Context: an optimization exercise on an open-source flow, tuned for small area and a short achievable clock period. The choices shown serve that exercise and are no tape-out recipe. Only simulation tests tie the RTL to the original design; equivalence was not proved. The series may have gaps, and a smaller design here may also do less where the tests do not look.

### flow/run.sh
#!/bin/bash
# synth_recipe.tcl (not shown) runs the flow's synth.tcl, then flattens the netlist and writes it again
# the make line also repeats each setting of config.mk as NAME=value (left out here)
make -C /OpenROAD-flow-scripts/flow DESIGN_CONFIG=/design/flow/config.mk WORK_HOME=/design/flow/orfs CLKGATE_MAP_FILE= SYNTH_SCRIPT=/design/flow/synth_recipe.tcl finish
### flow/config.mk
export PLATFORM = sky130hd
export DESIGN_NAME = CPU_single_cycle
export DESIGN_NICKNAME = CPU_single_cycle
export VERILOG_FILES = /design/flow/design.v
export SDC_FILE = /design/flow/constraint.sdc
export NUM_CORES = 4
export LEC_CHECK = 0
export CAP_MARGIN = 20
export CORE_MARGIN = 2
export CORE_UTILIZATION = 40
export PLACE_DENSITY = 0.6
export SLEW_MARGIN = 20
### flow/design.v
`timescale 1ns / 1ps
module PC(
    input CLK,
    input Reset, 
    input PCWre, 
    input [31:0] PCData,
    output reg [31:0] Addr
);
    always@(posedge CLK or negedge Reset) begin
        if(Reset == 0)
            Addr <= 0;
        else begin 
            if (PCWre == 0)
                Addr <= Addr;
            else 
                Addr <= PCData;
        end
    end
endmodule
`timescale 1ns / 1ps
module Extend(
    input ExtSel,
    input [15:0] DataIn,
    output [31:0] DataOut
);
    wire [15:0] ext_bit;
    assign ext_bit =(DataIn[15] == 0)?16'b0000_0000_0000_0000:16'b1111_1111_1111_1111;
    assign DataOut = (ExtSel == 0)?{16'b0000_0000_0000_0000, DataIn}:{ext_bit, DataIn};
endmodule
`timescale 1ns / 1ps
module mux2to1_32(
    input sel,
    input [31:0] DataIn1,
    input [31:0] DataIn2,
    output reg [31:0] DataOut
);
    always@(*) begin
    case(sel)
        1'b0: DataOut = DataIn1;
        1'b1: DataOut = DataIn2;
    endcase
end 
endmodule
`timescale 1ns / 1ps
module mux2to1_5(
    input sel,
    input [4:0] DataIn1,
    input [4:0] DataIn2,
    output reg [4:0] DataOut
);
    always@(*) begin
    case(sel)
        1'b0: DataOut = DataIn1;
        1'b1: DataOut = DataIn2;
    endcase
end 
endmodule
`timescale 1ns / 1ps
module mux4to1(
    input [1:0] sel,
    input Reset,
    input [31:0] DataIn1,
    input [31:0] DataIn2,
    input [31:0] DataIn3,
    input [31:0] DataIn4,
    output reg [31:0] DataOut
    );
    always@(*) begin
        if (Reset == 0) begin
            DataOut = 0;
        end 
        else begin
            case(sel)
                2'b00: DataOut = DataIn1;
                2'b01: DataOut = DataIn2;
                2'b10: DataOut = DataIn3;
                2'b11: DataOut = DataIn4;
            endcase
        end
    end
endmodule
`timescale 1ns / 1ps
module ALU32(
        input [2:0] ALUopcode,
        input [31:0] rega,
        input [31:0] regb,
        output reg [31:0] result,
        output sign,
        output zero
        );
    assign zero = (result == 0) ? 1 : 0;
    assign sign = result[31];
    always @(ALUopcode or rega or regb) begin
        case (ALUopcode)
            3'b000 : result = rega + regb;
            3'b001 : result = rega - regb;
            3'b010 : result = regb << rega;
            3'b011 : result = rega | regb;
            3'b100 : result = rega & regb;
            3'b101 : result = (rega < regb) ? 1 : 0;  
            3'b110 : 
                begin                            
                    if (rega < regb && ((rega[31] == 0 && regb[31] == 0) ||
                             (rega[31] == 1 && regb[31] == 1))) result = 1;
                    else if (rega[31] == 0 && regb[31] == 1) result = 0;
                    else if (rega[31] == 1 && regb[31] == 0) result = 1;
                    else result = 0;
                end 
            3'b111:
                    result = rega ^ regb;
            default : result = 32'h00000000;
        endcase
    end
endmodule
`timescale 1ns / 1ps
module Control_unit(
    input [5:0] Opcode,
    input zero,
    input sign,
    output reg Reset,
    output reg ALUSrcA,
    output reg ALUSrcB,
    output reg DBDataSrc,
    output reg PCWre,
    output reg RegWre,
    output reg InsMemRW,
    output reg nRD,  
    output reg nWR,  
    output reg RegDst,  
    output reg ExtSel,
    output reg [1:0] PCSrc,  
    output reg [2:0] ALUOp  
);
    always@(*)
    begin
        Reset <= 1;
        InsMemRW <= 1;
        PCWre <= 0;
        RegDst <= 0;
        RegWre <= 0;
        ALUSrcA <= 0;
        ALUSrcB <= 0;
        ALUOp <= 3'b000;
        DBDataSrc <= 0;
        ExtSel <= 0;
        nRD <= 1;
        nWR <= 1;
        PCSrc <= 2'b00;
        case(Opcode)
            6'b000000: begin  
                PCWre <= 1;
                RegDst <= 1;
                RegWre <= 1;
                ALUSrcA <= 0;
                ALUSrcB <= 0;
                ALUOp <= 3'b000;
                DBDataSrc <= 0;
                PCSrc <= 0;
                nRD <= 1;
                nWR <= 1;
            end
            6'b000001: begin  
                PCWre <= 1;
                RegDst <= 0;
                RegWre <= 1;
                ALUSrcA <= 0;
                ALUSrcB <= 1;
                ALUOp <= 3'b000;
                DBDataSrc <= 0;
                ExtSel <= 1;  
                nRD <= 1;
                nWR <= 1;
                PCSrc <= 0;
            end
            6'b000010: begin  
                PCWre <= 1;
                RegDst <= 1;
                RegWre <= 1;
                ALUSrcA <= 0;
                ALUSrcB <= 0;
                ALUOp <= 3'b001;
                DBDataSrc <= 0;
                nRD <= 1;
                nWR <= 1;
                PCSrc <= 0;
            end
            6'b010000: begin  
                PCWre <= 1;
                RegDst <= 0;
                RegWre <= 1;
                ALUSrcA <= 0;
                ALUSrcB <= 1;
                ALUOp <= 3'b011;
                DBDataSrc <= 0;
                ExtSel <= 0;  
                nRD <= 1;
                nWR <= 1;
                PCSrc <= 0;
            end
            6'b010001: begin  
                PCWre <= 1;
                RegDst <= 1;
                RegWre <= 1;
                ALUSrcA <= 0;
                ALUSrcB <= 0;
                ALUOp <= 3'b100;
                DBDataSrc <= 0;
                nRD <= 1;
                nWR <= 1;
                PCSrc <= 0;
            end
            6'b010010: begin   
                PCWre <= 1;
                RegDst <= 1;
                RegWre <= 1;
                ALUSrcA <= 0;
                ALUSrcB <= 0;
                ALUOp <= 3'b011;
                DBDataSrc <= 0;
                nRD <= 1;
                nWR <= 1;
                PCSrc <= 0;
            end
            6'b011000: begin  
                PCWre <= 1;
                RegDst <= 1;
                RegWre <= 1;
                ALUSrcA <= 1; 
                ALUSrcB <= 0;
                ALUOp <= 3'b010;
                DBDataSrc <= 0;
                nRD <= 1;
                nWR <= 1;
                PCSrc <= 0;
            end
            6'b011100: begin  
                PCWre <= 1;
                RegDst <= 1;
                RegWre <= 1;
                ALUSrcA <= 0; 
                ALUSrcB <= 0;
                ALUOp <= 3'b110;
                DBDataSrc <= 0;
                nRD <= 1;
                nWR <= 1;
                PCSrc <= 0;
            end
            6'b100110: begin  
                PCWre <= 1;
                RegDst <= 0;
                RegWre <= 0;
                ALUSrcA <= 0;
                ALUSrcB <= 1;
                ALUOp <= 3'b000;
                ExtSel <= 1;
                nRD <= 1;
                nWR <= 0;
                PCSrc <= 0;
            end
            6'b100111: begin  
                PCWre <= 1;
                RegDst <= 0;
                RegWre <= 1;
                ALUSrcA <= 0;
                ALUSrcB <= 1;
                ALUOp <= 3'b000;
                DBDataSrc <= 1;
                ExtSel <= 1;
                nRD <= 0;
                nWR <= 1;
                PCSrc <= 0;
            end
            6'b110000: begin  
                PCWre <= 1;
                RegDst <= 0;
                RegWre <= 0;
                ALUSrcA <= 0;
                ALUSrcB <= 0;
                ALUOp <= 3'b111;
                DBDataSrc <= 1; 
                ExtSel <= 1;
                nRD <= 1;
                nWR <= 1;
                PCSrc <= {1'b0,zero};
            end    
            6'b110001: begin  
                PCWre <= 1;
                RegDst <= 0;
                RegWre <= 0;
                ALUSrcA <= 0;
                ALUSrcB <= 0;
                ALUOp <= 3'b111;
                DBDataSrc <= 1; 
                ExtSel <= 1;
                nRD <= 1;
                nWR <= 1;
                PCSrc <= {1'b0,~zero};
            end
            6'b110010: begin  
                PCWre <= 1;
                RegDst <= 0;
                RegWre <= 0;
                ALUSrcA <= 0;
                ALUSrcB <= 0;
                ALUOp <= 3'b001;
                DBDataSrc <= 1; 
                ExtSel <= 1;
                nRD <= 1;
                nWR <= 1;
                PCSrc <= {1'b0,~(sign|zero)};
            end
            6'b111000: begin  
                PCWre <= 1;
                PCSrc <= 2'b10;
            end   
            6'b111111: begin
                PCWre <= 0;
                PCSrc <= 0;
            end
            default: PCWre <= 0;
        endcase
    end
endmodule
`timescale 1ns / 1ps
module RegFile(
    input CLK, 
    input RegWre, 
    input [4:0] ReadReg1,
    input [4:0] ReadReg2,
    input [4:0] WriteReg,  
    input [31:0] WriteData,  
    output [31:0] ReadData1,
    output [31:0] ReadData2,
    input RST  
);
    reg [31:0] regFile[1:31]; 
    integer i;
    assign   ReadData1 = (ReadReg1 == 0) ? 0 : regFile[ReadReg1];  
    assign   ReadData2 = (ReadReg2 == 0) ? 0 : regFile[ReadReg2];  
    always @ (posedge CLK or negedge RST) begin    
        if (RST==0) begin
            for(i=1;i<32;i=i+1) regFile[i] <= 0;  
        end
        else if(RegWre == 1 && WriteReg != 0)    
            regFile[WriteReg] <= WriteData;   
    end
endmodule
`timescale 1ns / 1ps
module Data_Memory(
    input CLK,
    input [31:0] DAddr,
    input [31:0] DataIn, 
    output [31:0] Dataout,
    input nRD,  
    input nWR  
);
    reg [7:0] lane0 [0:31];
    reg [7:0] lane1 [0:31];
    reg [7:0] lane2 [0:31];
    reg [7:0] lane3 [0:31];
    wire [1:0] o = DAddr[1:0];
    wire [4:0] r = DAddr[6:2];
    wire [4:0] rn = DAddr[6:2] + 5'd1;
    wire [4:0] row0 = (o != 2'd0) ? rn : r;
    wire [4:0] row1 = (o >  2'd1) ? rn : r;
    wire [4:0] row2 = (o == 2'd3) ? rn : r;
    wire [4:0] row3 = r;
    wire [7:0] b0 = DataIn[31:24], b1 = DataIn[23:16], b2 = DataIn[15:8], b3 = DataIn[7:0];
    reg [7:0] w0, w1, w2, w3;
    always @(*) begin
        case (o)
            2'd0: begin w0 = b0; w1 = b1; w2 = b2; w3 = b3; end
            2'd1: begin w0 = b3; w1 = b0; w2 = b1; w3 = b2; end
            2'd2: begin w0 = b2; w1 = b3; w2 = b0; w3 = b1; end
            default: begin w0 = b1; w1 = b2; w2 = b3; w3 = b0; end
        endcase
    end
    always @(posedge CLK) begin
        if (nWR == 0) begin
            lane0[row0] <= w0;
            lane1[row1] <= w1;
            lane2[row2] <= w2;
            lane3[row3] <= w3;
        end
    end
    wire [7:0] q0 = lane0[row0], q1 = lane1[row1], q2 = lane2[row2], q3 = lane3[row3];
    reg [31:0] rd;
    always @(*) begin
        case (o)
            2'd0: rd = {q0, q1, q2, q3};
            2'd1: rd = {q1, q2, q3, q0};
            2'd2: rd = {q2, q3, q0, q1};
            default: rd = {q3, q0, q1, q2};
        endcase
    end
    assign Dataout = rd;
endmodule
`timescale 1ns / 1ps
module CPU_single_cycle(
    input CLK,
    input Reset,  
    output [31:0] iaddr,  
    input [31:0] idata,  
    output reg tr_rf_we,  
    output reg [4:0] tr_rf_waddr,
    output reg [31:0] tr_rf_wdata,
    output reg tr_dm_we,  
    output reg [6:0] tr_dm_addr,
    output reg [31:0] tr_dm_wdata
);
    wire PCWre;
    wire ALUSrcA;
    wire ALUSrcB;
    wire DBDataSrc;
    wire RegWre;
    wire nRD;
    wire nWR;
    wire RegDst;
    wire ExtSel;
    wire [1:0] PCSrc;
    wire [2:0] ALUOp;
    wire [31:0] PCData;
    wire [31:0] Addr;
    PC mypc(
        .CLK(CLK),
        .Reset(Reset),
        .PCWre(PCWre), 
        .PCData(PCData), 
        .Addr(Addr)
    );
    wire [5:0] Op_code;
    wire [4:0] Rs_reg;
    wire [4:0] Rt_reg;
    wire [4:0] Rd_reg;
    wire [4:0] Sa_number;
    wire [15:0] Imm_number;
    assign iaddr = Addr;
    assign Op_code = idata[31:26];
    assign Rs_reg = idata[25:21];
    assign Rt_reg = idata[20:16];
    assign Rd_reg = idata[15:11];
    assign Sa_number = idata[10:6];
    assign Imm_number = idata[15:0];
    wire [4:0] Wre_reg;
    mux2to1_5 mux2to1_1(
        .sel(RegDst),
        .DataIn1(Rt_reg),
        .DataIn2(Rd_reg),
        .DataOut(Wre_reg)
    );
    wire [31:0] Re_Data_1;
    wire [31:0] Re_Data_2;
    wire [31:0] Wre_back_data;
    RegFile myregfile(
        .CLK(CLK),
        .RegWre(RegWre), 
        .ReadReg1(Rs_reg),
        .ReadReg2(Rt_reg),
        .WriteReg(Wre_reg),
        .WriteData(Wre_back_data),
        .ReadData1(Re_Data_1),
        .ReadData2(Re_Data_2),
        .RST(Reset)
    );
    wire [31:0] Ext_Sa_number = {27'b000000000000000000000000000, Sa_number};
    wire [31:0] Ext_Imm_number;
    Extend MY_Extend(
        .ExtSel(ExtSel), 
        .DataIn(Imm_number),
        .DataOut(Ext_Imm_number)
    );
    wire [31:0] ALU_a;
    wire [31:0] ALU_b;
    mux2to1_32 Select_ALU_srcA(
        .sel(ALUSrcA), 
        .DataIn1(Re_Data_1),
        .DataIn2(Ext_Sa_number),
        .DataOut(ALU_a)
    );
    mux2to1_32 Select_ALU_srcB(
        .sel(ALUSrcB),  
        .DataIn1(Re_Data_2),
        .DataIn2(Ext_Imm_number),
        .DataOut(ALU_b)
    );
    wire [31:0] ALU_result;
    wire sign;
    wire zero;
    ALU32 My_ALU32(
        .ALUopcode(ALUOp),
        .rega(ALU_a),
        .regb(ALU_b),
        .result(ALU_result),
        .sign(sign),
        .zero(zero) 
    );
    wire [31:0] Re_Mem_Data;
    Data_Memory MY_Data_Memory(
        .CLK(CLK),
        .DAddr(ALU_result),
        .DataIn(Re_Data_2),
        .nRD(nRD),
        .nWR(nWR), 
        .Dataout(Re_Mem_Data)
    );
    mux2to1_32 Select_Wre_back_data(
        .sel(DBDataSrc), 
        .DataIn1(ALU_result),
        .DataIn2(Re_Mem_Data),
        .DataOut(Wre_back_data)
    );
    wire [31:0] PC4 = Addr+4;
    wire [31:0] PC4_move = PC4+(Ext_Imm_number << 2);
    wire [31:0] PC4_jump = {PC4[31:28], Ext_Imm_number,2'b00};
    mux4to1 My_mux4to1(
        .sel(PCSrc), 
        .Reset(Reset),
        .DataIn1(PC4),
        .DataIn2(PC4_move),
        .DataIn3(PC4_jump),
        .DataIn4(32'b0),
        .DataOut(PCData)
    );
    Control_unit my_control_unit(
        .Opcode(Op_code),
        .zero(zero),
        .sign(sign),
        .PCWre(PCWre),
        .RegDst(RegDst),
        .RegWre(RegWre),
        .ALUOp(ALUOp),
        .ALUSrcA(ALUSrcA),
        .ALUSrcB(ALUSrcB),
        .ExtSel(ExtSel),
        .PCSrc(PCSrc),
        .nRD(nRD),
        .nWR(nWR),
        .DBDataSrc(DBDataSrc)
    );
    always @(posedge CLK or negedge Reset) begin
        if (Reset == 0) begin
            tr_rf_we <= 0;
            tr_rf_waddr <= 0;
            tr_rf_wdata <= 0;
            tr_dm_we <= 0;
            tr_dm_addr <= 0;
            tr_dm_wdata <= 0;
        end else begin
            tr_rf_we <= RegWre && (Wre_reg != 0);
            tr_rf_waddr <= Wre_reg;
            tr_rf_wdata <= Wre_back_data;
            tr_dm_we <= ~nWR;
            tr_dm_addr <= ALU_result[6:0];
            tr_dm_wdata <= Re_Data_2;
        end
    end
endmodule
### flow/constraint.sdc
create_clock -name core_clock -period 12.0 [get_ports {CLK}]
set_input_delay 2.4000 -clock core_clock [delete_from_list [all_inputs] [get_ports {CLK}]]
set_output_delay 2.4000 -clock core_clock [all_outputs]
set_load 0.01 [all_outputs]
run_1/layer_met1.png
Drawn at 1 px/um. Supply wires on this layer in gray. Cells faint in the background.
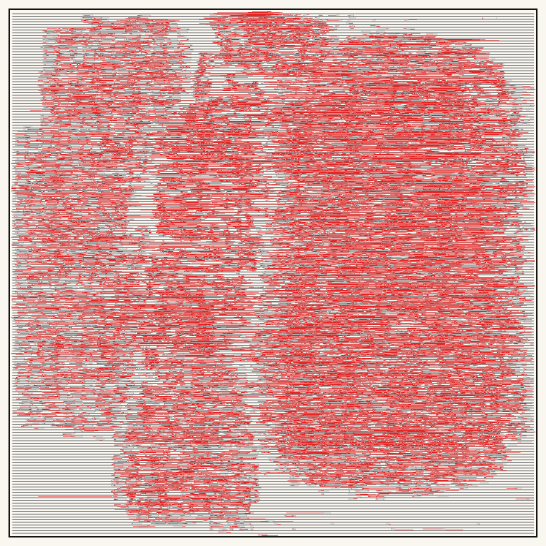
main direction: horizontal
longest straight run: 139 um
share of all routed wire: 36%
nets with wire on the layer: 9826
wire length on this layer: 201 mm
Detailed Route WL: 554.6 mm
via count: 96914
global routing met1 resource utilization: 0.4793

run_1/layer_met2.png
Drawn at 1 px/um.
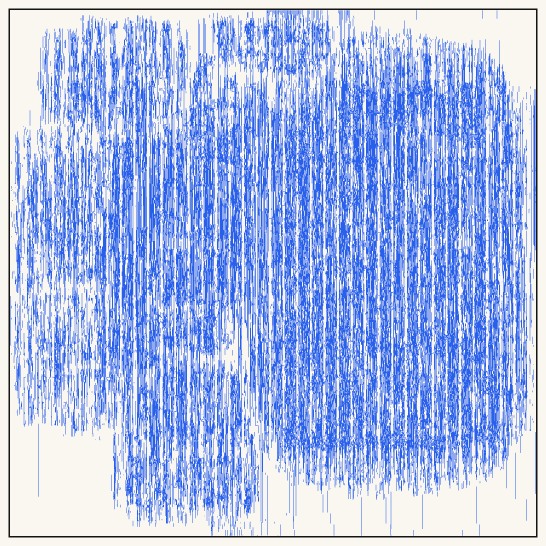
share of all routed wire: 42%
main direction: vertical
met2 capacity usage during global routing: 0.5696

==> Implementation_results.wiki, run 1 <==
{| class="wikitable"
! Metric !! Value
|-
| Netlist area before placement || around 0.11 mm2
|-
| Proportion of synthesized area in mux cells || 0.08348
|-
| WP depth || 30
|-
| Post-route antenna net violation count || 0
|-
| Library cells used by synthesis || between 100 and 150
|-
| Number of design rule violations left after detail routing || 0
|-
| CTS tree || built
|-
| Crit share post-route || 0.9258
|-
| Highest-count cells in the layout ignoring fill and taps || sky130_fd_sc_hd__dfrtp_1 (1100), sky130_fd_sc_hd__edfxtp_1 (1024), sky130_fd_sc_hd__nand2_1 (914)
|-
| Nature of the critical path endpoint || flop
|-
| Post-route core utilization || 0.4678
|-
| Overall routing resource usage || 0.3889
|-
| Max H-tree Level || 4
|-
| Number of clock buffer instances in the layout || 307
|-
| Sequential area share after synthesis || 0.5348
|-
| HPWL after detailed placement || roughly 370 mm
|-
| Number of nets at the end of the flow || 10346
|-
| Minimum setup slack in the final design || just under 900 ps
|-
| Most common cell after layout, fill and taps aside || sky130_fd_sc_hd__dfrtp_1
|-
| Busiest layer in global routing || met2
|-
| GP Congestion || 1.061
|-
| Max Slew Vio Count || 0
|-
| Fin area || between 0.1 and 0.15 mm2
|-
| Starting density of the core || 0.4021
|-
| Share of final-layout standard cells stronger than drive strength 1 || 0.1826
|-
| Worst hold-check path type || flop to flop
|-
| Non-Filler Instances || about 14000
|-
| Dominant combinational cell family by area after synthesis || compound AO/OA/AOI/OAI gates
|-
| Number of well taps || 3570
|-
| Initial antenna violation count || 42
|-
| Element type at the critical path start || primary input
|-
| Highest attainable clock frequency || roughly 90 MHz
|-
| Met3 WL post-DR || about 66 mm
|-
| Number of CTS-inserted buffers || between 200 and 250
|-
| Hold Startpoint || myregfile.regFile[29][15]
|-
| Maximum root-to-sink buffer count || 4
|-
| Rows || about 190
|-
| Placed inst area || 0.1186 mm2
|-
| RR Endpoint || myregfile.regFile[24][0]
|-
| Number of instances on the worst hold path || 2
|-
| Crit path max-delay family || simple AND/OR/NAND/NOR gates
|-
| Number of cells traversed by the worst register-to-register path || 28
|-
| Post-DR vias/cell || approximately 7
|-
| Number of flip-flops under the largest register name || 992
|-
| Portion of the layout cell area used by clock cells || 0.06320
|-
| Setup Slack @ Placement || ~84 ps
|-
| Metal-1 WL || approximately 200 mm
|-
| Cell at the slowest stage of the critical path || sky130_fd_sc_hd__nor2_2
|-
| Worst Path Max Fanout || 32
|-
| CTS-repair resized insts || 0
|-
| Cell type with the largest total area after synthesis || sky130_fd_sc_hd__edfxtp_1
|-
| Adder and majority gate portion of the synthesized area || 0.01559
|-
| Reg clk slew, reported paths || 70 ps
|-
| Hold slack final || 490.1 ps
|-
| Fin Clk Skew || 87.34 ps
|-
| Post-synthesis xor/xnor area fraction || 0.005925
|-
| Fill cell total of the finished layout || 24807
|-
| Highest Signal Layer || met5
|-
| Sequential cell count || 2124
|-
| Fraction of registers with async set/reset || 0.5179
|-
| Max-slew headroom at the worst pin || 0.09511
|-
| Critical R2R Launch || myregfile.regFile[30][1]
|-
| Core area || approximately 0.27 mm2
|-
| Ranking of synthesized cells by instance count || sky130_fd_sc_hd__dfrtp_1 (1100), sky130_fd_sc_hd__edfxtp_1 (1024), sky130_fd_sc_hd__nand2_1 (930)
|-
| Post-route setup TNS || 0 ps
|-
| Total of endpoints with negative setup slack in the final report || 0
|-
| CP Class || primary input to flop
|-
| First-pass GRT wire length || 758.3 mm
|-
| Register with the highest flop count || myregfile.regFile
|-
| Initial detailed-routing violation count || 15802
|-
| Area share of the largest cell type after synthesis || 0.2822
|-
| Complex-gate fraction of the synthesized area || 0.1826
|-
| Clock sink count || 2124
|-
| Reported max-cap violation count || 0
|-
| Most common cell in the synthesized netlist || sky130_fd_sc_hd__dfrtp_1
|-
| Overflow after GRT || 0
|-
| Combined area of the multi-input logic cells || 0.04779 mm2
|-
| Fraction of cell area in non-clock buffers || 0.05879
|-
| Slew at the pin with the worst max-slew slack || approximately 1400 ps
|-
| Die Span X || roughly 530 um
|-
| Largest stage delay, worst path || 930 ps
|-
| Number of buffers inserted for hold repair after clock tree synthesis || 0
|-
| Final critical-path required period || roughly 11000 ps
|-
| Count of port buffers added during placement || 141
|-
| Storage cell area || about 0.06 mm2
|-
| Setup repair after global routing missed its margin || no
|-
| Top-level I/O count || between 100 and 150
|-
| Min-Delay Endpoint || myregfile.regFile[29][15]
|-
| Vias in the first global route || just over 90000
|-
| Antenna cells || 40
|-
| FF-to-FF setup slack || 3300 ps
|-
| Signal arrival time at the worst endpoint || ~12000 ps
|-
| Largest cells by area after synthesis || sky130_fd_sc_hd__edfxtp_1 (28%), sky130_fd_sc_hd__dfrtp_1 (25%), sky130_fd_sc_hd__mux2_2 (4.9%), sky130_fd_sc_hd__nand2_1 (3.2%), sky130_fd_sc_hd__a22oi_1 (2.6%)
|-
| Result of the run || timing/DRC/antenna clean
|-
| Vertical die dimension || approximately 530 um
|-
| Wire length per cell || 39.66 um
|-
| Non-CTS inverters || between 150 and 200
|-
| Floorplan die area || between 0.2 and 0.3 mm2
|-
| Synthesized area divided by synthesized cell count || around 11 um2
|-
| Predominant post-synthesis flop cell || sky130_fd_sc_hd__dfrtp_1
|-
| Clock latency of the later-clocked register in the worst-skew pair || 970 ps
|-
| Count of warnings emitted by yosys || 10
|-
| Met2 WL post-DR || 235.1 mm
|}
run_1/layer_met3.png
Drawn at 1 px/um. Cells faint in the background.
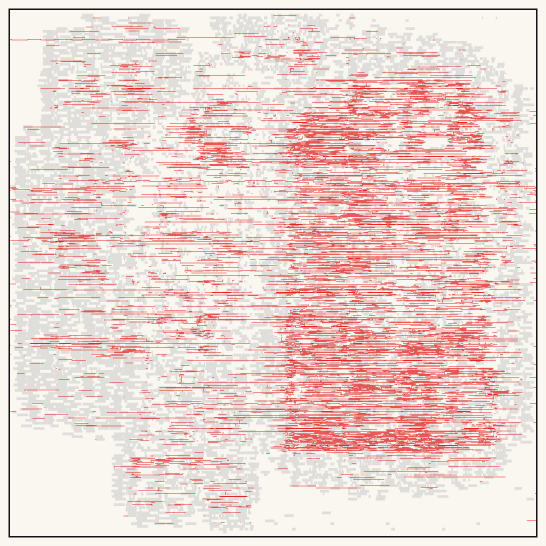
nets with wire on the layer: 1641
share of all routed wire: 12%
main direction: horizontal
wire length on this layer: 66.3 mm
met3 demand-to-capacity share in global routing: 0.1227

==> inputs of run 2 (changes only) <==
==> flow/design.v (replaced) <==
`timescale 1ns / 1ps
`timescale 1ns / 1ps
`timescale 1ns / 1ps
`timescale 1ns / 1ps
`timescale 1ns / 1ps
`timescale 1ns / 1ps
`timescale 1ns / 1ps
`timescale 1ns / 1ps
`timescale 1ns / 1ps
`timescale 1ns / 1ps
module CPU_single_cycle(
    input CLK,
    input Reset,  
    output [31:0] iaddr,  
    input [31:0] idata,  
    output reg tr_rf_we,  
    output reg [4:0] tr_rf_waddr,
    output reg [31:0] tr_rf_wdata,
    output reg tr_dm_we,  
    output reg [6:0] tr_dm_addr,
    output reg [31:0] tr_dm_wdata
);
    genvar i, L;
    wire [5:0] op = idata[31:26];
    wire [4:0] rs = idata[25:21];
    wire [4:0] rt = idata[20:16];
    wire [4:0] rd = idata[15:11];
    wire [4:0] sa = idata[10:6];
    wire [15:0] imm = idata[15:0];
    wire op_add  = (op == 6'b000000);
    wire op_addi = (op == 6'b000001);
    wire op_sub  = (op == 6'b000010);
    wire op_ori  = (op == 6'b010000);
    wire op_and  = (op == 6'b010001);
    wire op_or   = (op == 6'b010010);
    wire op_sll  = (op == 6'b011000);
    wire op_slt  = (op == 6'b011100);
    wire op_sw   = (op == 6'b100110);
    wire op_lw   = (op == 6'b100111);
    wire op_beq  = (op == 6'b110000);
    wire op_bne  = (op == 6'b110001);
    wire op_bgtz = (op == 6'b110010);
    wire op_j    = (op == 6'b111000);
    wire wr_rd = op_add | op_sub | op_and | op_or | op_sll | op_slt;
    wire wr_rt = op_addi | op_ori | op_lw;
    wire pc_en = wr_rd | wr_rt | op_sw | op_beq | op_bne | op_bgtz | op_j;
    wire [4:0] wa = wr_rd ? rd : rt;
    wire rf_we = (wr_rd | wr_rt) & (wa != 5'd0);
    wire [31:0] wdata;
    wire [31:0] rfq [0:31];
    reg  [31:1] rv;
    wire [31:0] rvw = {rv, 1'b0};
    assign rfq[0] = 32'd0;
    generate
        for (i = 1; i < 32; i = i + 1) begin : R
            reg [31:0] q;
            always @(posedge CLK)
                if (rf_we && wa == i) q <= wdata;
            assign rfq[i] = q;
        end
    endgenerate
    always @(posedge CLK or negedge Reset) begin
        if (Reset == 1'b0)
            rv <= 31'd0;
        else if (rf_we)
            rv[wa] <= 1'b1;
    end
    wire [31:0] A = rvw[rs] ? rfq[rs] : 32'd0;
    wire [31:0] B = rvw[rt] ? rfq[rt] : 32'd0;
    wire use_imm = op_addi | op_lw | op_sw;
    wire do_sub = op_sub | op_slt | op_bgtz;
    wire [31:0] simm = {{16{imm[15]}}, imm};
    wire [31:0] Bop = use_imm ? simm : (do_sub ? ~B : B);
    wire [31:0] sum = A + Bop + {31'd0, do_sub};
    wire lt = (A[31] ^ B[31]) ? A[31] : sum[31];
    wire eq = (A == B);
    wire [31:0] shl = B << sa;
    wire [6:0] ea = A[6:0] + imm[6:0];
    wire [1:0] o = ea[1:0];
    wire [7:0] wb [0:3];
    assign wb[0] = B[31:24];
    assign wb[1] = B[23:16];
    assign wb[2] = B[15:8];
    assign wb[3] = B[7:0];
    wire [7:0] q [0:3];
    generate
        for (L = 0; L < 4; L = L + 1) begin : LANE
            wire [6:0] ip = imm[6:0] + (3 - L);
            wire [6:0] ra = A[6:0] + ip;
            wire [4:0] row = ra[6:2];
            wire [1:0] k = L - o;
            wire [7:0] wbyte = wb[k];
            wire [7:0] m [0:31];
            for (i = 0; i < 32; i = i + 1) begin : ROW
                reg [7:0] b;
                always @(posedge CLK)
                    if (op_sw && row == i) b <= wbyte;
                assign m[i] = b;
            end
            assign q[L] = m[row];
        end
    endgenerate
    wire [31:0] mdata = {q[o], q[o + 2'd1], q[o + 2'd2], q[o + 2'd3]};
    assign wdata = ({32{op_add | op_addi | op_sub}} & sum)
                 | ({32{op_ori}} & (A | {16'd0, imm}))
                 | ({32{op_and}} & (A & B))
                 | ({32{op_or}}  & (A | B))
                 | ({32{op_sll}} & shl)
                 | ({32{op_slt}} & {31'd0, lt})
                 | ({32{op_lw}}  & mdata);
    reg [31:2] pc;
    wire [31:2] pc4 = pc + 30'd1;
    wire [31:2] pct = pc4 + {{14{imm[15]}}, imm};
    wire take = (op_beq & eq) | (op_bne & ~eq) | (op_bgtz & ~eq & ~sum[31]);
    wire [31:2] npc = op_j ? {14'd0, imm} : (take ? pct : pc4);
    always @(posedge CLK or negedge Reset) begin
        if (Reset == 1'b0)
            pc <= 30'd0;
        else if (pc_en)
            pc <= npc;
    end
    assign iaddr = {pc, 2'b00};
    always @(posedge CLK or negedge Reset) begin
        if (Reset == 1'b0) begin
            tr_rf_we <= 1'b0;
            tr_dm_we <= 1'b0;
        end else begin
            tr_rf_we <= rf_we;
            tr_dm_we <= op_sw;
        end
    end
    always @(posedge CLK) begin
        tr_rf_waddr <= wa;
        tr_rf_wdata <= wdata;
        tr_dm_addr <= ea;
        tr_dm_wdata <= B;
    end
endmodule
run_2/layer_met2.png
Drawn at 1 px/um.
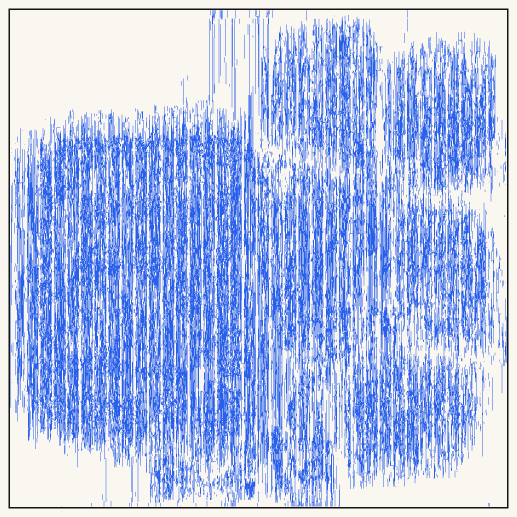
longest straight run: 162 um
nets with wire on the layer: 6703
wire length on this layer: 195 mm
met2 capacity usage during global routing: 0.5309
Detailed Route WL: 452.8 mm
via count: 78195

run_2/layer_met4.png
Drawn at 1 px/um. Supply wires on this layer in gray.
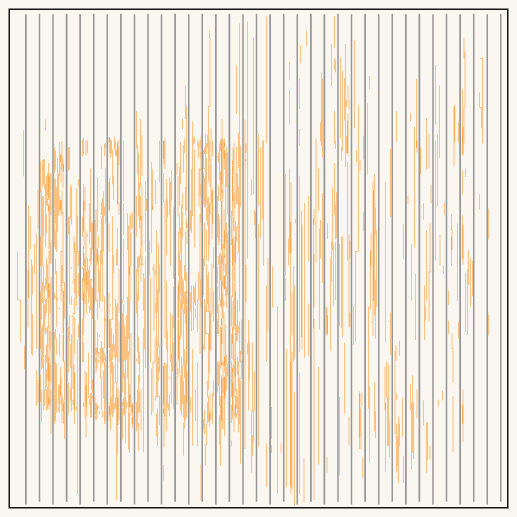
longest straight run: 329 um
main direction: vertical

==> run 2 against run 1 <==
Now fails the layout checks on capacitance limit, slew limit. Register-to-register slack worse by 70 ps. Clock-buffer cell count fell by 42. Worst setup slack got worse by 33 ps. Final cell count shrank 21%. Hold slack better by 15 ps. Die area down 11%. Sequential share of layout area up 10 points. Synthesized area fell by 11%. Critical path type unchanged.
==> Implementation_results.wiki, run 2 <==
{| class="wikitable"
! Metric !! Value
|-
| Number of flip-flops under the largest register name || 1024 (+3.2%)
|-
| Rows || 180 (-5.8%)
|-
| Floorplan die area || 0.2469 mm2 (-11%)
|-
| Number of clock buffer instances in the layout || 265 (-14%)
|-
| Met3 demand-to-capacity share in global routing || 0.1099 (-0.01284)
|-
| Slew at the pin with the worst max-slew slack || 1529 ps (+173.2 ps)
|-
| Largest cells by area after synthesis || sky130_fd_sc_hd__edfxtp_1 (62%), sky130_fd_sc_hd__a22oi_1 (5.7%), sky130_fd_sc_hd__mux2i_1 (2.1%), sky130_fd_sc_hd__ha_1 (2.0%), sky130_fd_sc_hd__nor2_1 (1.9%)
|-
| Post-DR vias/cell || 7.083 (+2.2%)
|-
| Sequential cell count || 2155 (+1.5%)
|-
| Synthesized area divided by synthesized cell count || 13.34 um2 (+22%)
|-
| Count of port buffers added during placement || 141 (unchanged)
|-
| Critical R2R Launch || rv[15]
|-
| Sequential area share after synthesis || 0.6549 (+0.1201)
|-
| Fraction of cell area in non-clock buffers || 0.04757 (-0.01122)
|-
| Setup repair after global routing missed its margin || no
|-
| Worst Path Max Fanout || 32 (unchanged)
|-
| Maximum root-to-sink buffer count || 3 (-1)
|-
| Register with the highest flop count || LANE.ROW.b
|-
| Largest stage delay, worst path || 980 ps (+50 ps)
|-
| Set of violated layout checks || capacitance limit, slew limit
|-
| Highest-count cells in the layout ignoring fill and taps || sky130_fd_sc_hd__edfxtp_1 (2016), sky130_fd_sc_hd__a22oi_1 (739), sky130_fd_sc_hd__buf_4 (425)
|-
| Antenna cells || 24 (-40%)
|-
| CP Class || primary input to flop
|-
| Overflow after GRT || 0 (unchanged)
|-
| Core area || 0.2410 mm2 (-11%)
|-
| Signal arrival time at the worst endpoint || 11740 ps (-240 ps)
|-
| Fill cell total of the finished layout || 21074 (-15%)
|-
| Post-synthesis xor/xnor area fraction || 0.01271 (+0.006784)
|-
| Cell type with the largest total area after synthesis || sky130_fd_sc_hd__edfxtp_1
|-
| Minimum setup slack in the final design || 858.2 ps (-32.67 ps)
|-
| GP Congestion || 1.047 (-1.3%)
|-
| Number of buffers inserted for hold repair after clock tree synthesis || 0 (unchanged)
|-
| Non-Filler Instances || 11040 (-21%)
|-
| Vias in the first global route || 73616 (-19%)
|-
| CTS tree || built
|-
| Predominant post-synthesis flop cell || sky130_fd_sc_hd__edfxtp_1
|-
| Overall routing resource usage || 0.3545 (-0.03433)
|-
| Combined area of the multi-input logic cells || 0.03261 mm2 (-32%)
|-
| Max H-tree Level || 4 (unchanged)
|-
| Highest Signal Layer || met5
|-
| Netlist area before placement || 0.09717 mm2 (-11%)
|-
| Proportion of synthesized area in mux cells || 0.03097 (-0.05251)
|-
| Worst hold-check path type || flop to flop
|-
| Fin area || 0.1137 mm2 (-10%)
|-
| CTS-repair resized insts || 0 (unchanged)
|-
| Post-route antenna net violation count || 0 (unchanged)
|-
| Number of design rule violations left after detail routing || 0 (unchanged)
|-
| Portion of the layout cell area used by clock cells || 0.06604 (+0.002840)
|-
| Initial antenna violation count || 36 (-14%)
|-
| Number of CTS-inserted buffers || 220 (-4.8%)
|-
| Fin Clk Skew || 111.3 ps (+23.93 ps)
|-
| Ranking of synthesized cells by instance count || sky130_fd_sc_hd__edfxtp_1 (2016), sky130_fd_sc_hd__a22oi_1 (739), sky130_fd_sc_hd__nor2_1 (481)
|-
| Area share of the largest cell type after synthesis || 0.6230 (+0.3408)
|-
| Number of well taps || 3185 (-11%)
|-
| Share of final-layout standard cells stronger than drive strength 1 || 0.1423 (-0.04032)
|-
| FF-to-FF setup slack || 3230 ps (-70 ps)
|-
| Crit path max-delay family || simple AND/OR/NAND/NOR gates
|-
| Nature of the critical path endpoint || flop
|-
| Count of warnings emitted by yosys || 1 (-9)
|-
| Result of the run || complete, but fails checks
|-
| Number of nets at the end of the flow || 7837 (-24%)
|-
| Clock latency of the later-clocked register in the worst-skew pair || 970 ps (about the same)
|-
| First-pass GRT wire length || 611.2 mm (-19%)
|-
| Die Span X || 496.9 um (-5.5%)
|-
| Reg clk slew, reported paths || 60 ps (about the same)
|-
| Initial detailed-routing violation count || 15288 (-3.3%)
|-
| Highest attainable clock frequency || 89.75 MHz (-0.29%)
|-
| Most common cell after layout, fill and taps aside || sky130_fd_sc_hd__edfxtp_1
|-
| Post-route setup TNS || 0 ps (unchanged)
|-
| HPWL after detailed placement || 289.8 mm (-23%)
|-
| Buffers inserted during post-CTS setup optimization || 0
|-
| Cell at the slowest stage of the critical path || sky130_fd_sc_hd__clkdlybuf4s50_1
|-
| WP depth || 23 (-23%)
|-
| Total of endpoints with negative setup slack in the final report || 0 (unchanged)
|-
| Metal-1 WL || 158.2 mm (-21%)
|-
| Library cells used by synthesis || 101 (-22%)
|-
| Complex-gate fraction of the synthesized area || 0.1613 (-0.02135)
|-
| Element type at the critical path start || primary input
|-
| Starting density of the core || 0.4032 (+0.001141)
|-
| Reported max-cap violation count || 1 (+1)
|-
| Global routing met1 resource utilization || 0.4476 (-0.03169)
|-
| Final critical-path required period || 11140 ps (+32.67 ps)
|-
| Storage cell area || 0.06364 mm2 (+9.2%)
|-
| Top-level I/O count || 144 (unchanged)
|-
| Most common cell in the synthesized netlist || sky130_fd_sc_hd__edfxtp_1
|-
| Max Slew Vio Count || 3 (+3)
|-
| Busiest layer in global routing || met2
|-
| Adder and majority gate portion of the synthesized area || 0.02155 (+0.005962)
|-
| Max-slew headroom at the worst pin || -0.02790 (-0.1230)
|-
| Setup Slack @ Placement || 372.6 ps (+288.3 ps)
|-
| Non-CTS inverters || 127 (-27%)
|-
| Fraction of registers with async set/reset || 0.02923 (-0.4887)
|-
| Post-route core utilization || 0.4717 (+0.003970)
|-
| Wire length per cell || 41.01 um (+3.4%)
|-
| Dominant combinational cell family by area after synthesis || compound AO/OA/AOI/OAI gates
|-
| Hold Startpoint || rv[21]
|-
| Met2 WL post-DR || 195.4 mm (-17%)
|-
| RR Endpoint || R[19].q[27]
|-
| Hold slack final || 505.3 ps (+15.20 ps)
|-
| Crit share post-route || 0.9285 (+0.002722)
|}
==> inputs of run 3 (changes only) <==
--- a/flow/config.mk
+++ b/flow/config.mk
@@ -11,2 +11,4 @@
 export PLACE_DENSITY = 0.6
+export SETUP_SLACK_MARGIN = 5
 export SLEW_MARGIN = 20
+export TNS_END_PERCENT = 10
run_3/layer_met2.png
Drawn at 1 px/um.
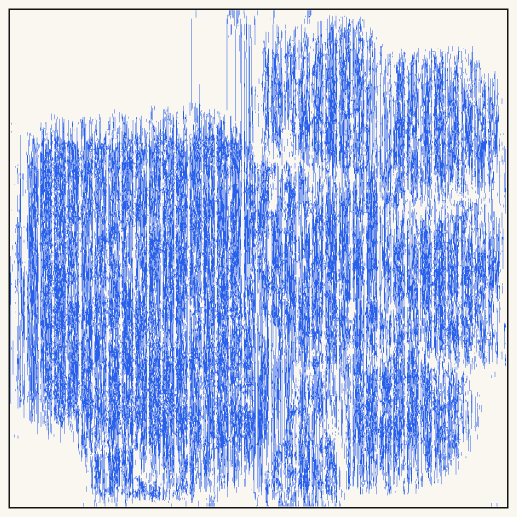
met2 capacity usage during global routing: 0.5420
via count: 81031
Detailed Route WL: 468.3 mm

run_3/layer_met4.png
Drawn at 1 px/um. Supply wires on this layer in gray.
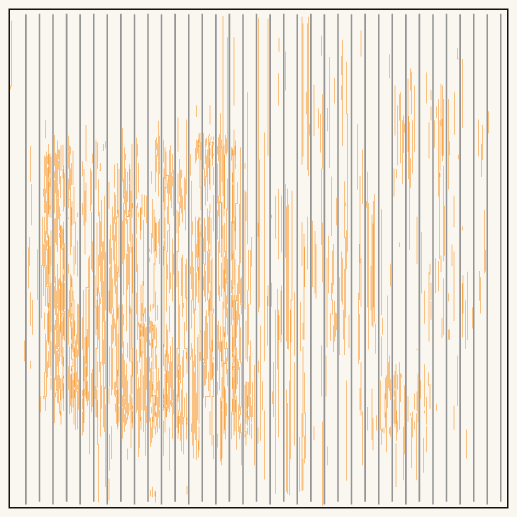

==> run 3 against run 2 <==
The run now finishes clean. Die area did not move. Global-route usage rose by 0.95 points. Clock skew fell by 43 ps. Fmax rose by 35%. Highest routed layer unchanged.
==> Implementation_results.wiki, run 3 <==
{| class="wikitable"
! Metric !! Value
|-
| Starting density of the core || 0.4032 (unchanged)
|-
| Global routing met1 resource utilization || 0.4513 (+0.003708)
|-
| Wire length per cell || 40.77 um (-0.58%)
|-
| Largest cells by area after synthesis || sky130_fd_sc_hd__edfxtp_1 (62%), sky130_fd_sc_hd__a22oi_1 (5.7%), sky130_fd_sc_hd__mux2i_1 (2.1%), sky130_fd_sc_hd__ha_1 (2.0%), sky130_fd_sc_hd__nor2_1 (1.9%)
|-
| CTS-repair resized insts || 542 (+542)
|-
| Largest stage delay, worst path || 520 ps (-460 ps)
|-
| Post-route antenna net violation count || 0 (unchanged)
|-
| Cell at the slowest stage of the critical path || sky130_fd_sc_hd__or3_4
|-
| Highest-count cells in the layout ignoring fill and taps || sky130_fd_sc_hd__edfxtp_1 (2016), sky130_fd_sc_hd__a22oi_1 (719), sky130_fd_sc_hd__buf_4 (673)
|-
| Number of flip-flops under the largest register name || 1024 (unchanged)
|-
| Dominant combinational cell family by area after synthesis || compound AO/OA/AOI/OAI gates
|-
| Sequential cell count || 2155 (unchanged)
|-
| Signal arrival time at the worst endpoint || 8920 ps (-2820 ps)
|-
| Number of nets at the end of the flow || 8267 (+5.5%)
|-
| Max-slew headroom at the worst pin || 0.1607 (+0.1886)
|-
| Predominant post-synthesis flop cell || sky130_fd_sc_hd__edfxtp_1
|-
| HPWL after detailed placement || 285.5 mm (-1.5%)
|-
| Setup repair after global routing missed its margin || yes
|-
| Post-DR vias/cell || 7.055 (-0.40%)
|-
| Fin Clk Skew || 68.28 ps (-42.98 ps)
|-
| Overflow after GRT || 0 (unchanged)
|-
| CTS tree || built
|-
| Hold slack final || 496.5 ps (-8.731 ps)
|-
| Max H-tree Level || 4 (unchanged)
|-
| Count of warnings emitted by yosys || 1 (unchanged)
|-
| Crit share post-route || 0.6897 (-0.2388)
|-
| Crit path max-delay family || buffers and inverters
|-
| Portion of the layout cell area used by clock cells || 0.06284 (-0.003202)
|-
| Number of clock buffer instances in the layout || 279 (+5.3%)
|-
| Initial detailed-routing violation count || 16032 (+4.9%)
|-
| Synthesized area divided by synthesized cell count || 13.34 um2 (unchanged)
|-
| Result of the run || timing/DRC/antenna clean
|-
| Setup Slack @ Placement || 189.6 ps (-183.0 ps)
|-
| Fin area || 0.1218 mm2 (+7.1%)
|-
| Cell type with the largest total area after synthesis || sky130_fd_sc_hd__edfxtp_1
|-
| GP Congestion || 1.047 (about the same)
|-
| Reported max-cap violation count || 0 (-1)
|-
| Area share of the largest cell type after synthesis || 0.6230 (unchanged)
|-
| Metal-1 WL || 161.8 mm (+2.3%)
|-
| Share of final-layout standard cells stronger than drive strength 1 || 0.2357 (+0.09348)
|-
| Reg clk slew, reported paths || 60 ps (about the same)
|-
| Count of port buffers added during placement || 141 (unchanged)
|-
| Maximum root-to-sink buffer count || 3 (unchanged)
|-
| Minimum setup slack in the final design || 3724 ps (+2866 ps)
|-
| Final critical-path required period || 8276 ps (-2866 ps)
|-
| Hold Startpoint || rv[9]
|-
| Non-CTS inverters || 127 (unchanged)
|-
| Buffers inserted during post-CTS setup optimization || 320 (+320)
|-
| Number of well taps || 3185 (unchanged)
|-
| Number of design rule violations left after detail routing || 0 (unchanged)
|-
| Non-Filler Instances || 11486 (+4.0%)
|-
| Clock latency of the later-clocked register in the worst-skew pair || 930 ps (-40 ps)
|-
| Met2 WL post-DR || 199.1 mm (+1.9%)
|-
| Rows || 180 (unchanged)
|-
| Most common cell in the synthesized netlist || sky130_fd_sc_hd__edfxtp_1
|-
| Fraction of cell area in non-clock buffers || 0.08456 (+0.03699)
|-
| Total of endpoints with negative setup slack in the final report || 0 (unchanged)
|-
| Vias in the first global route || 76710 (+4.2%)
|-
| Fraction of registers with async set/reset || 0.02923 (unchanged)
|-
| Highest attainable clock frequency || 120.8 MHz (+35%)
|-
| CP Class || primary input to flop
|-
| Most common cell after layout, fill and taps aside || sky130_fd_sc_hd__edfxtp_1
|-
| Antenna cells || 29 (+21%)
|-
| Slew at the pin with the worst max-slew slack || 1249 ps (-279.8 ps)
|}
==> run 4: a larger rewrite; changed files in full <==
==> flow/design.v <==
`timescale 1ns / 1ps
`timescale 1ns / 1ps
`timescale 1ns / 1ps
`timescale 1ns / 1ps
`timescale 1ns / 1ps
module c_aoi22(input a, input b, input c, input d, output y);
    assign y = ~((a & b) | (c & d));
endmodule
module c_nand4(input a, input b, input c, input d, output y);
    assign y = ~(a & b & c & d);
endmodule
module c_nor2(input a, input b, output y);
    assign y = ~(a | b);
endmodule
module c_nand2(input a, input b, output y);
    assign y = ~(a & b);
endmodule
module aor8(input [7:0] s, input [7:0] d, output y);
    assign y = |(s & d);
endmodule
module aor32(input [31:0] s, input [31:0] d, output y);
    wire [3:0] o;
    wire [1:0] n;
    genvar i;
    generate
        for (i = 0; i < 4; i = i + 1) begin : P
            aor8 u(.s(s[8*i+7:8*i]), .d(d[8*i+7:8*i]), .y(o[i]));
        end
    endgenerate
    c_nor2 u0(.a(o[0]), .b(o[1]), .y(n[0]));
    c_nor2 u1(.a(o[2]), .b(o[3]), .y(n[1]));
    c_nand2 u2(.a(n[0]), .b(n[1]), .y(y));
endmodule
module aor4(input [3:0] s, input [3:0] d, output y);
    assign y = |(s & d);
endmodule
module c_xor2(input a, input b, output y);
    assign y = a ^ b;
endmodule
module c_and2(input a, input b, output y);
    assign y = a & b;
endmodule
module c_inv(input a, output y);
    assign y = ~a;
endmodule
module c_aoi21(input a1, input a2, input b1, output y);
    assign y = ~((a1 & a2) | b1);
endmodule
module c_oai21(input a1, input a2, input b1, output y);
    assign y = ~((a1 | a2) & b1);
endmodule
`timescale 1ns / 1ps
module ALU32(
    input [31:0] a,
    input [31:0] b,
    input cin,
    output [31:0] s
);
    wire [31:0] p;
    wire [32:0] G [0:6];
    wire [32:0] P [0:6];
    genvar l, k;
    generate
        for (k = 0; k < 32; k = k + 1) begin : PG
            c_xor2 ux(.a(a[k]), .b(b[k]), .y(p[k]));
            c_and2 ug(.a(a[k]), .b(b[k]), .y(G[0][k+1]));
            assign P[0][k+1] = p[k];
        end
        assign G[0][0] = cin;
        assign P[0][0] = 1'b0;
        for (l = 0; l < 6; l = l + 1) begin : LV
            for (k = 0; k < 33; k = k + 1) begin : B
                if (k >= (1 << l)) begin : C
                    if (l % 2 == 0) begin : ODD
                        c_aoi21 ug(.a1(P[l][k]), .a2(G[l][k - (1 << l)]), .b1(G[l][k]), .y(G[l+1][k]));
                        if (k - (1 << l) >= 1) begin : PP
                            c_nand2 up(.a(P[l][k]), .b(P[l][k - (1 << l)]), .y(P[l+1][k]));
                        end else begin : PZ
                            assign P[l+1][k] = 1'b1;
                        end
                    end else begin : EVEN
                        c_oai21 ug(.a1(P[l][k]), .a2(G[l][k - (1 << l)]), .b1(G[l][k]), .y(G[l+1][k]));
                        if (k - (1 << l) >= 1) begin : PP
                            c_nor2 up(.a(P[l][k]), .b(P[l][k - (1 << l)]), .y(P[l+1][k]));
                        end else begin : PZ
                            assign P[l+1][k] = 1'b0;
                        end
                    end
                end else begin : N
                    c_inv ug(.a(G[l][k]), .y(G[l+1][k]));
                    assign P[l+1][k] = (l % 2 == 0) ? 1'b1 : 1'b0;
                end
            end
        end
        for (k = 0; k < 32; k = k + 1) begin : S
            c_xor2 us(.a(p[k]), .b(G[6][k]), .y(s[k]));
        end
    endgenerate
endmodule
`timescale 1ns / 1ps
`timescale 1ns / 1ps
module RegFile(
    input [31:0] s,
    input [1023:0] d,
    output [31:0] y
);
    genvar b, j;
    generate
        for (b = 0; b < 32; b = b + 1) begin : BIT
            wire [31:0] col;
            for (j = 0; j < 32; j = j + 1) begin : C
                assign col[j] = d[32*j + b];
            end
            aor32 m(.s(s), .d(col), .y(y[b]));
        end
    endgenerate
endmodule
`timescale 1ns / 1ps
module Data_Memory(
    input [6:0] A,
    input [6:0] ip,
    output [31:0] line
);
    wire [6:0] x = A ^ ip;
    wire [6:0] g = A & ip;
    wire c2 = g[1] | (x[1] & g[0]);
    genvar i;
    generate
        for (i = 0; i < 32; i = i + 1) begin : ROW
            wire [4:0] K = i;
            wire t2 = ~(x[2] ^ K[0] ^ c2);
            wire t3 = ~(x[3] ^ K[1] ^ (g[2] | (x[2] & ~K[0])));
            wire t4 = ~(x[4] ^ K[2] ^ (g[3] | (x[3] & ~K[1])));
            wire t5 = ~(x[5] ^ K[3] ^ (g[4] | (x[4] & ~K[2])));
            wire t6 = ~(x[6] ^ K[4] ^ (g[5] | (x[5] & ~K[3])));
            assign line[i] = t2 & t3 & t4 & t5 & t6;
        end
    endgenerate
endmodule
module dm_read(
    input [31:0] line,
    input [255:0] d,  
    output [7:0] y
);
    genvar b, j;
    generate
        for (b = 0; b < 8; b = b + 1) begin : BIT
            wire [31:0] col;
            for (j = 0; j < 32; j = j + 1) begin : C
                assign col[j] = d[8*j + b];
            end
            aor32 m(.s(line), .d(col), .y(y[b]));
        end
    endgenerate
endmodule
module dm_rot(
    input [3:0] oh,
    input [31:0] q,  
    output [31:0] y  
);
    genvar k, b;
    generate
        for (k = 0; k < 4; k = k + 1) begin : BY
            for (b = 0; b < 8; b = b + 1) begin : BI
                aor4 m(.s(oh),
                       .d({q[8*((3 + k) % 4) + b], q[8*((2 + k) % 4) + b],
                           q[8*((1 + k) % 4) + b], q[8*((0 + k) % 4) + b]}),
                       .y(y[8*(3 - k) + b]));
            end
        end
    endgenerate
endmodule
`timescale 1ns / 1ps
module CPU_single_cycle(
    input CLK,
    input Reset,  
    output [31:0] iaddr,  
    input [31:0] idata,  
    output reg tr_rf_we,  
    output reg [4:0] tr_rf_waddr,
    output reg [31:0] tr_rf_wdata,
    output reg tr_dm_we,  
    output reg [6:0] tr_dm_addr,
    output reg [31:0] tr_dm_wdata
);
    genvar i, L;
    wire [5:0] op = idata[31:26];
    wire [4:0] rs = idata[25:21];
    wire [4:0] rt = idata[20:16];
    wire [4:0] rd = idata[15:11];
    wire [4:0] sa = idata[10:6];
    wire [15:0] imm = idata[15:0];
    wire op_add  = (op == 6'b000000);
    wire op_addi = (op == 6'b000001);
    wire op_sub  = (op == 6'b000010);
    wire op_ori  = (op == 6'b010000);
    wire op_and  = (op == 6'b010001);
    wire op_or   = (op == 6'b010010);
    wire op_sll  = (op == 6'b011000);
    wire op_slt  = (op == 6'b011100);
    wire op_sw   = (op == 6'b100110);
    wire op_lw   = (op == 6'b100111);
    wire op_beq  = (op == 6'b110000);
    wire op_bne  = (op == 6'b110001);
    wire op_bgtz = (op == 6'b110010);
    wire op_j    = (op == 6'b111000);
    wire wr_rd = op_add | op_sub | op_and | op_or | op_sll | op_slt;
    wire wr_rt = op_addi | op_ori | op_lw;
    wire pc_en = wr_rd | wr_rt | op_sw | op_beq | op_bne | op_bgtz | op_j;
    wire [4:0] wa = wr_rd ? rd : rt;
    wire rf_we = (wr_rd | wr_rt) & (wa != 5'd0);
    wire [31:0] wdata;
    wire [1023:0] rfd;
    reg  [31:1] rv;
    wire [31:0] rvw = {rv, 1'b0};
    assign rfd[31:0] = 32'd0;
    generate
        for (i = 1; i < 32; i = i + 1) begin : R
            reg [31:0] q;
            always @(posedge CLK)
                if (rf_we && wa == i) q <= wdata;
            assign rfd[32*i+31:32*i] = q;
        end
    endgenerate
    always @(posedge CLK or negedge Reset) begin
        if (Reset == 1'b0)
            rv <= 31'd0;
        else if (rf_we)
            rv[wa] <= 1'b1;
    end
    wire [31:0] selA, selB;
    generate
        for (i = 0; i < 32; i = i + 1) begin : SEL
            assign selA[i] = rvw[i] & (rs == i);
            assign selB[i] = rvw[i] & (rt == i);
        end
    endgenerate
    wire [31:0] A, B;
    RegFile rdA(.s(selA), .d(rfd), .y(A));
    RegFile rdB(.s(selB), .d(rfd), .y(B));
    wire use_imm = op_addi | op_lw | op_sw;
    wire do_sub = op_sub | op_slt | op_bgtz;
    wire [31:0] simm = {{16{imm[15]}}, imm};
    wire [31:0] Bop = use_imm ? simm : (do_sub ? ~B : B);
    wire [31:0] sum;
    ALU32 alu(.a(A), .b(Bop), .cin(do_sub), .s(sum));
    wire lt = (A[31] ^ B[31]) ? A[31] : sum[31];
    wire eq = (A == B);
    wire [31:0] shl = B << sa;
    wire [6:0] ea = A[6:0] + imm[6:0];
    wire [1:0] o = A[1:0] + imm[1:0];
    wire [3:0] oh = {o == 2'd3, o == 2'd2, o == 2'd1, o == 2'd0};
    wire [7:0] wb [0:3];
    assign wb[0] = B[31:24];
    assign wb[1] = B[23:16];
    assign wb[2] = B[15:8];
    assign wb[3] = B[7:0];
    wire [31:0] q;
    generate
        for (L = 0; L < 4; L = L + 1) begin : LANE
            wire [6:0] ip = imm[6:0] + (3 - L);
            wire [31:0] line;
            Data_Memory dec(.A(A[6:0]), .ip(ip), .line(line));
            wire [1:0] k = L - o;
            wire [7:0] wbyte = wb[k];
            wire [255:0] md;
            for (i = 0; i < 32; i = i + 1) begin : ROW
                reg [7:0] b;
                always @(posedge CLK)
                    if (op_sw && line[i]) b <= wbyte;
                assign md[8*i+7:8*i] = b;
            end
            dm_read rd(.line(line), .d(md), .y(q[8*L+7:8*L]));
        end
    endgenerate
    wire [31:0] mdata;
    dm_rot rot(.oh(oh & {4{op_lw}}), .q(q), .y(mdata));
    assign wdata = ({32{op_add | op_addi | op_sub}} & sum)
                 | ({32{op_ori}} & (A | {16'd0, imm}))
                 | ({32{op_and}} & (A & B))
                 | ({32{op_or}}  & (A | B))
                 | ({32{op_sll}} & shl)
                 | ({32{op_slt}} & {31'd0, lt})
                 | mdata;  
    reg [31:2] pc;
    wire [31:2] pc4 = pc + 30'd1;
    wire [31:2] pct = pc4 + {{14{imm[15]}}, imm};
    wire take = (op_beq & eq) | (op_bne & ~eq) | (op_bgtz & ~eq & ~sum[31]);
    wire [31:2] npc = op_j ? {14'd0, imm} : (take ? pct : pc4);
    always @(posedge CLK or negedge Reset) begin
        if (Reset == 1'b0)
            pc <= 30'd0;
        else if (pc_en)
            pc <= npc;
    end
    assign iaddr = {pc, 2'b00};
    always @(posedge CLK or negedge Reset) begin
        if (Reset == 1'b0) begin
            tr_rf_we <= 1'b0;
            tr_dm_we <= 1'b0;
        end else begin
            tr_rf_we <= rf_we;
            tr_dm_we <= op_sw;
        end
    end
    always @(posedge CLK) begin
        tr_rf_waddr <= wa;
        tr_rf_wdata <= wdata;
        tr_dm_addr <= ea;
        tr_dm_wdata <= B;
    end
endmodule
==> flow/config.mk <==
export PLATFORM = sky130hd
export DESIGN_NAME = CPU_single_cycle
export DESIGN_NICKNAME = CPU_single_cycle
export VERILOG_FILES = /design/flow/design.v
export SDC_FILE = /design/flow/constraint.sdc
export NUM_CORES = 4
export LEC_CHECK = 0
export CAP_MARGIN = 30
export CORE_MARGIN = 2
export CORE_UTILIZATION = 40
export CTS_BUF_LIST = sky130_fd_sc_hd__clkbuf_8
export CTS_CLUSTER_SIZE = 20
export PLACE_DENSITY = 0.6
export SETUP_SLACK_MARGIN = 5
export SLEW_MARGIN = 30
export SYNTH_HIERARCHICAL = 1
export TNS_END_PERCENT = 10
run_4/layer_met3.png
Drawn at 1 px/um. Cells faint in the background.
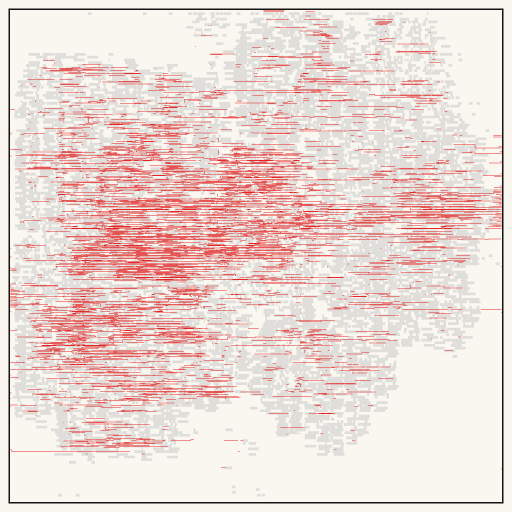
nets with wire on the layer: 1403
share of all routed wire: 12%
longest straight run: 226 um
main direction: horizontal

run_4/layer_met1.png
Drawn at 1 px/um. Supply wires on this layer in gray. Cells faint in the background.
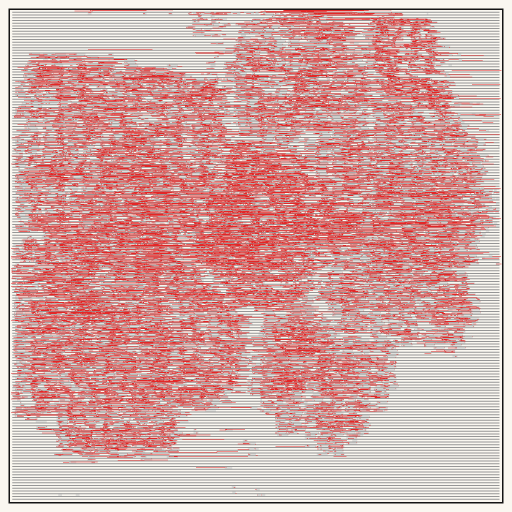
wire length on this layer: 133 mm
longest straight run: 133 um
global routing met1 resource utilization: 0.3685
Detailed Route WL: 364.0 mm

==> run 4 against run 3 <==
Flip-flop and latch count did not move. Clock-buffer cell count rose by 109. Cell area fell by 4.8%. Non-clock buffer count fell by 413. Hold slack better by 21 ps. Global-route usage is 7.4 points lower. Still clean on timing, DRC and antenna. Critical path type unchanged. Fmax is 14% higher. Clock skew grew 41 ps. Critical endpoint is now R[17].q[5]. Final cell count is 2.0% lower. Critical path depth decreased by 7. Routed wire length is 22% lower.
==> Implementation_results.wiki, run 4 <==
{| class="wikitable"
! Metric !! Value
|-
| Clock latency of the later-clocked register in the worst-skew pair || 1110 ps (+180 ps)
|-
| Metal-1 WL || 132.6 mm (-18%)
|-
| Nature of the critical path endpoint || flop
|-
| Total of endpoints with negative setup slack in the final report || 0 (unchanged)
|-
| GP Congestion || 0.9875 (-5.7%)
|-
| Count of port buffers added during placement || 141 (unchanged)
|-
| Highest attainable clock frequency || 138.3 MHz (+14%)
|-
| Post-synthesis to final-layout area growth || 21.74%
|-
| First drt pass iteration count || 7
|-
| Combined area of the multi-input logic cells || about 0.035 mm2
|-
| Fraction of registers with async set/reset || 0.02923 (unchanged)
|-
| Flip-flop and latch share of the layout cell area || 0.5490
|-
| Post-route antenna net violation count || 0 (unchanged)
|-
| Cell at the slowest stage of the critical path || sky130_fd_sc_hd__xor2_4
|-
| CTS-repair resized insts || 416 (-23%)
|-
| Vertical die dimension || around 490 um
|-
| Die Span X || just under 500 um
|-
| Initial detailed-routing violation count || 10303 (-36%)
|-
| Setup Slack @ Placement || 1563 ps (+1373 ps)
|-
| Crit share post-route || 0.6028 (-0.08693)
|-
| Cell count after placement || a little over 10000
|-
| Number of well taps || 3167 (-0.57%)
|-
| Busiest layer in global routing || met2
|-
| Register with the highest flop count || LANE.ROW.b
|-
| Antenna cells || 18 (-38%)
|-
| Area share of the largest cell type after synthesis || 0.6358 (+0.01282)
|-
| Number of synthesized register bits || approximately 2200
|-
| Multi-Input Combinational || around 4500
|-
| FF-to-FF setup slack || about 6000 ps
|-
| Post-route core utilization || 0.4887
|-
| Met3 demand-to-capacity share in global routing || 0.09014
|-
| Complex-gate fraction of the synthesized area || 0.1645
|-
| Wire length per cell || 32.34 um (-21%)
|-
| Overflow after GRT || 0 (unchanged)
|-
| Hold Startpoint || rv[10]
|-
| Multi-input gate share of total cell area || 0.3007
|-
| Number of clock buffer instances in the layout || 388 (+39%)
|-
| Adder and majority gate portion of the synthesized area || 0.02131
|-
| Cell type with the largest total area after synthesis || sky130_fd_sc_hd__edfxtp_1
|-
| Non-Filler Instances || 11255 (-2.0%)
|-
| Number of non-clock buffers || slightly above 600
|-
| Portion of the layout cell area used by clock cells || 0.05874 (-0.004092)
|-
| Number of CTS-inserted buffers || between 300 and 400
|-
| Met3 WL post-DR || ~45 mm
|-
| Count of warnings emitted by yosys || 8 (+7)
|-
| Sequential cell count || 2155 (unchanged)
|-
| Number of flip-flops under the largest register name || 1024 (unchanged)
|-
| Predominant post-synthesis flop cell || sky130_fd_sc_hd__edfxtp_1
|-
| Netlist area before placement || between 0.09 and 0.1 mm2
|-
| Number of buffers inserted for hold repair after clock tree synthesis || 0
|-
| Library cells used by synthesis || 93
|-
| Signal arrival time at the worst endpoint || 7990 ps (-930 ps)
|-
| Met2 capacity usage during global routing || 0.4296 (-0.1124)
|-
| Maximum root-to-sink buffer count || 4 (+1)
|-
| Number of hold violations in the final report || 0
|-
| First-pass GRT wire length || slightly above 500 mm
|-
| Max H-tree Level || 5 (+1)
|-
| Element type at the critical path start || primary input
|-
| Clock sink count || approximately 2200
|-
| Starting density of the core || 0.4014 (-0.001797)
|-
| Reg clk slew, reported paths || 60 ps (about the same)
|-
| Max Slew Vio Count || 0
|-
| Minimum setup slack in the final design || 4767 ps (+1043 ps)
|-
| Most Frequent Cell on Critical Path || sky130_fd_sc_hd__a22oi_1
|-
| Largest stage delay, worst path || 420 ps (-100 ps)
|-
| Fin Clk Skew || 109.7 ps (+41.40 ps)
|-
| CP Buf/Inv Count || 4
|-
| Sequential area share after synthesis || 0.6684
|-
| Non-CTS inverters || 201 (+58%)
|-
| Reported max-cap violation count || 0 (unchanged)
|-
| Proportion of synthesized area in mux cells || 0.01586
|-
| Post-synthesis xor/xnor area fraction || 0.02577
|-
| Initial antenna violation count || 19
|-
| RR Endpoint || R[17].q[5]
|-
| Fill cell total of the finished layout || around 20000
|-
| Post-DR vias/cell || 6.474 (-8.2%)
|-
| Overall routing resource usage || 0.2901
|-
| HPWL after detailed placement || 227.3 mm (-20%)
|-
| Worst hold-check path type || flop to flop
|-
| Critical R2R Launch || rv[18]
|-
| First element of the critical path || idata[22]
|-
| Slew at the pin with the worst max-slew slack || 1051 ps (-198.2 ps)
|-
| Final critical-path required period || 7233 ps (-1043 ps)
|-
| Highest Signal Layer || met5
|-
| Regs by FF count || LANE.ROW.b (1024), R.q (992)
|-
| Data required time of the critical path || roughly 13000 ps
|-
| Post-route setup TNS || 0 ps
|-
| Top-level I/O count || around 140
|-
| Crit path max-delay family || simple AND/OR/NAND/NOR gates
|-
| Highest-count cells in the layout ignoring fill and taps || sky130_fd_sc_hd__edfxtp_1 (2016), sky130_fd_sc_hd__a22oi_1 (1595), sky130_fd_sc_hd__nand4_1 (405)
|-
| Hold slack final || 517.6 ps (+21.12 ps)
|-
| Number of cells produced by synthesis || 6785
|-
| Number of nets at the end of the flow || 7986 (-3.4%)
|-
| Biggest cell category by area in the final layout || sequential cells
|-
| Via count || 72861 (-10%)
|-
| Rows || 179 (-0.56%)
|-
| Number of design rule violations left after detail routing || 0 (unchanged)
|-
| Number of cells traversed by the worst register-to-register path || 22
|-
| Most common cell after layout, fill and taps aside || sky130_fd_sc_hd__edfxtp_1
|-
| Max-slew headroom at the worst pin || 0.2993 (+0.1386)
|-
| Basic-gate share of the synthesized area counting and, or, nand and nor cells || 0.09035
|-
| Cell breakdown of the critical path || buf_2, nand2_1, nor2_4, and3_4, a22oi_1, nand4_1, nor2_4, nand2_4, buf_12, inv_1, ha_4, xor2_4, nor3_2, a22oi_1, nand4_1, nor2_1, nand2_2, a22oi_1, nand2_1, a221o_1, nor2_1, o21ai_2, buf_6
|-
| Core area || 0.2372 mm2
|-
| Worst Path Max Fanout || 33
|-
| Met2 WL post-DR || 158.2 mm (-21%)
|-
| Fin area || 0.1159 mm2 (-4.8%)
|-
| Synthesized area divided by synthesized cell count || 14.03 um2 (+5.2%)
|-
| Endpoint of the most critical setup path || R[17].q[5]
|-
| Buffers inserted during post-CTS setup optimization || 176 (-45%)
|-
| Clock root buffer master || sky130_fd_sc_hd__clkbuf_8
|-
| WP depth || 23
|-
| Dominant combinational cell family by area after synthesis || compound AO/OA/AOI/OAI gates
|-
| Largest net degree at the start of global routing || 69
|-
| Ranking of synthesized cells by instance count || sky130_fd_sc_hd__edfxtp_1 (2016), sky130_fd_sc_hd__a22oi_1 (1601), sky130_fd_sc_hd__nand4_1 (405)
|-
| Floorplan die area || ~0.24 mm2
|-
| Setup repair after global routing missed its margin || yes
|-
| Number of instances on the worst hold path || 1
|-
| Result of the run || timing/DRC/antenna clean
|-
| Share of final-layout standard cells stronger than drive strength 1 || 0.2062 (-0.02954)
|-
| Placed inst area || 0.1031 mm2
|-
| CTS tree || built
|-
| CP Class || primary input to flop
|-
| Number of synthesized flops with an enable pin || approximately 2000
|-
| Min-Delay Endpoint || rv[10]
|-
| Largest cells by area after synthesis || sky130_fd_sc_hd__edfxtp_1 (64%), sky130_fd_sc_hd__a22oi_1 (13%), sky130_fd_sc_hd__nand4_1 (2.7%), sky130_fd_sc_hd__ha_1 (2.1%), sky130_fd_sc_hd__dfrtp_1 (1.7%)
|-
| Most common cell in the synthesized netlist || sky130_fd_sc_hd__edfxtp_1
|-
| Fraction of cell area in non-clock buffers || 0.05043 (-0.03412)
|-
| Storage cell area || between 0.06 and 0.07 mm2
|-
| Vias in the first global route || 69723 (-9.1%)
|}
==> inputs of run 5 (changes only) <==
--- a/flow/design.v
+++ b/flow/design.v
@@ -20,2 +20,19 @@
 endmodule
+module aor7(input [6:0] s, input [6:0] d, output y);
+    assign y = |(s & d);
+endmodule
+module aor31(input [30:0] s, input [30:0] d, output y);
+    wire [3:0] o;
+    wire [1:0] n;
+    aor7 u7(.s(s[6:0]), .d(d[6:0]), .y(o[0]));
+    genvar i;
+    generate
+        for (i = 1; i < 4; i = i + 1) begin : P
+            aor8 u(.s(s[8*i+6:8*i-1]), .d(d[8*i+6:8*i-1]), .y(o[i]));
+        end
+    endgenerate
+    c_nor2 u0(.a(o[0]), .b(o[1]), .y(n[0]));
+    c_nor2 u1(.a(o[2]), .b(o[3]), .y(n[1]));
+    c_nand2 u2(.a(n[0]), .b(n[1]), .y(y));
+endmodule
 module aor32(input [31:0] s, input [31:0] d, output y);
@@ -51,2 +68,8 @@
 endmodule
+module c_nand3(input a, input b, input c, output y);
+    assign y = ~(a & b & c);
+endmodule
+module c_ao22(input a, input b, input c, input d, output y);
+    assign y = (a & b) | (c & d);
+endmodule
 `timescale 1ns / 1ps
@@ -75,3 +98,3 @@
                         c_aoi21 ug(.a1(P[l][k]), .a2(G[l][k - (1 << l)]), .b1(G[l][k]), .y(G[l+1][k]));
-                        if (k - (1 << l) >= 1) begin : PP
+                        if (k >= (2 << l)) begin : PP
                             c_nand2 up(.a(P[l][k]), .b(P[l][k - (1 << l)]), .y(P[l+1][k]));
@@ -82,3 +105,3 @@
                         c_oai21 ug(.a1(P[l][k]), .a2(G[l][k - (1 << l)]), .b1(G[l][k]), .y(G[l+1][k]));
-                        if (k - (1 << l) >= 1) begin : PP
+                        if (k >= (2 << l)) begin : PP
                             c_nor2 up(.a(P[l][k]), .b(P[l][k - (1 << l)]), .y(P[l+1][k]));
@@ -102,4 +125,4 @@
 module RegFile(
-    input [31:0] s,
-    input [1023:0] d,
+    input [30:0] s,
+    input [991:0] d,
     output [31:0] y
@@ -109,7 +132,7 @@
         for (b = 0; b < 32; b = b + 1) begin : BIT
-            wire [31:0] col;
-            for (j = 0; j < 32; j = j + 1) begin : C
+            wire [30:0] col;
+            for (j = 0; j < 31; j = j + 1) begin : C
                 assign col[j] = d[32*j + b];
             end
-            aor32 m(.s(s), .d(col), .y(y[b]));
+            aor31 m(.s(s), .d(col), .y(y[b]));
         end
@@ -123,4 +146,10 @@
 );
-    wire [6:0] x = A ^ ip;
+    wire [6:0] x;
     wire [6:0] g = A & ip;
+    genvar n;
+    generate
+        for (n = 0; n < 7; n = n + 1) begin : X
+            c_xor2 ux(.a(A[n]), .b(ip[n]), .y(x[n]));
+        end
+    endgenerate
     wire c2 = g[1] | (x[1] & g[0]);
@@ -158,2 +187,3 @@
     input [31:0] q,  
+    input [31:0] other_n,
     output [31:0] y  
@@ -164,6 +194,6 @@
             for (b = 0; b < 8; b = b + 1) begin : BI
-                aor4 m(.s(oh),
-                       .d({q[8*((3 + k) % 4) + b], q[8*((2 + k) % 4) + b],
-                           q[8*((1 + k) % 4) + b], q[8*((0 + k) % 4) + b]}),
-                       .y(y[8*(3 - k) + b]));
+                wire n0, n1;
+                c_aoi22 u0(.a(oh[0]), .b(q[8*((0 + k) % 4) + b]), .c(oh[1]), .d(q[8*((1 + k) % 4) + b]), .y(n0));
+                c_aoi22 u1(.a(oh[2]), .b(q[8*((2 + k) % 4) + b]), .c(oh[3]), .d(q[8*((3 + k) % 4) + b]), .y(n1));
+                c_nand3 u2(.a(n0), .b(n1), .c(other_n[8*(3 - k) + b]), .y(y[8*(3 - k) + b]));
             end
@@ -219,4 +249,11 @@
             reg [31:0] q;
+            wire we = rf_we && wa == i;
+            wire hold = ~we;
+            wire [31:0] dn;
+            genvar b2;
+            for (b2 = 0; b2 < 32; b2 = b2 + 1) begin : H
+                c_ao22 h(.a(we), .b(wdata[b2]), .c(hold), .d(q[b2]), .y(dn[b2]));
+            end
             always @(posedge CLK)
-                if (rf_we && wa == i) q <= wdata;
+                q <= dn;
             assign rfd[32*i+31:32*i] = q;
@@ -238,4 +275,4 @@
     wire [31:0] A, B;
-    RegFile rdA(.s(selA), .d(rfd), .y(A));
-    RegFile rdB(.s(selB), .d(rfd), .y(B));
+    RegFile rdA(.s(selA[31:1]), .d(rfd[1023:32]), .y(A));
+    RegFile rdB(.s(selB[31:1]), .d(rfd[1023:32]), .y(B));
     wire use_imm = op_addi | op_lw | op_sw;
@@ -268,4 +305,11 @@
                 reg [7:0] b;
+                wire we = op_sw & line[i];
+                wire hold = ~we;
+                wire [7:0] dn;
+                genvar b2;
+                for (b2 = 0; b2 < 8; b2 = b2 + 1) begin : H
+                    c_ao22 h(.a(we), .b(wbyte[b2]), .c(hold), .d(b[b2]), .y(dn[b2]));
+                end
                 always @(posedge CLK)
-                    if (op_sw && line[i]) b <= wbyte;
+                    b <= dn;
                 assign md[8*i+7:8*i] = b;
@@ -275,11 +319,9 @@
     endgenerate
-    wire [31:0] mdata;
-    dm_rot rot(.oh(oh & {4{op_lw}}), .q(q), .y(mdata));
-    assign wdata = ({32{op_add | op_addi | op_sub}} & sum)
-                 | ({32{op_ori}} & (A | {16'd0, imm}))
-                 | ({32{op_and}} & (A & B))
-                 | ({32{op_or}}  & (A | B))
-                 | ({32{op_sll}} & shl)
-                 | ({32{op_slt}} & {31'd0, lt})
-                 | mdata;  
+    wire [31:0] other = ({32{op_add | op_addi | op_sub}} & sum)
+                      | ({32{op_ori}} & (A | {16'd0, imm}))
+                      | ({32{op_and}} & (A & B))
+                      | ({32{op_or}}  & (A | B))
+                      | ({32{op_sll}} & shl)
+                      | ({32{op_slt}} & {31'd0, lt});
+    dm_rot rot(.oh(oh & {4{op_lw}}), .q(q), .other_n(~other), .y(wdata));
     reg [31:2] pc;
run_5/layer_met2.png
Drawn at 1 px/um.
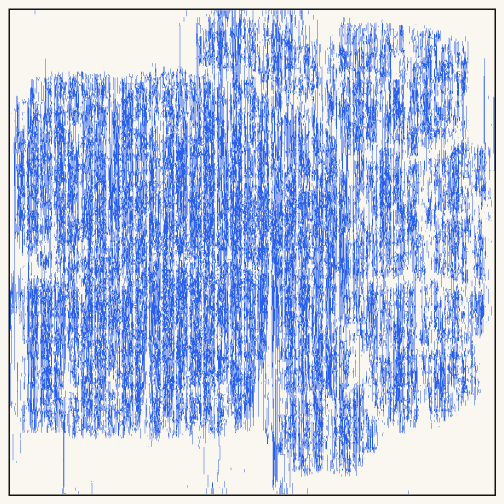
nets with wire on the layer: 8786
longest straight run: 179 um
share of all routed wire: 40%
Detailed Route WL: 436.9 mm
met2 capacity usage during global routing: 0.4920

run_5/layer_met4.png
Drawn at 1 px/um. Supply wires on this layer in gray.
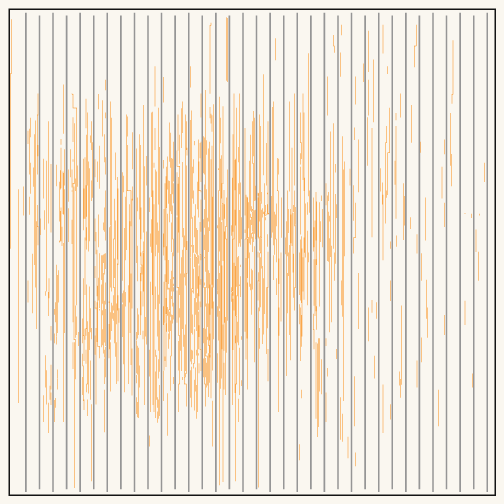
wire length on this layer: 34.6 mm
main direction: vertical
share of all routed wire: 7.9%

==> run 5 against run 4 <==
Utilization is 0.64 points higher. Clock-buffer cell count up 96. Synthesized cell count rose by 30%. Still clean. Non-clock buffer count increased by 22. Critical path depth up 2. Clock skew is 18 ps lower.
==> Implementation_results.wiki, run 5 <==
{| class="wikitable"
! Metric !! Value
|-
| Number of synthesized register bits || 2155 (unchanged)
|-
| Setup Slack @ Placement || 1715 ps (+152.3 ps)
|-
| Core area || 0.2297 mm2 (-3.2%)
|-
| Number of nets at the end of the flow || 9934 (+24%)
|-
| HPWL after detailed placement || 254.5 mm (+12%)
|-
| Min-Delay Endpoint || LANE[3].ROW[6].b[4]
|-
| Combined area of the multi-input logic cells || 0.05121 mm2 (+47%)
|-
| Non-Filler Instances || 13109 (+16%)
|-
| Flip-flop and latch share of the layout cell area || 0.3822 (-0.1668)
|-
| Critical R2R Launch || rv[4]
|-
| Post-route antenna net violation count || 0 (unchanged)
|-
| Nature of the critical path endpoint || flop
|-
| Proportion of synthesized area in mux cells || 0.01908 (+0.003223)
|-
| Multi-input gate share of total cell area || 0.4504 (+0.1497)
|-
| Starting density of the core || 0.4019 (+0.0004621)
|-
| Dominant combinational cell family by area after synthesis || compound AO/OA/AOI/OAI gates
|-
| Number of hold violations in the final report || 0 (unchanged)
|-
| Cell count after placement || 12071 (+17%)
|-
| Via count || 91055 (+25%)
|-
| Register with the highest flop count || LANE.ROW.b
|-
| Post-DR vias/cell || 6.946 (+7.3%)
|-
| Crit path max-delay family || compound AO/OA/AOI/OAI gates
|-
| Netlist area before placement || 0.09231 mm2 (-3.1%)
|-
| Largest cells by area after synthesis || sky130_fd_sc_hd__dfxtp_1 (45%), sky130_fd_sc_hd__a22o_1 (19%), sky130_fd_sc_hd__a22oi_1 (12%), sky130_fd_sc_hd__nand4_1 (2.2%), sky130_fd_sc_hd__nand2_1 (1.9%)
|-
| Fraction of cell area in non-clock buffers || 0.05551 (+0.005080)
|-
| Met3 demand-to-capacity share in global routing || 0.1472 (+0.05702)
|-
| Regs by FF count || LANE.ROW.b (1024), R.q (992)
|-
| Max-slew headroom at the worst pin || 0.3027 (+0.003381)
|-
| Busiest layer in global routing || met2
|-
| Fin area || 0.1137 mm2 (-1.9%)
|-
| Share of final-layout standard cells stronger than drive strength 1 || 0.1929 (-0.01333)
|-
| Most common cell in the synthesized netlist || sky130_fd_sc_hd__dfxtp_1
|-
| Vertical die dimension || 484.4 um (-1.5%)
|-
| Cell at the slowest stage of the critical path || sky130_fd_sc_hd__nor2_1
|-
| Fraction of registers with async set/reset || 0.02923 (unchanged)
|-
| Number of CTS-inserted buffers || 373 (+1.9%)
|-
| Element type at the critical path start || primary input
|-
| Number of clock buffer instances in the layout || 484 (+25%)
|-
| Crit share post-route || 0.6018 (-0.0009917)
|-
| Highest attainable clock frequency || 138.5 MHz (+0.16%)
|-
| Metal-1 WL || 164.6 mm (+24%)
|-
| Overall routing resource usage || 0.3516 (+0.06149)
|-
| Adder and majority gate portion of the synthesized area || 0.01643 (-0.004887)
|-
| Worst hold-check path type || flop to flop
|-
| Maximum root-to-sink buffer count || 4 (unchanged)
|-
| Number of cells traversed by the worst register-to-register path || 22 (unchanged)
|-
| Clock latency of the later-clocked register in the worst-skew pair || 1160 ps (+50 ps)
|-
| Minimum setup slack in the final design || 4779 ps (+11.90 ps)
|-
| Final critical-path required period || 7221 ps (-11.90 ps)
|-
| Result of the run || timing/DRC/antenna clean
|-
| Fin Clk Skew || 91.69 ps (-17.99 ps)
|-
| Largest stage delay, worst path || 450 ps (+30 ps)
|-
| CTS-repair resized insts || 493 (+19%)
|-
| Buffers inserted during post-CTS setup optimization || 234 (+33%)
|-
| Sequential cell count || 2155 (unchanged)
|-
| Basic-gate share of the synthesized area counting and, or, nand and nor cells || 0.08733 (-0.003013)
|-
| Met3 WL post-DR || 61.37 mm (+36%)
|-
| Count of port buffers added during placement || 141 (unchanged)
|-
| Met2 WL post-DR || 175.9 mm (+11%)
|-
| Ranking of synthesized cells by instance count || sky130_fd_sc_hd__dfxtp_1 (2092), sky130_fd_sc_hd__a22o_1 (2016), sky130_fd_sc_hd__a22oi_1 (1434)
|-
| Number of buffers inserted for hold repair after clock tree synthesis || 0 (unchanged)
|-
| Overflow after GRT || 0 (unchanged)
|-
| Highest Signal Layer || met5
|-
| Number of design rule violations left after detail routing || 0 (unchanged)
|-
| Fill cell total of the finished layout || 20780 (+2.5%)
|-
| Clock sink count || 2155 (unchanged)
|-
| Placed inst area || 0.09908 mm2 (-3.9%)
|-
| Synthesized area divided by synthesized cell count || 10.44 um2 (-26%)
|-
| Signal arrival time at the worst endpoint || 8240 ps (+250 ps)
|-
| Post-synthesis to final-layout area growth || 23.18%
|-
| Vias in the first global route || 85404 (+22%)
|-
| Portion of the layout cell area used by clock cells || 0.06736 (+0.008619)
|-
| Cell type with the largest total area after synthesis || sky130_fd_sc_hd__dfxtp_1
|-
| Count of warnings emitted by yosys || 8 (unchanged)
|-
| Number of non-clock buffers || 632 (+3.6%)
|-
| Die Span X || 484.4 um (-1.5%)
|-
| Number of well taps || 3026 (-4.5%)
|-
| FF-to-FF setup slack || 6030 ps (+50 ps)
|-
| Number of flip-flops under the largest register name || 1024 (unchanged)
|-
| WP depth || 25 (+8.7%)
|-
| Post-route core utilization || 0.4951 (+0.006377)
|-
| Hold slack final || 470.7 ps (-46.96 ps)
|-
| CP Class || primary input to flop
|-
| Slew at the pin with the worst max-slew slack || 1046 ps (-5.072 ps)
|-
| Largest net degree at the start of global routing || 130 (+88%)
|-
| Library cells used by synthesis || 89 (-4.3%)
|-
| Post-route setup TNS || 0 ps (unchanged)
|-
| Post-synthesis xor/xnor area fraction || 0.02472 (-0.001046)
|-
| GP Congestion || 0.9882 (about the same)
|-
| Highest-count cells in the layout ignoring fill and taps || sky130_fd_sc_hd__dfxtp_1 (2092), sky130_fd_sc_hd__a22o_1 (2016), sky130_fd_sc_hd__a22oi_1 (1433)
|-
| Area share of the largest cell type after synthesis || 0.4537 (-0.1821)
|-
| Total of endpoints with negative setup slack in the final report || 0 (unchanged)
|-
| Storage cell area || 0.04346 mm2 (-32%)
|-
| RR Endpoint || R[10].q[28]
|-
| Initial detailed-routing violation count || 13505 (+31%)
|-
| Reported max-cap violation count || 0 (unchanged)
|-
| CTS tree || built
|-
| Number of synthesized flops with an enable pin || 0 (-100%)
|-
| Number of cells produced by synthesis || 8843 (+30%)
|-
| Predominant post-synthesis flop cell || sky130_fd_sc_hd__dfxtp_1
|-
| Clock root buffer master || sky130_fd_sc_hd__clkbuf_8
|-
| CP Buf/Inv Count || 7 (+3)
|-
| Data required time of the critical path || 13020 ps (+260 ps)
|-
| Reg clk slew, reported paths || 60 ps (about the same)
|-
| First element of the critical path || idata[22]
|-
| Max H-tree Level || 5 (unchanged)
|-
| Setup repair after global routing missed its margin || yes
|-
| Worst Path Max Fanout || 16 (-52%)
|-
| Rows || 176 (-1.7%)
|-
| Antenna cells || 19 (+1)
|-
| Sequential area share after synthesis || 0.4708 (-0.1976)
|-
| Endpoint of the most critical setup path || R[8].q[16]
|-
| Floorplan die area || 0.2346 mm2 (-3.0%)
|}

## separate check: timing with driven ports
How much do the figures lean on ideal ports? The routed layouts below were timed once more, with nothing changed but the port constraints.
Step 1 sets driving cells, clkbuf_16 on the clock port and buf_2 on the other inputs (assumed; they add their load-dependent delay and slew).
Step 2 adds t to the input delays and takes it off the output delays; t is the mean of the earliest and latest rising clock arrival at the registers after step 1. Input paths then give back, and output paths get back, about the clock's delay inside the block.
a / b / c = no drivers / after step 1 / after step 2; a / b = the first two.
| run | shift t [ns] | setup WS [ns] | hold slack, ns | clock arrival spread, ns | cell pins on the clock port's net |
|---|---|---|---|---|---|
| run 1 | 1.038 | 0.891 / 0.908 / -0.130 | 0.490 / 0.490 / 0.490 | 0.087 / 0.087 | 1 |
| run 2 | 1.004 | 0.858 / 0.926 / -0.078 | 0.505 / 0.505 / 0.505 | 0.114 / 0.115 | 1 |
| run 3 | 0.986 | 3.724 / 3.729 / 2.744 | 0.497 / 0.497 / 0.497 | 0.069 / 0.069 | 1 |
| run 4 | 1.150 | 4.767 / 4.797 / 3.647 | 0.518 / 0.518 / 0.518 | 0.114 / 0.114 | 1 |
| run 5 | 1.212 | 4.779 / 4.823 / 3.611 | 0.471 / 0.471 / 0.471 | 0.092 / 0.092 | 1 |
The setup slack of run 5, which loses most, moves by +0.044 ns with the drivers and by -1.168 ns with both steps.
